From an optimization exercise on the open Yosys and OpenROAD flow, aimed at small area; shortcuts taken in it are not production practice. Where RTL was checked, it was by simulation tests only, not by an equivalence proof against the original. Not every run is shown, and edits may drop behaviour that the tests do not exercise. No functional check of the RTL was part of run 2.

run_1/ir_drop.png
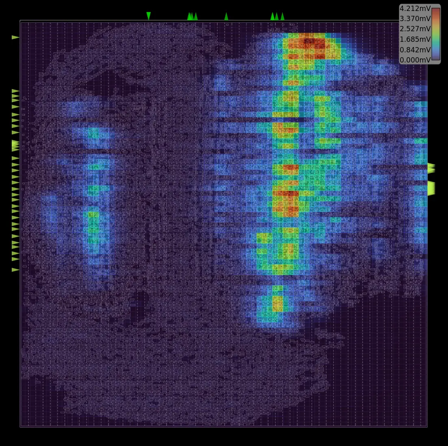
run_1/io_fan.png
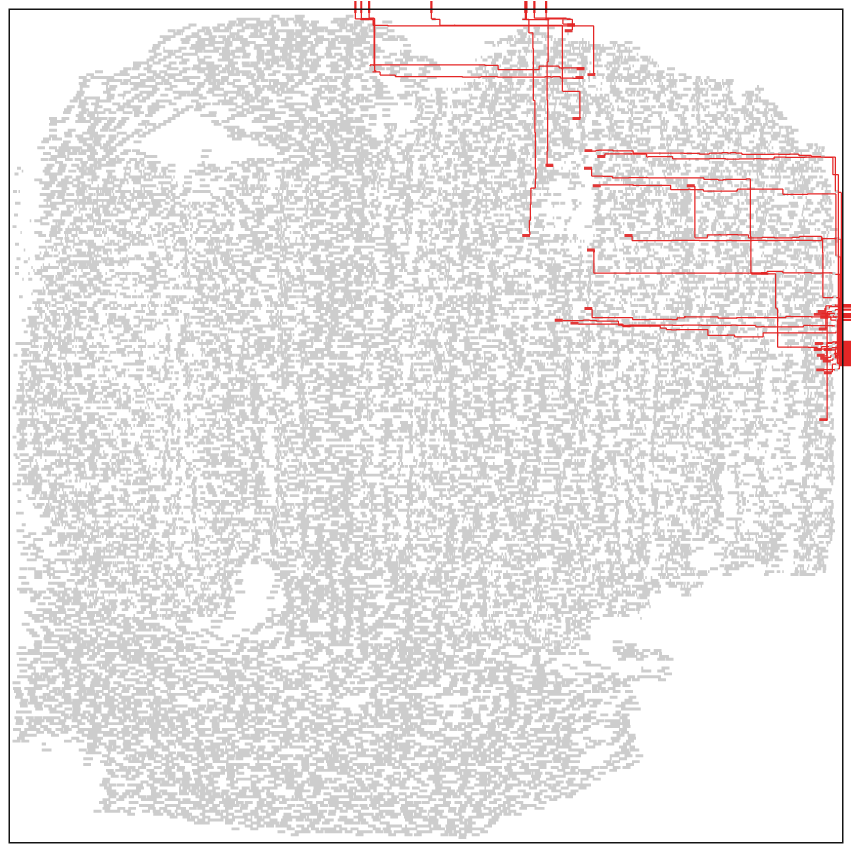
run_1/metal_density.png
The bar under the picture is 200 um long. 39 x 39 tiles, from dark purple (low) to yellow (high), scaled to the fullest tile. Values are wire area over tile area, all layers added.
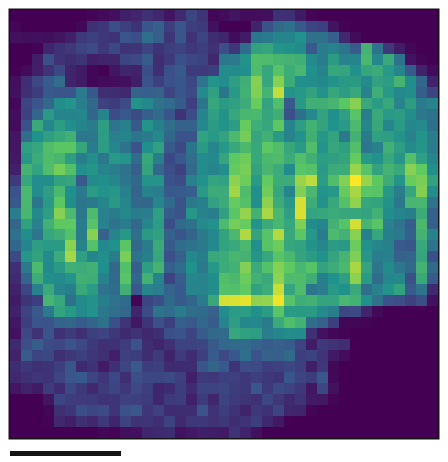
run_1/chip.png
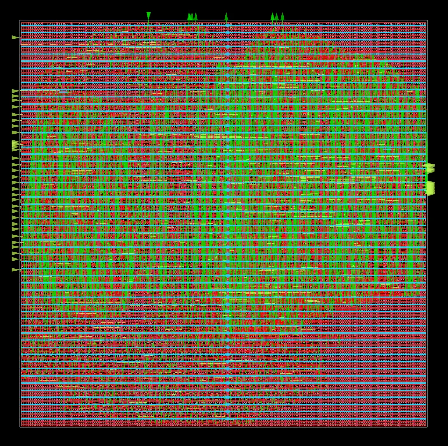
==> flow/design.v <==
`timescale 1ns / 1ps
module eeg_filter_chain(
    input                   clk,
    input                   rst,
    input                   en,
    input   signed [31:0]   in_signal,
    output  signed [31:0]   out_signal,
    output                  valid
    );
localparam logic signed [15:0] coeff_a1 = -16'sd10778;
localparam logic signed [15:0] coeff_a2 = 16'sd15599;
localparam logic signed [15:0] coeff_b1 = -16'sd11043;
wire clr = rst | ~en;
logic [7:0] cnt;             
logic       vld;
wire        add_en  = (cnt >= 8'd6);
wire        sub_en  = (cnt >= 8'd135);
wire        vld_nxt = (cnt >= 8'd157);
always_ff @(posedge clk) begin
    if (clr) begin
        cnt <= 0;
        vld <= 0;
    end else begin
        if (cnt != 8'd157) cnt <= cnt + 1'b1;
        vld <= vld_nxt;
    end
end
logic signed [31:0] u1, u2;
logic signed [31:0] f0, f1, f2, f3;      
wire signed [47:0] sb0 = in_signal <<< 14;
wire signed [47:0] mb1 = u1 * coeff_b1;
wire signed [47:0] sb2 = u2 <<< 14;
wire signed [47:0] ma1 = f2 * coeff_a1;
wire signed [47:0] ma2 = f3 * coeff_a2;
wire signed [49:0] acc = sb0 + mb1 + sb2 - ma1 - ma2;
wire signed [31:0] fo  = {acc[49], (acc[45:15] + acc[14] + acc[15])};
always_ff @(posedge clk) begin
    if (clr) begin
        u1 <= 0; u2 <= 0;
        f0 <= 0; f1 <= 0; f2 <= 0; f3 <= 0;
    end else begin
        u1 <= in_signal;
        u2 <= u1;
        f0 <= fo;
        f1 <= f0;
        f2 <= f1;
        f3 <= f2;
    end
end
logic [126*32-1:0] win;
always_ff @(posedge clk) win <= {win[125*32-1:0], f3};
wire [31:0] l127 = win[(127-4)*32 +: 32];
wire [31:0] l129 = win[(129-4)*32 +: 32];
logic [39:0] rsum;
wire  [31:0] addv = add_en ? f0   : 32'd0;
wire  [31:0] subv = sub_en ? l129 : 32'd0;
always_ff @(posedge clk) begin
    if (clr) rsum <= 0;
    else     rsum <= rsum + {{8{addv[31]}}, addv} - {{8{subv[31]}}, subv};
end
wire        rnd  = rsum[39] & (|rsum[6:0]);
wire [31:0] ynew = l127 + ~rsum[38:7] + {31'd0, ~rnd};
logic [24*32-1:0] fline;
always_ff @(posedge clk) fline <= {fline[23*32-1:0], ynew};
wire signed [15:0] coeff [0:15];
assign coeff[0] = -16'sd48;
assign coeff[1] = -16'sd47;
assign coeff[2] = 16'sd354;
assign coeff[3] = -16'sd923;
assign coeff[4] = 16'sd1301;
assign coeff[5] = -16'sd472;
assign coeff[6] = -16'sd3268;
assign coeff[7] = 16'sd19486;
assign coeff[8] = 16'sd19486;
assign coeff[9] = -16'sd3268;
assign coeff[10] = -16'sd472;
assign coeff[11] = 16'sd1301;
assign coeff[12] = -16'sd923;
assign coeff[13] = 16'sd354;
assign coeff[14] = -16'sd47;
assign coeff[15] = -16'sd48;
logic signed [51:0] fsum;
integer j;
always_comb begin
    fsum = 0;
    for (j = 0; j < 16; j = j + 1)
        fsum = fsum + $signed(fline[(8+j)*32 +: 32]) * coeff[j];
end
logic [31:0] outr;
always_ff @(posedge clk) begin
    if (clr | ~vld_nxt) outr <= 0;
    else                outr <= {fsum[51], fsum[44:14]};
end
assign out_signal = outr;
assign valid      = vld;
endmodule
==> flow/run.sh <==
#!/bin/bash
# synth_recipe.tcl (not shown) runs the flow's synth.tcl, then flattens the netlist and writes it again
# the make line also repeats each setting of config.mk as NAME=value (left out here)
make -C /OpenROAD-flow-scripts/flow DESIGN_CONFIG=/design/flow/config.mk WORK_HOME=/design/flow/orfs CLKGATE_MAP_FILE= SYNTH_SCRIPT=/design/flow/synth_recipe.tcl finish
==> flow/config.mk <==
export PLATFORM = sky130hd
export DESIGN_NAME = eeg_filter_chain
export DESIGN_NICKNAME = eeg_filter_chain
export VERILOG_FILES = /design/flow/design.v
export SDC_FILE = /design/flow/constraint.sdc
export NUM_CORES = 4
export LEC_CHECK = 0
export CAP_MARGIN = 20
export CORE_MARGIN = 2
export CORE_UTILIZATION = 40
export PLACE_DENSITY = 0.55
export SLEW_MARGIN = 20
==> flow/constraint.sdc <==
create_clock -name core_clock -period 18.0 [get_ports {clk}]
set_input_delay 3.6000 -clock core_clock [delete_from_list [all_inputs] [get_ports {clk}]]
set_output_delay 3.6000 -clock core_clock [all_outputs]
set_load 0.01 [all_outputs]
==> results.tsv, run 1 <==
metric	value	unit
vias	124171	
synth_compound_area_frac	0.0364	
clk_pin_slew	0.06	ns
cp.arrival	15.74	ns
place.gp.congestion	0.887	
non_clock_buffer_area_share	0.00334	
hold_class	flop to flop	
path_max_fanout	6	
grt_pass1_wl	804000	um
clkCellAreaFrac	0.0677	
diodes	7	
post_cts_resized	0	
die_y	774	um
worstPathRequired	18.93	ns
crit_slowest_cell	o41ai_1	
drc	0	
drive_gt1_frac	0.0472	
hold_end	win[818]	
r2r-end	outr[30]	
tap_cells	7810	
status	complete, no violations	
synthCells	19186	
crit_type	flop to flop	
ys_types	95	
r2r_cells	46	
synth_fp_nets	25092	
dp_cells	27036	
clk_latency	1.08	ns
antenna_found_initial	30	
hold_buffers	0	
regMostFlops	win	
cp-end-kind	flop	
synth-simple-area-share	0.0289	
fin_skew	0.0832	ns
worst_slew_pin_slew	1.09	ns
cts_tree	yes	
synth_top_family_by_area	adder cells	
cpLargestDelayFamily	adder cells	
timing.fmax	67.5	MHz
slew_headroom	0.261	
synth-async-reset-ratio	0	
nClkBuffers	706	
synth_mux_area_frac	0.00103	
synth-main-ff-cell	dfxtp_1	
cts_buffers	519	
yosys_warnings	1	
htreeDepth	6	
sh_seq_area	0.382	
finalSetupViolCount	0	
viasPerCell	4.44	
multi_input_area	117000	sq um
largest_reg_flops	4032	
cts.sinks	5073	
grt_max_degree	90	
## Picture notes: ir_drop.png

## Picture notes: io_fan.png
Key: red = out_signal [bits 32, direction output, edge 24 right, 8 top, end cells 32, buffers 32, wire 5390 um]
Ports: 68
Port-buffer cells: 67

## Picture notes: metal_density.png
The fullest tile reaches 0.38. The emptiest ninth of the die: lower right. 31% of the tiles are over half the peak. The mean over all tiles is 0.13. 13% of the tiles are nearly empty.
WL final: 515000 um
Avg WL per Cell: 18.4 um

## Picture notes: chip.png
Design Area, Final: 266000 sq um
Die ar.: 599000 sq um
Final Non-Filler Cells: 27961
Final Util: 0.450

==> run 1: layer usage <==
| metal | global-route usage | wire (um) | vias up |
|---|---|---|---|
| li1 | - | - | 59403 |
| met1 | 0.236 | 235000 | 62291 |
| met2 | 0.298 | 247000 | 1711 |
| met3 | 0.0225 | 18400 | 762 |
| met4 | 0.0465 | 14500 | 4 |
| met5 | 0 | 27 | - |
==> run 1: synthesized netlist by cell type (24+ instances only) <==
library cell  instances  area share
a21o_1              225      0.0071
nand3_1             101      0.0021
or3_1                24     0.00063
nor2b_1              77      0.0020
o21a_1               82      0.0026
inv_1              4856       0.077
dfxtp_1            5073        0.43
and3_1               47      0.0012
clkbuf_1             49     0.00078
xor2_1              230      0.0085
nor2_1              424      0.0067
a211oi_1             32      0.0010
or2_2                25     0.00066
a31oi_1              37     0.00098
nand2_1             241      0.0038
o21bai_1             61      0.0019
nand4_1              39      0.0010
a21oi_1             440      0.0093
nor3_1               79      0.0017
fa_1               3046        0.26
xnor2_1             360       0.013
and2_1              153      0.0040
o21ai_0             235      0.0050
nand2b_1             79      0.0021
ha_1               2825        0.15
==> run 1: layout by cell type, fill, tap and decap left out, drive strengths merged, types with 29 or more instances in the layout <==
cell           instances
and3                  47
a31oi                 37
ha                  2825
nand2b                79
nor3                  82
buf                   29
clkinv               134
nor2                 424
a21o                 228
xnor2                360
fa                  3046
nand2                241
bufinv                42
nand4                 39
dfxtp               5073
o21a                  82
a211oi                33
clkbuf               706
o21ai                237
nand3                101
inv                 4876
nor2b                 77
a21oi                441
and2                 156
xor2                 230
o21bai                61
clkdlybuf4s50         67
==> run 1: cells by family after synthesis <==
logic type,Yosys count
DFF,5073
other,1
buffers and inverters,4912
muxes,23
and+or+nand+nor,1373
AOI/OAI and AO/OA,1343
adders and majority gates,5871
xor gates and xnor gates,590
==> run 1: metrics by stage <==
step	worst slack, ns	instance area [sq um]	utilization
after floorplan	5.17	237000	-
after global placement	2.96	248000	0.420
after detailed placement	3.31	248000	0.420
after CTS	3.20	266000	0.450
after global routing	2.58	266000	0.450
final	3.19	266000	0.450
run_1/clk_routes.png
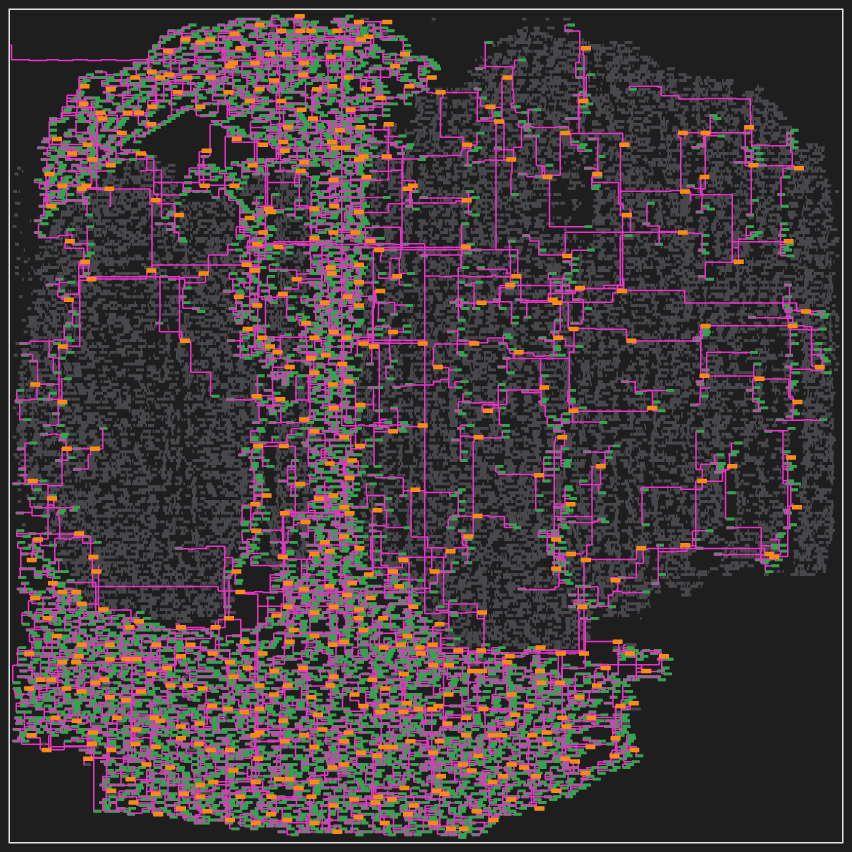

--- run 2 (changed files replaced; the others as in run 1) ---
==> flow/design.v <==
`timescale 1ns / 1ps
module biquad_notch_filter(
    input   logic               clk,               
    input   logic               rst,
    input   logic               enable,            
    input   logic signed [31:0] filter_in,
    output  logic               valid,
    output  logic signed [31:0] filter_out
    );
    localparam logic signed [15:0] coeff_a1 = -16'sd10778;  
    localparam logic signed [15:0] coeff_a2 = 16'sd15599;
    localparam logic signed [15:0] coeff_b1 = -16'sd11043;
    logic signed [31:0] x_reg [2:0];
    logic signed [31:0] y_reg [1:0];
    logic signed [49:0] accumulator;
    logic signed [47:0] shift_b0, mult_b1, shift_b2, mult_a1, mult_a2;
    logic [2:0] counter_for_valid;
    always_ff @(posedge clk) begin
        if (rst | ~enable) begin  
        x_reg[0]            <= 0;        
        x_reg[1]            <= 0;        
        x_reg[2]            <= 0;        
        y_reg[0]            <= 0;        
        y_reg[1]            <= 0;
        counter_for_valid   <= 0;
        valid               <= 0;        
        end else begin          
        counter_for_valid   <= counter_for_valid + 1;   
        x_reg[0] <= filter_in;     
        x_reg[1] <= x_reg[0]; 
        x_reg[2] <= x_reg[1]; 
        y_reg[0] <= filter_out;    
        y_reg[1] <= y_reg[0]; 
        if (counter_for_valid == 7) begin
            valid <= 1;
            counter_for_valid   <= 7;
        end
        end                         
    end
    always_ff @(posedge clk) begin
        if (rst | ~enable) begin
            shift_b0 <= 0;
            mult_b1 <= 0;
            shift_b2 <= 0;
            mult_a1 <= 0;
            mult_a2 <= 0;
            accumulator <= 0;
        end else begin     
            shift_b0 <= x_reg[0] <<< 14;
            mult_b1 <= x_reg[1] * coeff_b1;   
            shift_b2 <= x_reg[2] <<< 14;
            mult_a1 <= y_reg[0] * coeff_a1;   
            mult_a2 <= y_reg[1] * coeff_a2;   
            accumulator <= shift_b0 + mult_b1 + shift_b2 - mult_a1 - mult_a2;
        end
    end     
    assign filter_out = {accumulator[49], (accumulator[45:15] + accumulator[14] + accumulator[15])};
endmodule
`timescale 1ns / 1ps
module moving_difference #(
    parameter WINDOW_LENGTH = 128
)(
    input                         clk,
    input                         rst,
    input                         en,
    input                         validIn,
    input         signed [31:0]   filter_in,
    output  logic                 valid,
    output  logic signed [31:0]   filter_out
);
logic [31:0] window [0:WINDOW_LENGTH - 1];
logic [31:0] window_out;
logic [39:0] sum;
logic [39:0] average; 
logic [7:0] counter_for_valid;
integer i,j;
always_ff @(posedge clk) begin
    if (rst | ~en) begin
        for (i = 0; i < WINDOW_LENGTH; i = i + 1) begin
            window[i] <= 0;
        end
        window_out <= 0;
        valid <= 0;
        counter_for_valid <= 0;
    end
    else if (validIn) begin
        counter_for_valid <= counter_for_valid + 1;
        window[0] <= filter_in;
        window_out <= window[WINDOW_LENGTH - 1];
        for (j = 1; j < WINDOW_LENGTH; j = j + 1) begin
            window[j] <= window[j - 1];
        end
        if (counter_for_valid == 127) begin
            valid <= 1;
            counter_for_valid <= 127;
        end
    end
end
always_ff @(posedge clk) begin
    if (rst | ~en) begin
        filter_out  <= 0;
        average     <= 0;
        sum         <= 0;
    end
    else if (validIn) begin
        sum     <= $signed(sum) + $signed(filter_in) - $signed(window_out);
        average <= $signed(sum) / WINDOW_LENGTH;
        filter_out <= $signed(window[WINDOW_LENGTH - 1]) - $signed(average);
    end
end
endmodule
`timescale 1ns / 1ps
module fir_lowpass(
    input                   clk, rst, en, validIn,
    input  signed [31:0]    in_signal,
    output logic            valid,
    output signed [31:0]    out_signal
    );
    wire  signed [15:0] coeff [0:15];            
    assign coeff[0] = -16'sd48;
    assign coeff[1] = -16'sd47;
    assign coeff[2] = 16'sd354;
    assign coeff[3] = -16'sd923;
    assign coeff[4] = 16'sd1301;
    assign coeff[5] = -16'sd472;
    assign coeff[6] = -16'sd3268;
    assign coeff[7] = 16'sd19486;
    assign coeff[8] = 16'sd19486;
    assign coeff[9] = -16'sd3268;
    assign coeff[10] = -16'sd472;
    assign coeff[11] = 16'sd1301;
    assign coeff[12] = -16'sd923;
    assign coeff[13] = 16'sd354;
    assign coeff[14] = -16'sd47;
    assign coeff[15] = -16'sd48;
    logic signed [31:0] input_reg [0:15];        
    logic signed [47:0] product [0:15];          
    logic signed [51:0] accumulator_s0 [7:0];
    logic signed [51:0] accumulator_s1 [3:0];
    logic signed [51:0] accumulator_s2 [1:0];
    logic signed [51:0] accumulator_s3;
    logic [4:0] counter_for_valid;
    integer i, j, k, l, m;
    always_ff @(posedge clk) begin
        if (rst | ~en) begin
            for (i = 0; i <= 15; i = i + 1) begin
                input_reg[i] <= 0;
            end
            valid <= 0;
            counter_for_valid <= 0;
        end else if (validIn) begin
            counter_for_valid <= counter_for_valid + 1;
            input_reg[0] <= in_signal;
            for (i = 1; i <= 15; i = i + 1) begin
                input_reg[i] <= input_reg[i - 1];
            end  
            if (counter_for_valid == 21) begin
                valid <= 1;
                counter_for_valid <= 21;
            end 
        end
    end
    always_ff @(posedge clk) begin
        if (rst | ~en) begin
            for (j = 0; j <= 15; j = j + 1) begin
                product[j] <= 0;
            end
        end else if (validIn) begin
            for (j = 0; j <= 15; j = j + 1) begin
                product[j] <= input_reg[j] * coeff[j];
            end           
        end
    end
    always_ff @(posedge clk) begin
        if (rst | ~en) begin
            for (k = 0; k <= 7; k = k + 1) begin
                accumulator_s0[k] <= 0;
            end
        end else if (validIn) begin
            for (k = 0; k <= 7; k = k + 1) begin
                accumulator_s0[k] <= product[2*k] + product[2*k+1];          
            end
        end
    end
    always_ff @(posedge clk) begin
        if (rst | ~en) begin
            for (l = 0; l <= 3; l = l + 1) begin
                accumulator_s1[l] <= 0;
            end
        end else if (validIn) begin
            for (l = 0; l <= 3; l = l + 1) begin
                accumulator_s1[l] <= accumulator_s0[2*l] + accumulator_s0[2*l+1];          
            end
        end
    end
    always_ff @(posedge clk) begin
        if (rst | ~en) begin
            for (m = 0; m <= 1; m = m + 1) begin
                accumulator_s2[m] <= 0;
            end
        end else if (validIn) begin
            for (m = 0; m <= 1; m = m + 1) begin
                accumulator_s2[m] <= accumulator_s1[2*m] + accumulator_s1[2*m+1];          
            end
        end
    end    
    always_ff @(posedge clk) begin
        if (rst | ~en) begin
            accumulator_s3 <= 0;
        end else if (validIn) begin
            accumulator_s3 <= accumulator_s2[0] + accumulator_s2[1];          
        end
    end
    assign out_signal = {accumulator_s3[51], accumulator_s3[44:14]};
endmodule
`timescale 1ns / 1ps
module eeg_filter_chain(
    input                   clk,
    input                   rst,
    input                   en,
    input   signed [31:0]   in_signal,
    output  signed [31:0]   out_signal,
    output                  valid
    );
localparam WINDOW_LENGTH    = 128;
logic signed [31:0] notch_out;
logic signed [31:0] movdiff_out;
logic signed [31:0] lpf_out;
logic               notch_valid;
logic               movdiff_valid;
biquad_notch_filter first_stage_notch (
    .clk        (clk),
    .rst        (rst),
    .enable     (en),
    .filter_in  (in_signal),
    .filter_out (notch_out),
    .valid      (notch_valid)
);
moving_difference # (
    .WINDOW_LENGTH  (WINDOW_LENGTH)
) second_stage_difference(
    .clk        (clk),
    .rst        (rst),
    .en         (en),
    .validIn    (notch_valid),
    .filter_in  (notch_out),
    .filter_out (movdiff_out),
    .valid      (movdiff_valid)
);
fir_lowpass third_stage_lowpass(
    .clk        (clk),
    .rst        (rst),
    .en         (en),
    .validIn    (movdiff_valid),
    .in_signal  (movdiff_out),
    .out_signal (lpf_out),
    .valid      (valid)
);
assign out_signal = valid ? lpf_out : 32'd0;
endmodule
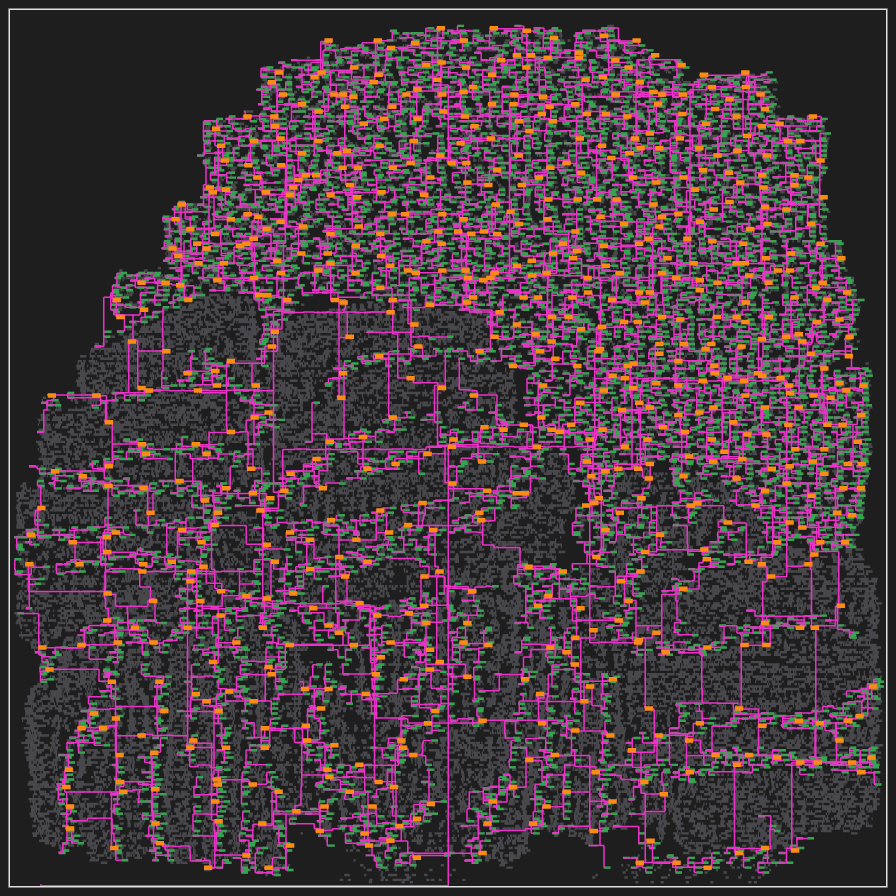
run_2/clk_routes.png
Key: orange = clock drivers [count 751]; green = flip-flops [count 6471]; magenta = clock wires [length 89.4 mm]
There are 752 routed clock nets.

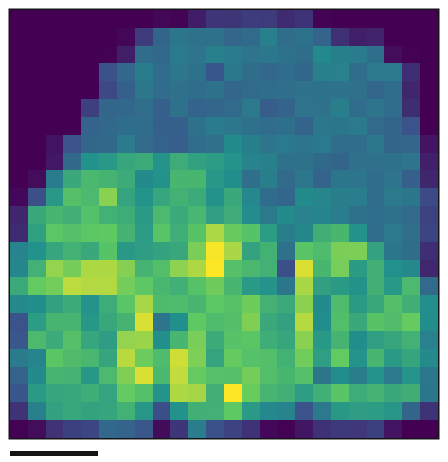
run_2/metal_density.png
The bar under the picture is 200 um long. 24 x 24 tiles, from dark purple (low) to yellow (high), scaled to the fullest tile. Values are wire area over tile area, all layers added.
The mean over all tiles is 0.15. 12% of the tiles are nearly empty. 44% of the tiles are over half the peak. The fullest tile reaches 0.33. The emptiest ninth of the die: upper left.
Avg WL per Cell: 17.0 um
All-Layer GR Usage: 0.182
total vias in the final route: 260489

==> run 2 against run 1 <==
  * Area after synthesis rose by 59%
  * Final area rose by 55%
  * Synthesized cell count is 110% higher
  * Critical endpoint is now second_stage_difference.window[59][7]
  * Final cell count increased by 86%
  * Global-route usage rose by 0.73 points
==> results.tsv, run 2 <==
metric	value	unit	change
routed_wl	886000	um	was 515000 um
top_layer	met5		unchanged
die_y	974	um	was 774 um
hold_buffers	0		unchanged
synth_fp_nets	45097		was 25092
synthCells	39472		was 19186
ys_types	108		was 95
cp-end-kind	flop		unchanged
first_pass_iters	6		unchanged
netlist_top_cells_count	nor2_1 (6520), dfxtp_1 (6471), mux2i_1 (5264)		was dfxtp_1 (5073), inv_1 (4856), fa_1 (3046)
path_max_fanout	204		was 6
worstPathRequired	18.90	ns	was 18.93 ns
clk_latency	1.17	ns	was 1.08 ns
finalSetupViolCount	0		unchanged
place.gp.congestion	0.886		was 0.887
drive_gt1_frac	0.0396		was 0.0472
utilization	0.440		was 0.450
fin_crit_sh	0.442		was 0.823
hold_end	second_stage_difference.window[99][1]		was win[818]
synth_top_area_share	0.344		was 0.428
cts_tree	yes		unchanged
synth-main-ff-cell	dfxtp_1		unchanged
met2WireLength	421000	um	was 247000 um
cap_violations	0		unchanged
slew_headroom	0.235		was 0.261
r2r_cells	21		was 46
whs_path_depth	2		was 0
status	complete, no violations		unchanged
wl_met1	410000	um	was 235000 um
cts_buffers	751		was 519
fin_ws	10.04	ns	was 3.19 ns
htreeDepth	6		unchanged
crit_slowest_cell	buf_4		was o41ai_1
timing.fmax	126	MHz	was 67.5 MHz
grt_max_degree	232		was 90
place_ws	8.96	ns	was 3.31 ns
synth-async-reset-ratio	0		unchanged
viasPerCell	5.01		was 4.44
final_cell_mix	nor2_1 (6518), dfxtp_1 (6468), mux2i_1 (5264), inv_1 (4268), ha_1 (3527)		was dfxtp_1 (5071), inv_1 (4856), fa_1 (3046), ha_1 (2825), clkbuf_16 (525)
hold_class	flop to flop		unchanged
synth_top_area_cell	dfxtp_1		unchanged
antenna_found_initial	12		was 30
drc	0		unchanged
clk_pin_slew	0.06	ns	about the same
post_cts_resized	0		unchanged
io_pins	68		unchanged
yosys_warnings	11		was 1
die-area	948000	sq um	was 599000 sq um
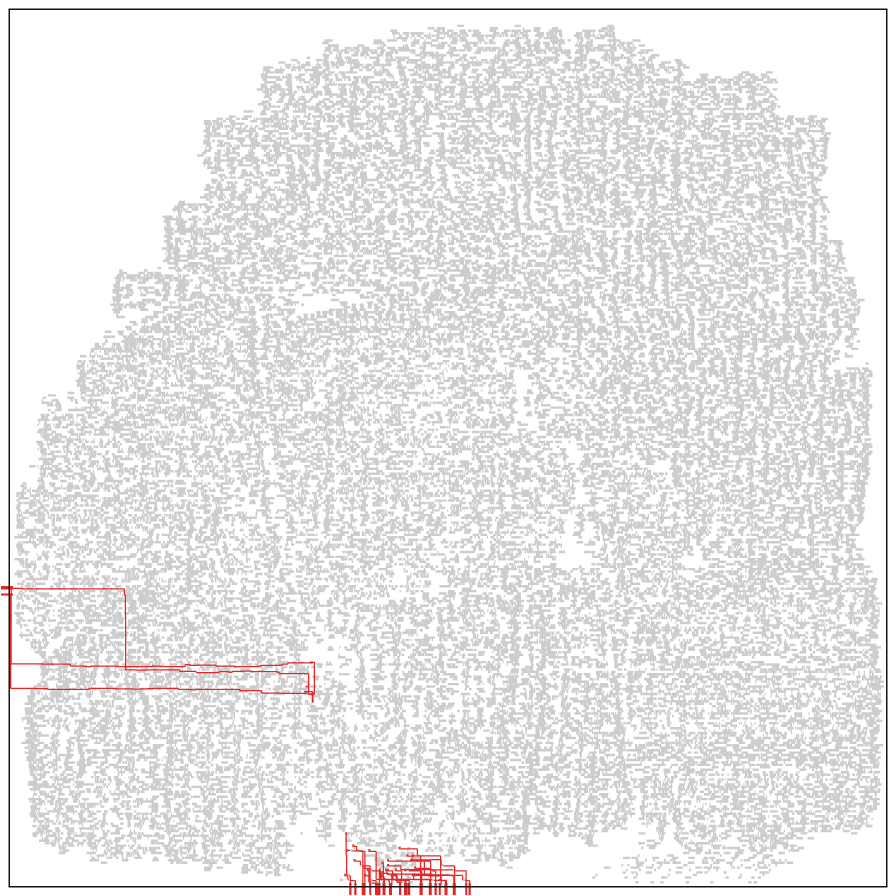
run_2/io_fan.png
Key: red = out_signal [bits 32, direction output, edge 29 bottom, 3 left, end cells 32, buffers 32, wire 2690 um]

[run 2: logic make-up after synthesis]
family,Yosys count,synth area share
AO/OA/AOI/OAI,5168,0.0883
flip-flops,6471,0.344
multiplexers,5284,0.141
AND/OR/NAND/NOR,9656,0.108
buffers and inverters,5921,0.0591
XOR/XNOR,1381,0.0322
adder cells (fa/ha/maj),5591,0.227
[run 2: critical path, delay by kind of cell]
family / cells / cell delay [ns]
and+or+nand+nor: 2 / 0.60
buffers and inverters: 6 / 4.11
[run 2: layout make-up]
| cell class | instances | area, sq um | share of cell area |
|---|---|---|---|
| Antenna cell | 5 | 12.5 | 0.0000303 |
| Clock buffer | 1058 | 21500 | 0.0521 |
| Clock inverter | 251 | 3210 | 0.00778 |
| Inverter | 4269 | 16000 | 0.0388 |
| Multi-Input combinational cell | 27080 | 224000 | 0.543 |
| Sequential cell | 6471 | 130000 | 0.314 |
| Tap cell | 12530 | 15700 | 0.0379 |
| Timing Repair Buffer | 294 | 2720 | 0.00658 |
[run 2: how the worst max path moves through the flow]
stage | start | to | slack [ns]
finish | rst | second_stage_difference.window[59][7] | 10.04
global placement | rst | second_stage_difference.window[36][19] | 9.03
floorplan | first_stage_notch.y_reg[0][31] | first_stage_notch.mult_a1[46] | 11.61
detailed placement | rst | second_stage_difference.window[85][5] | 8.96
CTS | rst | second_stage_difference.window[67][4] | 10.16
global route | rst | second_stage_difference.window[66][5] | 9.74
[run 2: metal layers]
metal  vias up  GRT usage
li1     130551          -
met1    125366      0.242
met2      3293      0.311
met3      1277     0.0200
met4         2     0.0588
met5         -          0
[run 2: through the flow]
stage	hold slack, ns	cells
5_1_grt	0.435	51955
4_1_cts	0.409	51953
3_5_place_dp	0.411	50644
2_1_floorplan	0.406	39472
6_report	0.416	51958
3_3_place_gp	0.413	50644
run_2/ir_drop.png
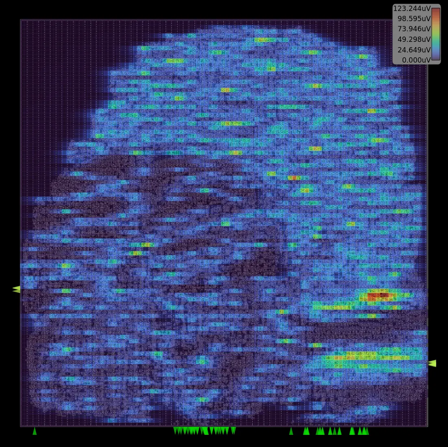

## Run 3: large edit since run 2, in outline
flow/design.v: 260 -> 5190 lines; modules unchanged: 0
  eeg_filter_chain: edited, 44 -> 5179 lines
  eeg_fa: new, 10 lines
  removed: biquad_notch_filter, moving_difference, fir_lowpass
==> module eeg_fa as of run 3 <==
module eeg_fa(
    input  a,
    input  b,
    input  c,
    output s,
    output co
    );
assign s  = a ^ b ^ c;
assign co = (a & b) | (a & c) | (b & c);
endmodule
--- a/flow/config.mk
+++ b/flow/config.mk
@@ -11,2 +11,4 @@
 export PLACE_DENSITY = 0.55
 export SLEW_MARGIN = 20
+export SYNTH_HIERARCHICAL = 1
+export SYNTH_MINIMUM_KEEP_SIZE = 0
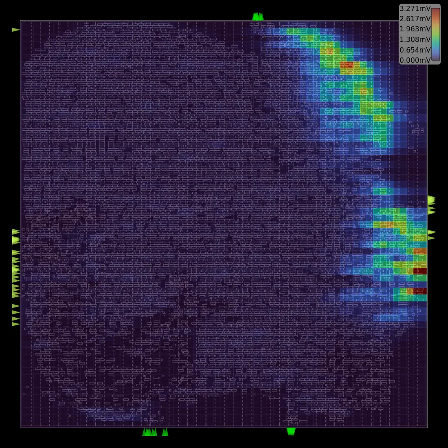
run_3/ir_drop.png

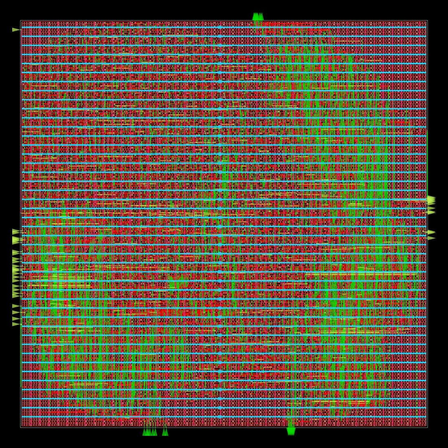
run_3/chip.png
Die ar.: 374000 sq um
WL final: 262000 um
Final Non-Filler Cells: 13891

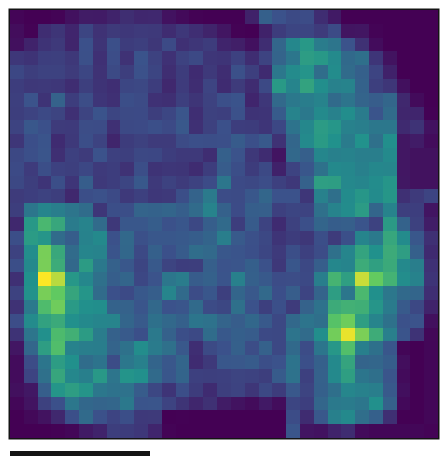
run_3/metal_density.png
The bar under the picture is 200 um long. 31 x 31 tiles, from dark purple (low) to yellow (high), scaled to the fullest tile. Values are wire area over tile area, all layers added.
8.6% of the tiles are over half the peak. The fullest tile reaches 0.41. 8.4% of the tiles are nearly empty. The mean over all tiles is 0.11.

==> run 3 against run 2 <==
  * Sequential share of layout area up 29 points
  * Clock-buffer cell count decreased by 377
  * Area after synthesis is 61% lower
  * Flip-flop and latch count is 1381 lower
  * Hold slack worse by 0.19 ns
  * Via count fell by 78%
  * Core utilization is 2.2 points higher
  * Global-route usage shrank 3.6 points
  * Setup slack worse by 6.6 ns
  * Synthesized cell count down 79%
  * Clock skew shrank 0.034 ns
==> results.tsv, run 3 <==
metric	value	unit	change
status	complete, no violations		unchanged
fin_ws	3.48	ns	was 10.04 ns
slew_headroom	0.364		was 0.235
seqCellArea	102000	sq um	was 130000 sq um
worstPathRequired	18.81	ns	was 18.90 ns
htreeDepth	5		was 6
hold_class	flop to flop		unchanged
die_y	611	um	was 974 um
synthCells	8132		was 39472
antenna_found_initial	7		was 12
vias	56472		was 260489
cts_tree	yes		unchanged
finalSetupViolCount	0		unchanged
cts_buffers	465		was 751
multi_input_area	43700	sq um	was 224000 sq um
synth_fp_nets	10283		was 45097
first_pass_iters	5		was 6
startpoint	u1[2]		was rst
synth-main-ff-cell	dfxtp_1		unchanged
synth_top_area_cell	dfxtp_1		unchanged
crit_slowest_cell	dfxtp_1		was buf_4
port_buffers	67		unchanged
busiest_layer	met2		unchanged
worst_slew_pin_slew	0.954	ns	was 1.13 ns
viasPerCell	4.07		was 5.01
final_cell_mix	dfxtp_1 (5090), fa_1 (1962), inv_1 (484), clkbuf_16 (466), and2_1 (228)		was nor2_1 (6518), dfxtp_1 (6468), mux2i_1 (5264), inv_1 (4268), ha_1 (3527)
synth.top_cells.by_area	dfxtp_1 (69%), fa_1 (27%), ha_1 (1.3%)		was dfxtp_1 (34%), mux2i_1 (14%), ha_1 (12%)
fin_skew	0.106	ns	was 0.140 ns
place_area	154000	sq um	was 388000 sq um
drc	0		unchanged
grt.total_usage	0.147		was 0.182
place.gp.congestion	0.868		was 0.886
r2r_cells	48		was 21
grt_pass1_wl	408000	um	was 1420000 um
cp-end-kind	flop		unchanged
cap_violations	0		unchanged
cts.sinks	5090		was 6471
cp.arrival	15.34	ns	was 8.85 ns
timing.fmax	68.9	MHz	was 126 MHz
largest_reg_flops	4032		was 4096
io_pins	68		unchanged
hold_buffers	0		unchanged
dp_cells	13032		was 50644
netlist_top_cells_count	dfxtp_1 (5090), fa_1 (1962), inv_1 (484)		was nor2_1 (6520), dfxtp_1 (6471), mux2i_1 (5264)
synth-async-reset-ratio	0		unchanged
crit_type	flop to flop		was input port to flop
final_area	170000	sq um	was 413000 sq um
post-synth-top-count-cell	dfxtp_1		was nor2_1
endpoint	f0[31]		was second_stage_difference.window[59][7]
regMostFlops	win		
drive_gt1_frac	0.0868		was 0.0396
grt_max_degree	151		was 232
## run 3: cell types whose count changed after synthesis, moves of 255 or more
| cell | previous run | this run |
|---|---|---|
| mux2i_1 | 5264 | 0 |
| inv_1 | 4269 | 484 |
| dfxtp_1 | 6471 | 5090 |
| nor3_1 | 258 | 3 |
| clkbuf_1 | 1417 | 30 |
| xor2_1 | 544 | 3 |
| nand2_1 | 1178 | 37 |
| a21o_1 | 922 | 0 |
| ha_1 | 3527 | 154 |
| nor2_1 | 6520 | 8 |
| o21ai_0 | 1005 | 7 |
| xnor2_1 | 836 | 4 |
| a21oi_1 | 1494 | 7 |
| nand3_1 | 380 | 6 |
## run 3: cell type report
cell class	count	share of cell area
clock buffers	681	0.0793
well taps	4837	0.0356
flip-flops and latches	5090	0.599
clock inverters	169	0.0131
repair buffers	105	0.00569
multi-input cells	2516	0.257
diodes	9	0.000132
inverters	484	0.0107
## run 3: critical path: cells and delay by family, from the launching register on
family                   cells  cell delay [ns]
AO/OA/AOI/OAI                1             0.32
adder cells (fa/ha/maj)     42            12.39
buffers and inverters        2             0.10
flip-flops                   1             0.88
AND/OR/NAND/NOR              3             0.70
## run 3: cells by family (layout without fill, tap and decap cells)
kind of cell	count (synthesis)	count (layout)	synth area share
AOI/OAI and AO/OA	51	51	0.00246
xor gates and xnor gates	7	7	0.000415
adders and majority gates	2116	2116	0.279
buffers and inverters	526	1439	0.0135
DFF	5090	5090	0.690
other	0	9	0
and+or+nand+nor	342	342	0.0141
## run 3: per-module statistics from Yosys (local to each module, per instance)
module / copies in the design / cells / cell area (sq um)
eeg_fa: 1961 / 1 / 20.0
eeg_filter_chain: 1 / 6171 / 108000
## run 3: worst min path at each step
stage                             to  slack, ns  depth (start not counted)
final                      win[3021]       0.22                          0
after global routing       win[3021]       0.19                          0
after CTS                  win[3021]       0.21                          0
after detailed placement   win[1028]       0.31                          0
after global placement     win[2159]       0.31                          0
after floorplan           fline[100]       0.31                          0
## run 3: layer usage
metal	part of all wire	vias up
met5	0	-
met4	0.026	0
met3	0.038	439
met2	0.48	842
met1	0.46	29428
li1	-	25763
run_3/clk_routes.png
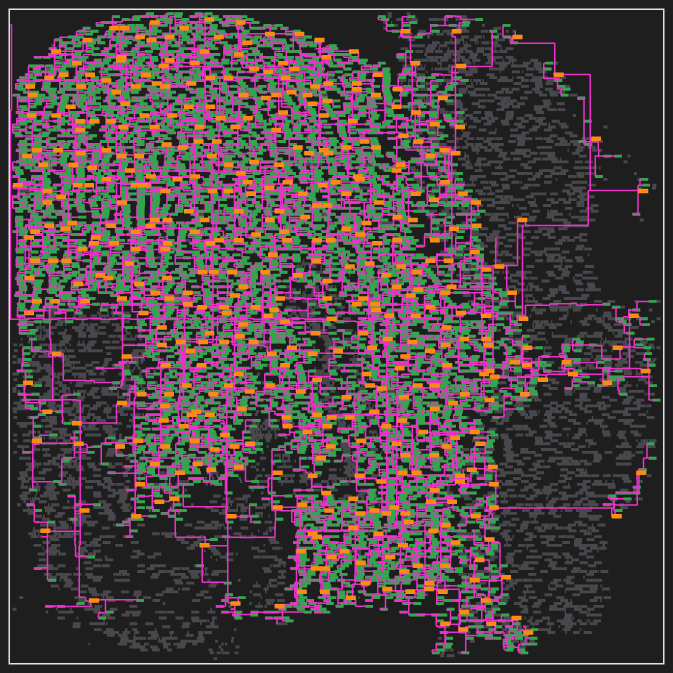

==> inputs of run 4 (changes only) <==
==> flow/flow/run.sh (new file) <==
#!/bin/bash
# Own flow: the standard layout (standard.sh, unchanged synthesis and
# steps), with clock-tree synthesis run without dummy loads and with
# mid-size clock buffers in clusters of at most 18 flip-flops.
set -euo pipefail
export CTS_ARGS="-sink_clustering_enable -repair_clock_nets -dont_use_dummy_load -buf_list sky130_fd_sc_hd__clkbuf_8 -sink_clustering_size 18 -sink_clustering_max_diameter 60"
bash standard.sh > standard_make.log 2>&1
==> flow/standard.sh (new file) <==
#!/bin/bash
# synth_recipe.tcl (not shown) runs the flow's synth.tcl, then flattens the netlist and writes it again
# the make line also repeats each setting of config.mk as NAME=value (left out here)
make -C /OpenROAD-flow-scripts/flow DESIGN_CONFIG=/design/flow/config.mk WORK_HOME=/design/flow/orfs CLKGATE_MAP_FILE= SYNTH_SCRIPT=/design/flow/synth_recipe.tcl "${@:-finish}"
removed: flow/run.sh
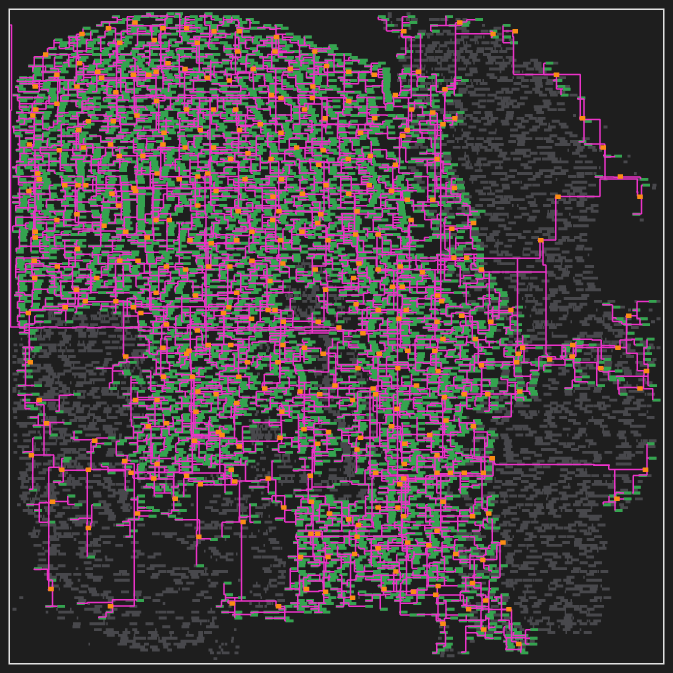
run_4/clk_routes.png
Key: orange = clock drivers [count 358]; magenta = clock wires [length 48.4 mm]; green = flip-flops [count 5090]
There are 359 routed clock nets.

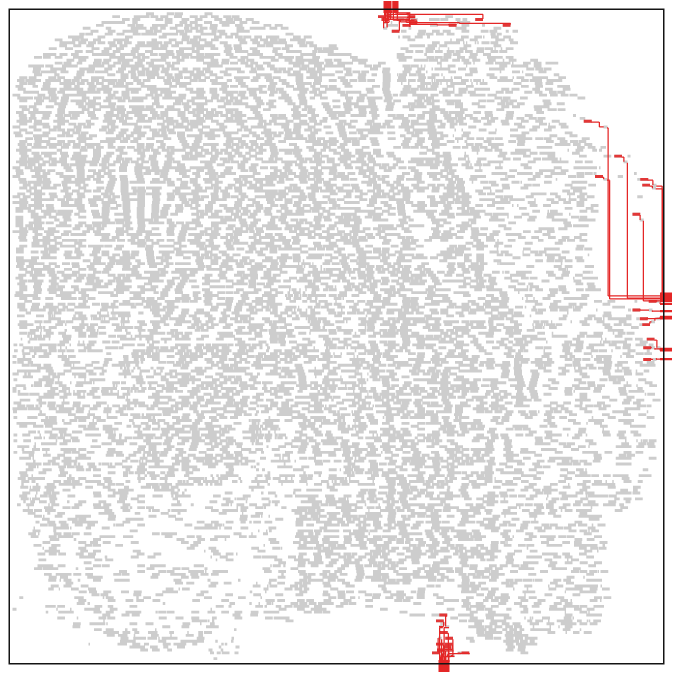
run_4/io_fan.png
Key: red = out_signal [bits 32, direction output, edge 13 right, 10 bottom, 9 top, end cells 32, buffers 32, wire 1750 um]

==> run 4 against run 3 <==
  * Still clean
  * Register-to-register slack better by 0.06 ns
  * First-iteration DRC count is 2.3% lower
  * Global-route usage shrank 0.24 points
  * Routed wire length down 1.7%
  * Core utilization is 2.9 points lower
  * Maximum frequency increased by 0.42%
==> results.tsv, run 4 <==
metric	value	unit	change
die-area	374000	sq um	unchanged
fin_crit_sh	0.803		was 0.807
post_cts_resized	0		unchanged
clk_pin_slew	0.10	ns	was 0.06 ns
synth_top_area_share	0.690		unchanged
crit_type	flop to flop		unchanged
dp_cells	13032		unchanged
grt_pass1_wl	401000	um	was 408000 um
cp.arrival	15.38	ns	was 15.34 ns
cts_buffers	358		was 465
hold_class	flop to flop		unchanged
netlist_top_cells_count	dfxtp_1 (5090), fa_1 (1962), inv_1 (484)		unchanged
viasPerCell	4.11		was 4.07
hold_buffers	0		unchanged
worstPathRequired	18.92	ns	was 18.81 ns
cts.sinks	5090		unchanged
cap_violations	0		unchanged
grt.total_usage	0.144		was 0.147
status	complete, no violations		unchanged
r2r_cells	48		unchanged
layout_commonest_cell	dfxtp_1		unchanged
slew_headroom	0.264		was 0.364
synth_top_area_cell	dfxtp_1		unchanged
synthCells	8132		unchanged
met3_usage	0.0237		was 0.0257
whs_path_depth	0		unchanged
first_pass_iters	4		was 5
wl_per_cell	19.2	um	was 18.9 um
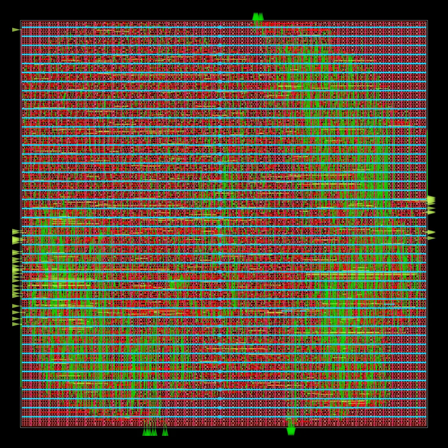
run_4/chip.png
Final Non-Filler Cells: 13400
Design Area, Final: 159000 sq um
Final Util: 0.433
WL final: 258000 um

==> run 4: cell types whose count changed in the layout (fill, tap and decap cells not counted), sizes merged <==
cell      delta
bufinv      -35
clkbuf     -323
clkinv     -100
clkinvlp     -9
diode        +1
inv         -25
==> run 4: cell type report <==
class | instances | area [sq um] | area share
diodes | 10 | 25.0 | 0.000157
flip-flops and latches | 5090 | 102000 | 0.639
well taps | 4837 | 6050 | 0.0380
multi-input cells | 2516 | 43700 | 0.274
inverters | 484 | 1820 | 0.0114
repair buffers | 105 | 968 | 0.00607
clock buffers | 358 | 4930 | 0.0309
==> run 4: kinds of logic after synthesis <==
kind of cell / after synthesis / share of synthesized area
buffers and inverters: 526 / 0.0135
AOI/OAI and AO/OA: 51 / 0.00246
adders and majority gates: 2116 / 0.279
DFF: 5090 / 0.690
xor gates and xnor gates: 7 / 0.000415
and+or+nand+nor: 342 / 0.0141
==> run 4: modules after synthesis, one instance, submodules excluded <==
module            cell area, sq um  flops+latches
eeg_fa                        20.0              0
eeg_filter_chain            108000           5090
==> run 4: how the worst max path moves through the flow <==
stage               slack, ns     end  cells after the start
finish                   3.54  f0[31]                     48
global route             2.79  f0[31]                     48
CTS                      3.37  f0[31]                     48
detailed placement       3.19  f0[31]                     43
global placement         2.98  f0[31]                     43
floorplan                4.59  f0[31]                     42
==> run 4: worst reg2reg max path: cells and delay by family (launching register included) <==
kind / cells / cell delay [ns]
AOI/OAI and AO/OA: 1 / 0.33
DFF: 1 / 0.88
and+or+nand+nor: 3 / 0.69
buffers and inverters: 2 / 0.11
adders and majority gates: 42 / 12.42
==> run 4: layer usage <==
layer,vias to the layer above,routed length [um]
li1,25084,-
met1,28756,118000
met2,748,123000
met3,416,9840
met4,6,7100
met5,-,34
==> run 4: stage by stage <==
stage	utilization	worst slack, ns
2_1_floorplan	-	4.59
3_3_place_gp	0.420	2.98
3_5_place_dp	0.420	3.19
4_1_cts	0.433	3.37
5_1_grt	0.433	2.79
6_report	0.433	3.54
run_4/ir_drop.png
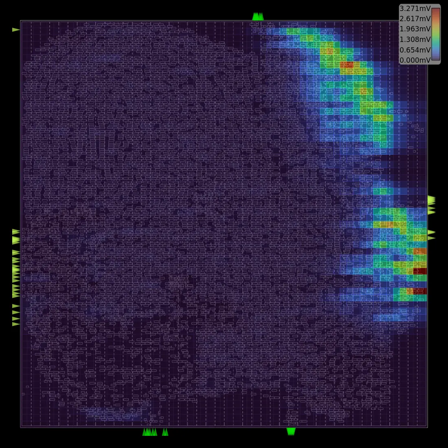

==> run 5: too many edits to list; what changed since run 4 <==
flow/design.v: 5190 -> 5021 lines; modules unchanged: 1
  eeg_filter_chain: edited, 5179 -> 5010 lines
==> flow/flow/run.sh (replaced) <==
#!/bin/bash
# Own flow: the standard layout (standard.sh: unchanged synthesis and
# steps) with two settings passed through the environment:
#  - clock-tree synthesis without dummy loads, with clkbuf_8 buffers in
#    clusters of at most 18 flip-flops;
#  - port buffers of the smallest buffer cell.
set -euo pipefail
export CTS_ARGS="-sink_clustering_enable -repair_clock_nets -dont_use_dummy_load -buf_list sky130_fd_sc_hd__clkbuf_8 -sink_clustering_size 18 -sink_clustering_max_diameter 60"
export BUFFER_PORTS_ARGS="-buffer_cell sky130_fd_sc_hd__buf_1"
bash standard.sh > standard_make.log 2>&1
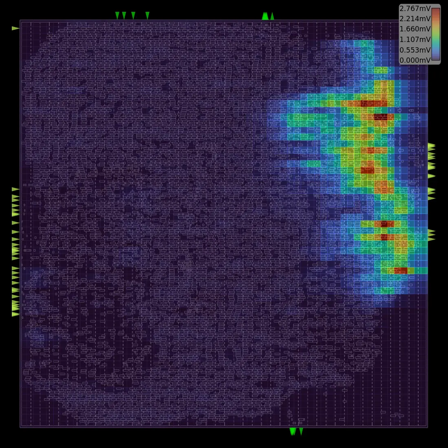
run_5/ir_drop.png

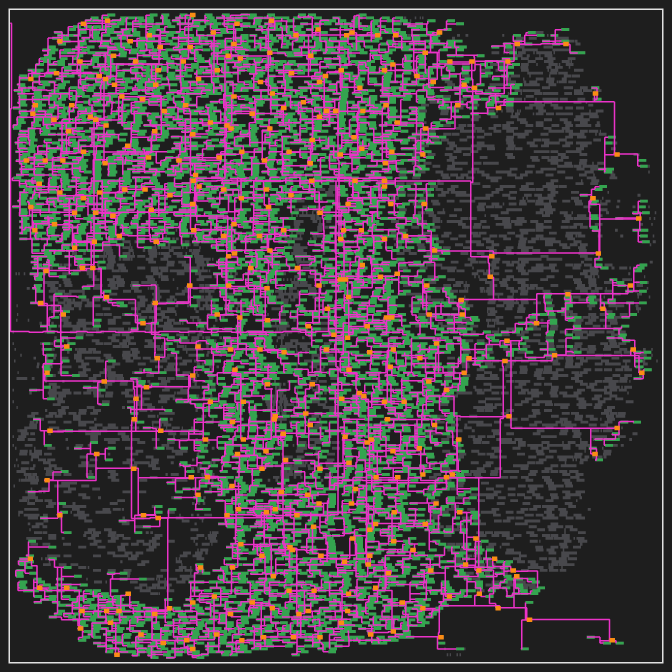
run_5/clk_routes.png
Key: magenta = clock wires [length 49.0 mm]; green = flip-flops [count 5090]; orange = clock drivers [count 363]
There are 364 routed clock nets.
Clock Latency Late Sink: 1.07 ns

==> run 5 against run 4 <==
  * Setup slack got worse by 1.2 ns
  * Flip-flop and latch count unchanged
  * Sequential share of layout area grew 0.35 points
  * Critical path depth rose by 5
  * Via count decreased by 0.89%
  * Routed wire length is 0.98% higher
  * Maximum frequency shrank 7.7%
  * Critical endpoint unchanged
  * Largest cell class unchanged
==> results.tsv, run 5 <==
metric	value	unit	change
grt_pass1_wl	401000	um	about the same
port_buffers	67		unchanged
worst_slew_pin_slew	1.03	ns	was 1.09 ns
fin_ws	2.33	ns	was 3.54 ns
synth-async-reset-ratio	0		unchanged
status	complete, no violations		unchanged
utilization	0.434		was 0.433
ys_types	36		was 39
synth.top_cells.by_area	dfxtp_1 (69%), fa_1 (27%), ha_1 (1.3%)		unchanged
cp-end-kind	flop		unchanged
regMostFlops	win		unchanged
wl_per_cell	19.6	um	was 19.2 um
cts.sinks	5090		unchanged
post-synth-top-count-cell	dfxtp_1		unchanged
fin_skew	0.131	ns	was 0.110 ns
slew_headroom	0.305		was 0.264
fin_crit_sh	0.871		was 0.803
hold_buffers	0		unchanged
routed_wl	260000	um	was 258000 um
grt.total_usage	0.145		was 0.144
worstPathRequired	18.96	ns	was 18.92 ns
viasPerCell	4.12		was 4.11
layout_commonest_cell	dfxtp_1		unchanged
synth-main-ff-cell	dfxtp_1		unchanged
timing.fmax	63.8	MHz	was 69.1 MHz
cts_buffers	363		was 358
largest_reg_flops	4032		unchanged
final_cell_mix	dfxtp_1 (5090), fa_1 (1962), clkbuf_8 (363), inv_1 (312), and2_1 (223)		was dfxtp_1 (5090), fa_1 (1962), inv_1 (484), clkbuf_8 (358), and2_1 (228)
crit_slowest_cell	dfxtp_1		unchanged
first_pass_iters	5		was 4
grt_max_degree	76		was 151
place_ws	2.13	ns	was 3.19 ns
startpoint	u1[0]		was u1[2]
synth_top_area_cell	dfxtp_1		unchanged
clk_pin_slew	0.10	ns	about the same
finalSetupViolCount	0		unchanged
antenna_found_initial	16		was 9
synthCells	7954		was 8132
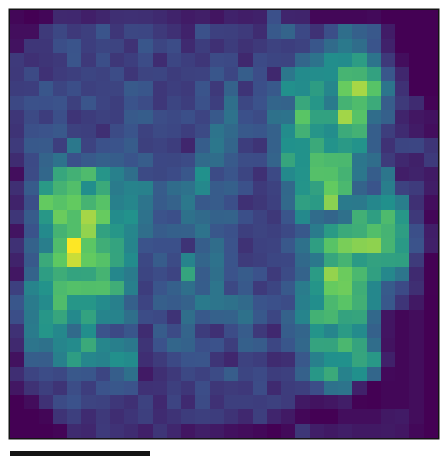
run_5/metal_density.png
The bar under the picture is 200 um long. 30 x 30 tiles, from dark purple (low) to yellow (high), scaled to the fullest tile. Values are wire area over tile area, all layers added.
6.9% of the tiles are nearly empty. The fullest tile reaches 0.38. The mean over all tiles is 0.11. 17% of the tiles are over half the peak.

## run 5: worst min path at each step
stage,depth (start not counted),startpoint,end
global route,0,win[72],win[104]
floorplan,0,fline[68],fline[100]
finish,0,win[72],win[104]
CTS,0,win[72],win[104]
global placement,0,win[1928],win[1960]
detailed placement,0,win[992],win[1024]
## run 5: critical path, delay by kind of cell (launching register included)
kind,cells,cell delay [ns]
compound gates,1,0.33
fa+ha+maj,45,13.73
buf+inv,4,0.24
flops,1,0.65
simple gates,3,0.73
## run 5: through the flow
stage / area [sq um] / hold WS, ns / std cells
after global routing: 159000 / 0.256 / 13237
after floorplan: 147000 / 0.310 / 7954
after global placement: 154000 / 0.309 / 12873
after detailed placement: 154000 / 0.312 / 12873
after CTS: 159000 / 0.258 / 13236
final: 159000 / 0.264 / 13241
## run 5: Yosys stat by module (local to each module, per instance)
module            cells inside  flops+latches
eeg_fa                       1              0
eeg_filter_chain          5993           5090
## run 5: routing by layer
layer  vias up  part of all wire  track usage
li1      24767                 -            -
met1     28432              0.49        0.210
met2       864              0.44        0.222
met3       454             0.046       0.0287
met4         2             0.028       0.0398
met5         -          0.000050            0
## run 5: area by class of cell
cell class	instances	area (sq um)	share of cell area
Clock buffer	363	5000	0.0315
Sequential cell	5090	102000	0.643
Inverter	312	1170	0.00739
Tap cell	4816	6030	0.0380
Timing Repair Buffer	142	815	0.00514
Multi-Input combinational cell	2513	43600	0.275
Antenna cell	5	12.5	0.0000789
## run 5: cells by family after synthesis
| kind of cell | count (synthesis) | synth area share |
|---|---|---|
| xor gates and xnor gates | 7 | 0.000418 |
| AOI/OAI and AO/OA | 18 | 0.000750 |
| DFF | 5090 | 0.694 |
| buffers and inverters | 351 | 0.00912 |
| and+or+nand+nor | 372 | 0.0151 |
| adders and majority gates | 2116 | 0.281 |
run_5/io_fan.png
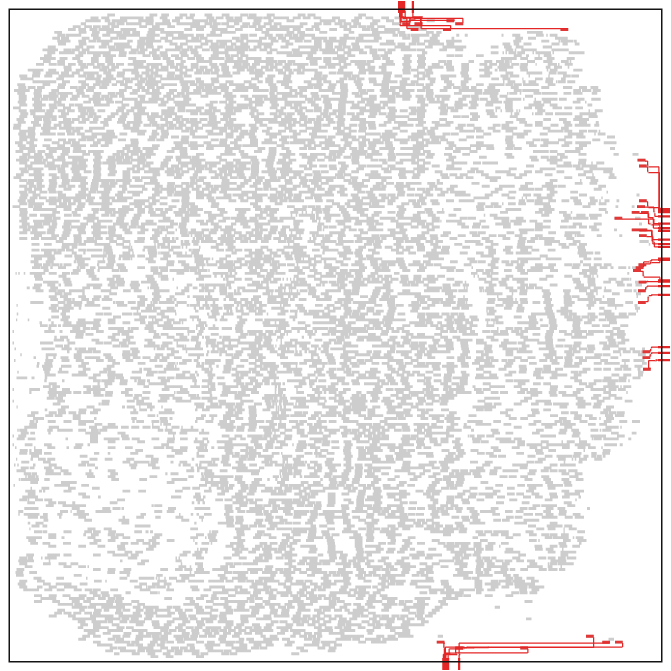

==> inputs of run 6 (changes only) <==
--- a/flow/config.mk
+++ b/flow/config.mk
@@ -9,4 +9,4 @@
 export CORE_MARGIN = 2
-export CORE_UTILIZATION = 40
-export PLACE_DENSITY = 0.55
+export CORE_UTILIZATION = 60
+export PLACE_DENSITY = 0.7
 export SLEW_MARGIN = 20
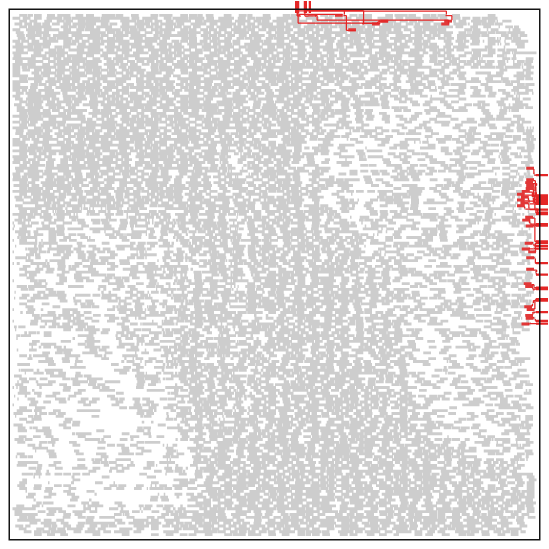
run_6/io_fan.png
Key: red = out_signal [bits 32, direction output, edge 26 right, 6 top, end cells 32, buffers 32, wire 918 um]

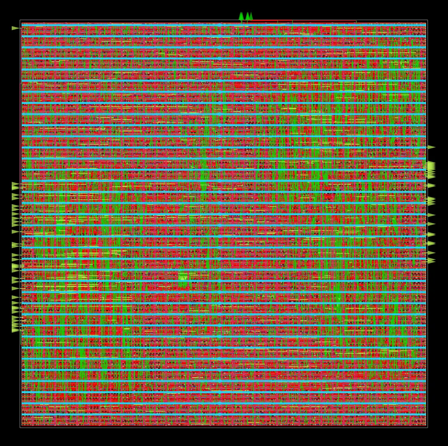
run_6/chip.png
Die ar.: 249000 sq um
Row Count: 181
Final Util: 0.642
Design Area, Final: 156000 sq um

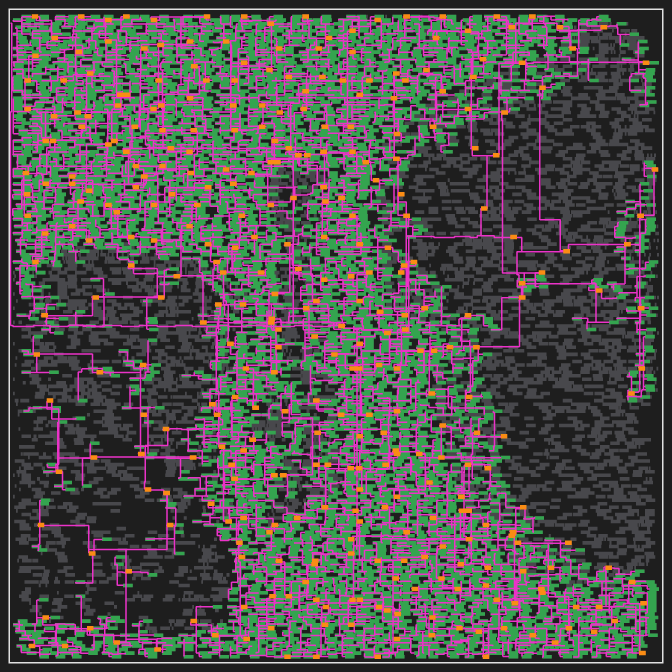
run_6/clk_routes.png
Clock Latency Late Sink: 1.03 ns

==> run 6 against run 5 <==
  * Maximum frequency fell by 1.9%
  * Critical path depth unchanged
  * Largest cell class unchanged
  * Highest routed layer is now met4
  * Area after synthesis did not move
  * Final area decreased by 1.4%
  * Clock-buffer cell count is 10 lower
  * Hold slack worse by 0.042 ns
  * Synthesized cell count unchanged
  * Clock skew increased by 0.0029 ns
  * Via count is 0.67% lower
==> results.tsv, run 6 <==
metric	value	unit	change
clk_pin_slew	0.09	ns	was 0.10 ns
synth-async-reset-ratio	0		unchanged
fin_crit_sh	0.887		was 0.871
r2r-end	f0[31]		unchanged
cp.arrival	16.83	ns	was 16.63 ns
port_buffers	67		unchanged
cts_buffers	353		was 363
synth_top_area_cell	dfxtp_1		unchanged
worst_slew_pin_slew	1.12	ns	was 1.03 ns
cap_violations	0		unchanged
status	complete, no violations		unchanged
place_ws	2.03	ns	was 2.13 ns
r2r_cells	53		unchanged
crit_slowest_cell	dfxtp_1		unchanged
die_y	499	um	was 610 um
grt.total_usage	0.207		was 0.145
hold_buffers	0		unchanged
viasPerCell	4.67		was 4.12
synth-main-ff-cell	dfxtp_1		unchanged
io_pins	68		unchanged
regMostFlops	win		unchanged
crit_buf_inv	4		unchanged
synthCells	7954		unchanged
finalSetupViolCount	0		unchanged
largest_reg_flops	4032		unchanged
first_pass_iters	5		unchanged
drc	0		unchanged
whs	0.221	ns	was 0.264 ns
whs_path_depth	0		unchanged
cp-end-kind	flop		unchanged
post_cts_resized	0		unchanged
routed_wl	245000	um	was 260000 um
hold_class	flop to flop		unchanged
layout_commonest_cell	dfxtp_1		unchanged
post-synth-top-count-cell	dfxtp_1		unchanged
final_cell_mix	dfxtp_1 (5090), fa_1 (1962), clkbuf_8 (353), inv_1 (312), and2_1 (223)		was dfxtp_1 (5090), fa_1 (1962), clkbuf_8 (363), inv_1 (312), and2_1 (223)
synth_top_area_share	0.694		unchanged
antenna_found_initial	4		was 16
cts.sinks	5090		unchanged
htreeDepth	5		unchanged
ys_types	36		unchanged
place.gp.congestion	0.915		was 0.867
crit_type	flop to flop		unchanged
wl_per_cell	21.1	um	was 19.6 um
netlist_top_cells_count	dfxtp_1 (5090), fa_1 (1962), inv_1 (312)		unchanged
timing.fmax	62.6	MHz	was 63.8 MHz
cts_tree	yes		unchanged
hold_end	win[3517]		was win[104]
grt_max_degree	228		was 76
run 6: cell type report:
cell class                 instances  area [sq um]  share of cell area
multi-input combinational       2513         43600               0.279
clock buffer                     353          4860              0.0311
timing repair buffer             124           692             0.00443
inverter                         312          1170             0.00750
sequential                      5090        102000               0.652
antenna                            5          12.5           0.0000801
tap                             3202          4010              0.0256
run 6: metrics by stage:
stage	instances
floorplan	7954
global placement	11241
detailed placement	11241
CTS	11594
global route	11596
finish	11599
run 6: kinds of logic after synthesis:
family,Yosys count,synth area share
flip-flops,5090,0.694
adder cells (fa/ha/maj),2116,0.281
AND/OR/NAND/NOR,372,0.0151
buffers and inverters,351,0.00912
AO/OA/AOI/OAI,18,0.000750
XOR/XNOR,7,0.000418
run 6: how the worst max path moves through the flow:
stage          startpoint     end  slack (ns)  cells past startpoint
2_1_floorplan       u1[2]  f0[31]        3.33                     53
3_3_place_gp        u1[0]  f0[31]        1.81                     53
3_5_place_dp        u1[0]  f0[31]        2.03                     53
4_1_cts             f2[7]  f0[31]        1.92                     53
5_1_grt             f2[7]  f0[31]        1.32                     53
6_report            f2[7]  f0[31]        2.03                     53
run 6: worst register-to-register path, delay by kind of cell, from the launching register on:
family / cells / cell delay, ns
compound gates: 1 / 0.29
simple gates: 3 / 0.73
fa+ha+maj: 45 / 13.82
buf+inv: 4 / 0.21
flops: 1 / 0.78
run 6: routing by layer:
layer / vias to the layer above / global-route usage / share of wire
met3: 385 / 0.0329 / 0.038
met4: 0 / 0.0533 / 0.024
met5: - / 0 / 0
met2: 890 / 0.312 / 0.44
met1: 28141 / 0.318 / 0.50
li1: 24738 / - / -
run 6: per-module statistics from Yosys (local to each module, per instance):
module | copies in the design | cells
eeg_fa | 1961 | 1
eeg_filter_chain | 1 | 5993
run_6/metal_density.png
The bar under the picture is 100 um long. 25 x 25 tiles, from dark purple (low) to yellow (high), scaled to the fullest tile. Values are wire area over tile area, all layers added.
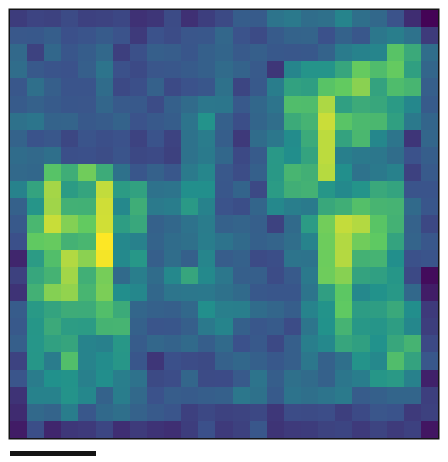

==> run 7: too many edits to list; what changed since run 6 <==
flow/design.v: 5021 -> 5034 lines; modules unchanged: 1
  eeg_filter_chain: edited, 5010 -> 5023 lines
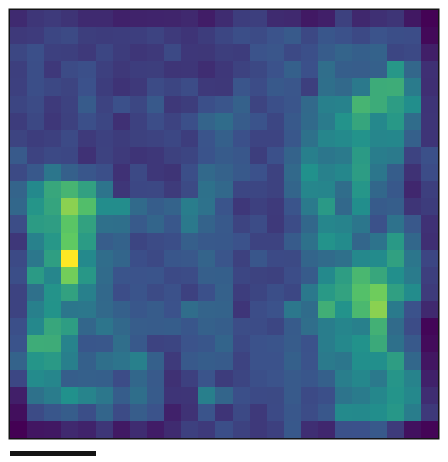
run_7/metal_density.png
The bar under the picture is 100 um long. 25 x 25 tiles, from dark purple (low) to yellow (high), scaled to the fullest tile. Values are wire area over tile area, all layers added.
10% of the tiles are over half the peak. The fullest tile reaches 0.52. 0.60% of the tiles are nearly empty.

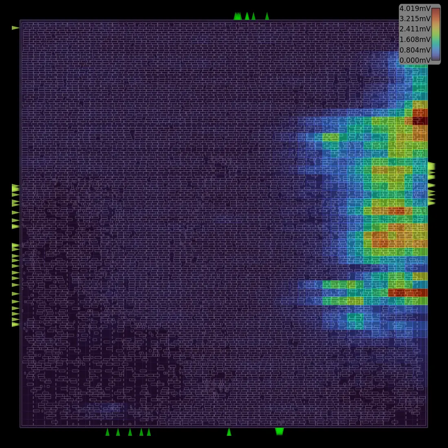
run_7/ir_drop.png

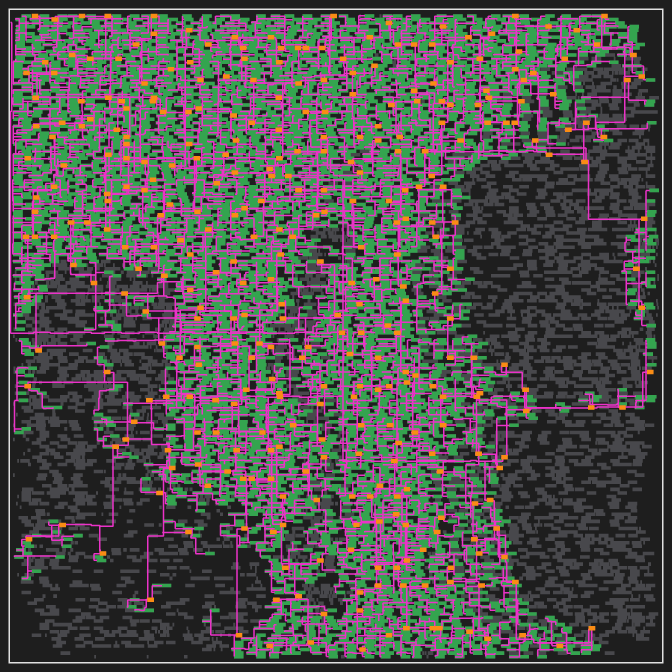
run_7/clk_routes.png
Key: green = flip-flops [count 5094]; magenta = clock wires [length 43.5 mm]; orange = clock drivers [count 352]
There are 353 routed clock nets.
clock skew: 0.137 ns

==> run 7 against run 6 <==
  * Flip-flop and latch count up 4
  * First-iteration DRC count up 0.85%
  * Clock-buffer cell count down 1
  * Final area down 0.13%
  * Sequential share of layout area up 0.14 points
  * Critical path depth up 3
  * Global-route usage up 0.35 points
  * Area after synthesis down 0.19%
  * Via count down 0.23%
  * Largest cell class unchanged
==> results.tsv, run 7 <==
metric	value	unit	change
yosys_warnings	7		unchanged
clk_pin_slew	0.10	ns	was 0.09 ns
grt_pass1_wl	387000	um	was 382000 um
io_pins	68		unchanged
netlist_top_cells_count	dfxtp_1 (5094), fa_1 (1962), inv_1 (318)		was dfxtp_1 (5090), fa_1 (1962), inv_1 (312)
grt_max_degree	47		was 228
layout_commonest_cell	dfxtp_1		unchanged
largest_reg_flops	4032		unchanged
whs	0.251	ns	was 0.221 ns
status	complete, no violations		unchanged
worstPathRequired	18.91	ns	was 18.87 ns
cp-end-kind	flop		unchanged
cts_buffers	352		was 353
hold_buffers	0		unchanged
synth_top_area_share	0.696		was 0.694
synthCells	7896		was 7954
vias	54028		was 54154
worst_slew_pin_slew	0.929	ns	was 1.12 ns
port_buffers	67		unchanged
path_max_fanout	9		was 7
routed_wl	248000	um	was 245000 um
slew_headroom	0.380		was 0.250
cp.arrival	17.23	ns	was 16.83 ns
dp_cells	11203		was 11241
whs_path_depth	0		unchanged
crit_slowest_cell	dfxtp_1		unchanged
post-synth-top-count-cell	dfxtp_1		unchanged
rows	181		unchanged
synth-main-ff-cell	dfxtp_1		unchanged
crit_type	flop to flop		unchanged
cts.sinks	5094		was 5090
post_cts_resized	0		unchanged
[run 7: final timing paths]
check / start / to / slack (ns)
worst max-delay path: gate[0] / f0[31] / 1.68
worst min-delay path: win[2318] / win[2350] / 0.25
worst max register to register: gate[0] / f0[31] / 1.68
worst min register to register: win[2318] / win[2350] / 0.25
[run 7: modules after synthesis (local to each module, per instance)]
module            flip-flops and latches  cells inside  times used  cell area [sq um]
eeg_fa                                 0             1        1961               20.0
eeg_filter_chain                    5094          5935           1             107000
[run 7: metal layers]
layer | GRT usage | share of wire | wire length [um] | vias to the layer above
met1 | 0.312 | 0.48 | 118000 | 28169
met5 | 0 | 0.000052 | 13 | -
met2 | 0.331 | 0.46 | 115000 | 889
met4 | 0.0522 | 0.024 | 5960 | 2
li1 | - | - | - | 24574
met3 | 0.0328 | 0.038 | 9450 | 394
[run 7: kinds of logic after synthesis]
kind of cell,share of synthesized area
AND/OR/NAND/NOR,0.0126
AO/OA/AOI/OAI,0.000768
flip-flops,0.696
adder cells (fa/ha/maj),0.281
buffers and inverters,0.00919
XOR/XNOR,0.000418
[run 7: worst max-delay path, delay by kind of cell (launching register included)]
kind	cells	cell delay (ns)
adders and majority gates	45	13.69
DFF	1	0.69
buffers and inverters	6	0.81
and+or+nand+nor	4	0.76
AOI/OAI and AO/OA	1	0.29
[run 7: per-stage QoR]
| stage | util | cell area [sq um] |
|---|---|---|
| CTS | 0.642 | 156000 |
| global route | 0.642 | 156000 |
| global placement | 0.622 | 151000 |
| detailed placement | 0.622 | 151000 |
| finish | 0.642 | 156000 |
| floorplan | - | 147000 |
[run 7: area by class of cell]
class | instances | area [sq um]
antenna | 8 | 20.0
clock buffer | 352 | 4840
fill | 16551 | 87000
inverter | 318 | 1190
multi-input combinational | 2453 | 43200
sequential | 5094 | 102000
tap | 3202 | 4010
timing repair buffer | 136 | 767
run_7/io_fan.png
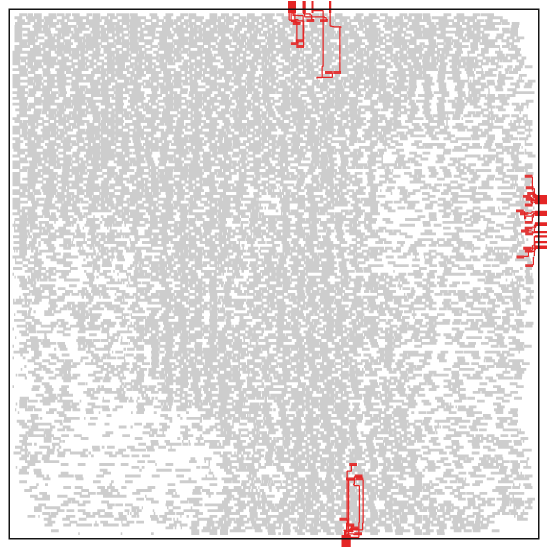

==> inputs of run 8 (changes only) <==
==> flow/flow/run.sh (replaced) <==
#!/bin/bash
# Own flow: the standard layout (standard.sh: unchanged synthesis and
# steps) with two settings passed through the environment:
#  - clock-tree synthesis without dummy loads, with clkbuf_4 buffers in
#    clusters of at most 12 flip-flops;
#  - port buffers of the smallest buffer cell.
set -euo pipefail
export CTS_ARGS="-sink_clustering_enable -repair_clock_nets -dont_use_dummy_load -buf_list sky130_fd_sc_hd__clkbuf_4 -sink_clustering_size 12 -sink_clustering_max_diameter 40"
export BUFFER_PORTS_ARGS="-buffer_cell sky130_fd_sc_hd__buf_1"
bash standard.sh > standard_make.log 2>&1
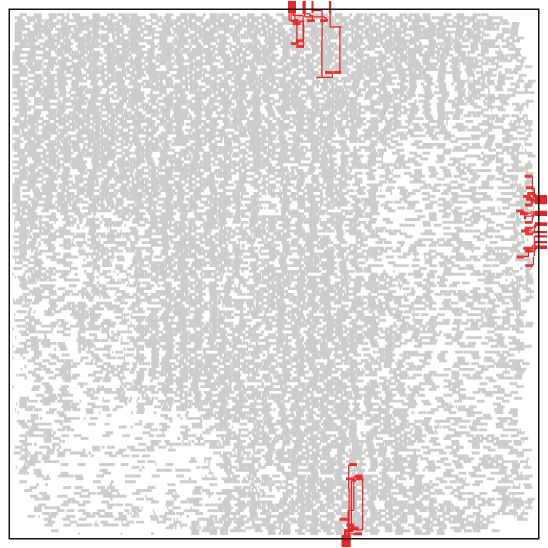
run_8/io_fan.png

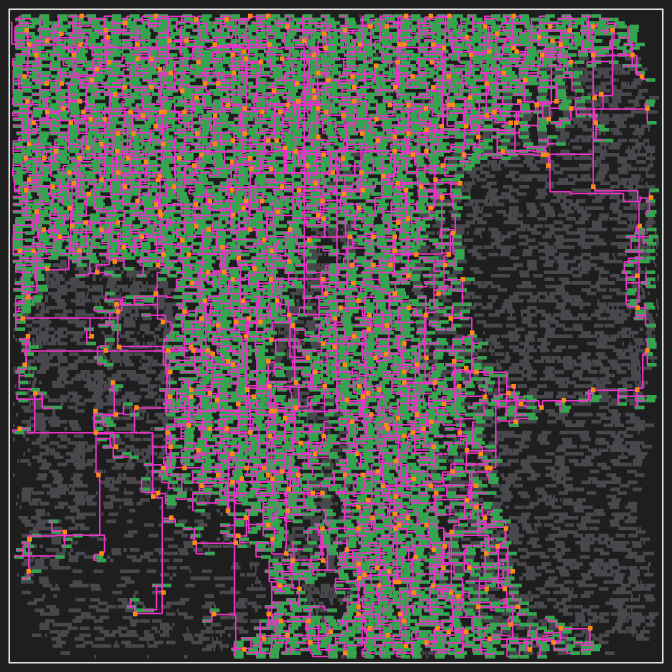
run_8/clk_routes.png
Clock Latency Late Sink: 1.36 ns

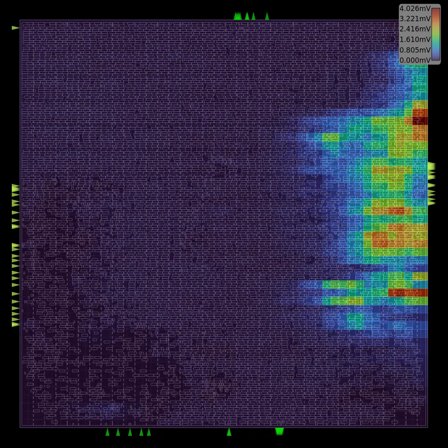
run_8/ir_drop.png

==> run 8 against run 7 <==
  * Critical path depth is the same
  * Largest cell class unchanged
  * Clock skew grew 0.053 ns
  * Still clean on timing, DRC and antenna
==> results.tsv, run 8 <==
metric	value	unit	change
status	complete, no violations		unchanged
cap_violations	0		unchanged
slew_headroom	0.380		about the same
grt_max_degree	47		unchanged
synth-async-reset-ratio	0		unchanged
multi_input_area	43200	sq um	unchanged
io_pins	68		unchanged
regMostFlops	win		unchanged
seqCellArea	102000	sq um	unchanged
cp.arrival	17.54	ns	was 17.23 ns
port_buffers	67		unchanged
grt.total_usage	0.212		was 0.211
rows	181		unchanged
hold_class	flop to flop		unchanged
worstPathRequired	19.19	ns	was 18.91 ns
routed_wl	248000	um	about the same
cts.sinks	5094		unchanged
synth-main-ff-cell	dfxtp_1		unchanged
cts_buffers	543		was 352
layout_commonest_cell	dfxtp_1		unchanged
crit_slowest_cell	dfxtp_1		unchanged
antenna_found_initial	15		was 13
wl_per_cell	21.1	um	was 21.5 um
clk_pin_slew	0.11	ns	was 0.10 ns
cts_tree	yes		unchanged
drc	0		unchanged
worst_slew_pin_slew	0.929	ns	about the same
grt_pass1_wl	389000	um	was 387000 um
synth_top_area_share	0.696		unchanged
die_y	498	um	unchanged
htreeDepth	6		was 5
largest_reg_flops	4032		unchanged
path_max_fanout	9		unchanged
first_pass_iters	5		unchanged
synth_fp_nets	10047		unchanged
cp-end-kind	flop		unchanged
place.gp.congestion	0.918		unchanged
post_cts_resized	0		unchanged
[run 8: cell counts after synthesis]
Identical to the previous run, type by type.
[run 8: worst max-delay path: cells and delay by family, from the launching register on]
| family | cells | cell delay (ns) |
|---|---|---|
| adder cells (fa/ha/maj) | 45 | 13.70 |
| buffers and inverters | 6 | 0.83 |
| AND/OR/NAND/NOR | 4 | 0.79 |
| flip-flops | 1 | 0.68 |
| AO/OA/AOI/OAI | 1 | 0.29 |
[run 8: layout make-up]
type / instances / area share
flip-flops and latches: 5094 / 0.657
multi-input cells: 2453 / 0.278
clock buffers: 543 / 0.0263
well taps: 3202 / 0.0258
inverters: 318 / 0.00769
repair buffers: 136 / 0.00494
diodes: 12 / 0.000193
[run 8: per-module statistics from Yosys, one instance, submodules excluded]
module / flip-flops and latches / times used / area (sq um)
eeg_filter_chain: 5094 / 1 / 107000
eeg_fa: 0 / 1961 / 20.0
[run 8: path summary, 6_finish.rpt]
kind | to | startpoint | slack, ns | cells past startpoint
setup / recovery | f0[31] | gate[0] | 1.64 | 56
setup reg to reg | f0[31] | gate[0] | 1.64 | 56
hold reg to reg | win[2737] | win[2705] | 0.20 | 0
hold / removal | win[2737] | win[2705] | 0.20 | 0
[run 8: logic make-up after synthesis]
| logic type | count (synthesis) | share of synthesized area |
|---|---|---|
| xor+xnor | 7 | 0.000418 |
| buf+inv | 349 | 0.00919 |
| simple gates | 312 | 0.0126 |
| flops | 5094 | 0.696 |
| compound gates | 18 | 0.000768 |
| fa+ha+maj | 2116 | 0.281 |
[run 8: per-stage QoR]
step,area [sq um],util,instances,hold WS [ns]
floorplan,147000,-,7896,0.310
global placement,151000,0.622,11202,0.310
detailed placement,151000,0.622,11203,0.312
CTS,155000,0.639,11746,0.166
global route,155000,0.639,11753,0.162
finish,155000,0.639,11758,0.204
[run 8: per-layer routing]
metal	global-route usage	wire length, um
met5	0	13
met4	0.0581	6070
met3	0.0398	10600
met2	0.329	114000
met1	0.310	117000
run_8/metal_density.png
The bar under the picture is 100 um long. 25 x 25 tiles, from dark purple (low) to yellow (high), scaled to the fullest tile. Values are wire area over tile area, all layers added.
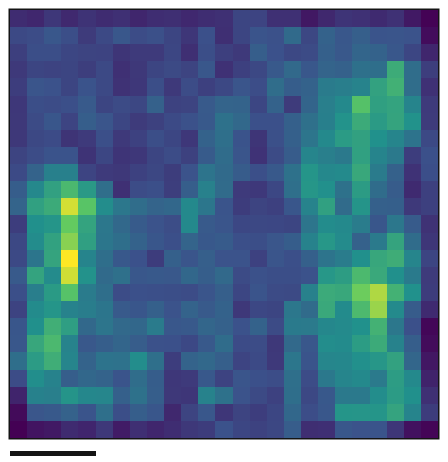

==> inputs of run 9 (changes only) <==
==> flow/flow/run.sh (replaced) <==
#!/bin/bash
# Own flow: the standard layout (standard.sh: unchanged synthesis and
# steps) with two settings passed through the environment:
#  - clock-tree synthesis without dummy loads, with clkbuf_4 buffers in
#    clusters of at most 11 flip-flops;
#  - port buffers of the smallest buffer cell.
set -euo pipefail
export CTS_ARGS="-sink_clustering_enable -repair_clock_nets -dont_use_dummy_load -buf_list sky130_fd_sc_hd__clkbuf_4 -sink_clustering_size 11 -sink_clustering_max_diameter 40"
export BUFFER_PORTS_ARGS="-buffer_cell sky130_fd_sc_hd__buf_1"
bash standard.sh > standard_make.log 2>&1
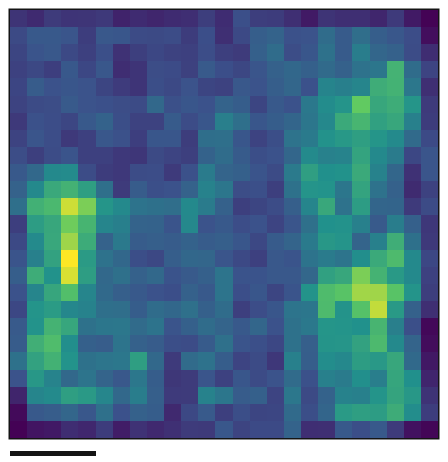
run_9/metal_density.png
The bar under the picture is 100 um long. 25 x 25 tiles, from dark purple (low) to yellow (high), scaled to the fullest tile. Values are wire area over tile area, all layers added.
The mean over all tiles is 0.16. The emptiest ninth of the die: upper left. 17% of the tiles are over half the peak.

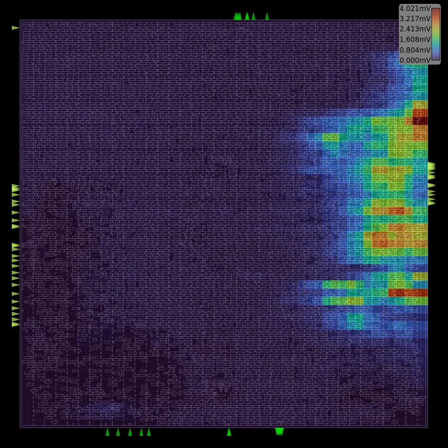
run_9/ir_drop.png

==> run 9 against run 8 <==
  * Register-to-register slack got worse by 0.04 ns
  * Maximum frequency fell by 0.24%
  * Area after synthesis did not move
==> results.tsv, run 9 <==
metric	value	unit	change
status	complete, no violations		unchanged
post-synth-top-count-cell	dfxtp_1		unchanged
cap_violations	0		unchanged
cts.sinks	5094		unchanged
crit_slowest_cell	dfxtp_1		unchanged
rr_startpoint	gate[0]		unchanged
synth_fp_nets	10047		unchanged
cts_tree	yes		unchanged
startpoint	gate[0]		unchanged
place.gp.congestion	0.918		unchanged
synth_top_area_cell	dfxtp_1		unchanged
synthCells	7896		unchanged
viasPerCell	4.70		about the same
first_pass_iters	5		unchanged
drive_gt1_frac	0.0763		was 0.0726
yosys_warnings	7		unchanged
finalSetupViolCount	0		unchanged
cts_buffers	578		was 543
synth-async-reset-ratio	0		unchanged
r2r_cells	56		unchanged
cp-end-kind	flop		unchanged
ys_types	36		unchanged
antenna_found_initial	15		unchanged
fin_crit_sh	0.911		was 0.909
grt.total_usage	0.212		about the same
regMostFlops	win		unchanged
path_max_fanout	9		unchanged
fin_ws	1.61	ns	was 1.64 ns
worst_slew_pin_slew	0.902	ns	was 0.929 ns
hold_buffers	0		unchanged
place_ws	1.44	ns	unchanged
drc	0		unchanged
synthAdderAreaFrac	0.281		unchanged
synth_compound_area_frac	0.000768		unchanged
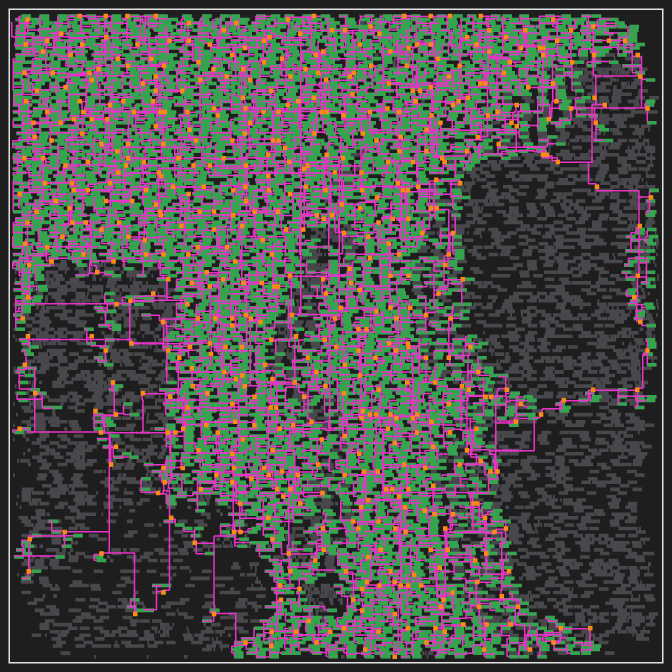
run_9/clk_routes.png
Key: green = flip-flops [count 5094]; magenta = clock wires [length 44.7 mm]; orange = clock drivers [count 578]
There are 579 routed clock nets.
clock skew: 0.185 ns
Clock Latency Late Sink: 1.35 ns

-- run 9: cell counts after synthesis --
Identical to the previous run, type by type.
-- run 9: area by class of cell --
cell class	count	area, sq um	share of cell area
clock buffers	578	4340	0.0279
inverters	318	1190	0.00767
repair buffers	136	767	0.00493
diodes	13	32.5	0.000209
well taps	3202	4010	0.0258
flip-flops and latches	5094	102000	0.656
multi-input cells	2453	43200	0.278
-- run 9: stage by stage --
stage | hold slack (ns) | util | std cells | instance area, sq um
floorplan | 0.310 | - | 7896 | 147000
global placement | 0.310 | 0.622 | 11202 | 151000
detailed placement | 0.312 | 0.622 | 11203 | 151000
CTS | 0.195 | 0.640 | 11781 | 156000
global route | 0.210 | 0.640 | 11791 | 156000
finish | 0.219 | 0.640 | 11794 | 156000
-- run 9: per-module statistics from Yosys (local to each module, per instance) --
module	flip-flops and latches	area, sq um	times used
eeg_fa	0	20.0	1961
eeg_filter_chain	5094	107000	1
-- run 9: cell families (layout without fill, tap and decap cells) --
kind of cell	Yosys count	count (layout)
adder cells (fa/ha/maj)	2116	2116
other	0	13
AND/OR/NAND/NOR	312	312
flip-flops	5094	5094
XOR/XNOR	7	7
buffers and inverters	349	1032
AO/OA/AOI/OAI	18	18
-- run 9: layer usage --
layer / track usage / part of all wire / wire length (um) / up-vias
met5: 0 / 0.00011 / 27 / -
met4: 0.0612 / 0.025 / 6270 / 4
met3: 0.0397 / 0.043 / 10700 / 445
met2: 0.329 / 0.46 / 115000 / 1069
met1: 0.310 / 0.47 / 117000 / 28643
li1: - / - / - / 25260
-- run 9: worst paths after layout --
| path | end | slack, ns |
|---|---|---|
| worst max-delay path | f0[31] | 1.61 |
| worst min-delay path | win[3029] | 0.22 |
| worst max register to register | f0[31] | 1.61 |
| worst min register to register | win[3029] | 0.22 |
-- run 9: worst max-delay path: cells and delay by family (launching register included) --
family,cells,cell delay (ns)
buffers and inverters,6,0.82
AND/OR/NAND/NOR,4,0.80
AO/OA/AOI/OAI,1,0.30
flip-flops,1,0.67
adder cells (fa/ha/maj),45,13.71

==> layout pictures side by side <==
Finished layout with every layer on.
image #1
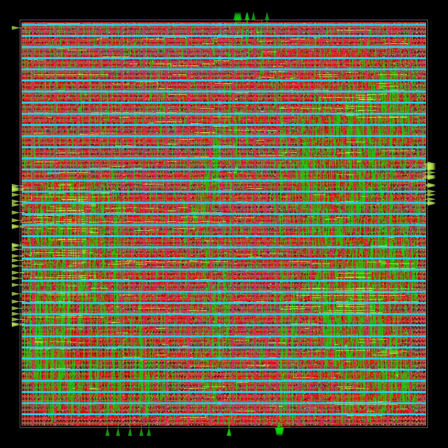
image #2
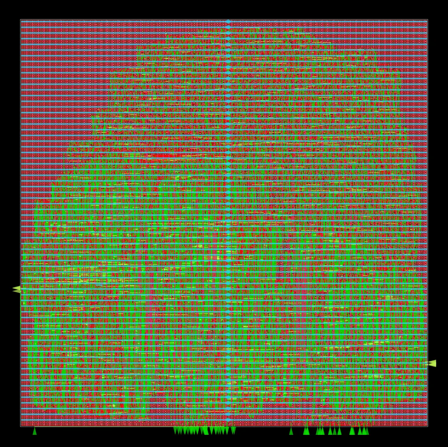
image #2: run 2
image #1: run 7
Of these, most wire: image #2
Of these, highest utilization: image #1

-- static timing again, ports no longer ideal --
How much do the figures lean on ideal ports? The routed layouts below were timed once more, with nothing changed but the port constraints.
Step 1 (the two cells are an assumption about what drives the block):
set clk [get_ports {clk}]
set_driving_cell -lib_cell sky130_fd_sc_hd__clkbuf_16 $clk
set_driving_cell -lib_cell sky130_fd_sc_hd__buf_2 [delete_from_list [all_inputs] $clk]
Step 2, shift: input delay + t, output delay - t, t = (earliest + latest rising clock arrival at the registers) / 2. This alone moves slack from input paths to output paths.
Slacks: ideal ports / drivers / drivers and shift; pairs: ideal ports / drivers.
| run | shift t [ns] | slack for setup (ns) | clock arrival spread, ns | worst slew at a driven data input, ns |
|---|---|---|---|---|
| run 1 | 1.162 | 3.188 / 3.188 / 3.188 | 0.094 / 0.094 | 0.08 |
| run 2 | 1.221 | 10.043 / 10.153 / 8.931 | 0.190 / 0.191 | 0.04 |
| run 3 | 1.016 | 3.477 / 3.477 / 3.282 | 0.116 / 0.115 | 0.07 |
| run 4 | 1.062 | 3.537 / 3.537 / 3.337 | 0.177 / 0.177 | 0.07 |
| run 5 | 1.100 | 2.331 / 2.331 / 2.331 | 0.175 / 0.174 | 0.15 |
| run 6 | 1.089 | 2.034 / 2.034 / 2.034 | 0.210 / 0.210 | 0.05 |
| run 7 | 1.089 | 1.681 / 1.681 / 1.681 | 0.197 / 0.197 | 0.07 |
| run 8 | 1.361 | 1.645 / 1.645 / 1.645 | 0.226 / 0.226 | 0.07 |
| run 9 | 1.367 | 1.606 / 1.606 / 1.606 | 0.239 / 0.239 | 0.07 |
After both steps setup and hold are still met in every run listed. For run 2, which loses most, drivers alone change the setup slack by +0.110 ns; drivers and shift together by -1.112 ns.
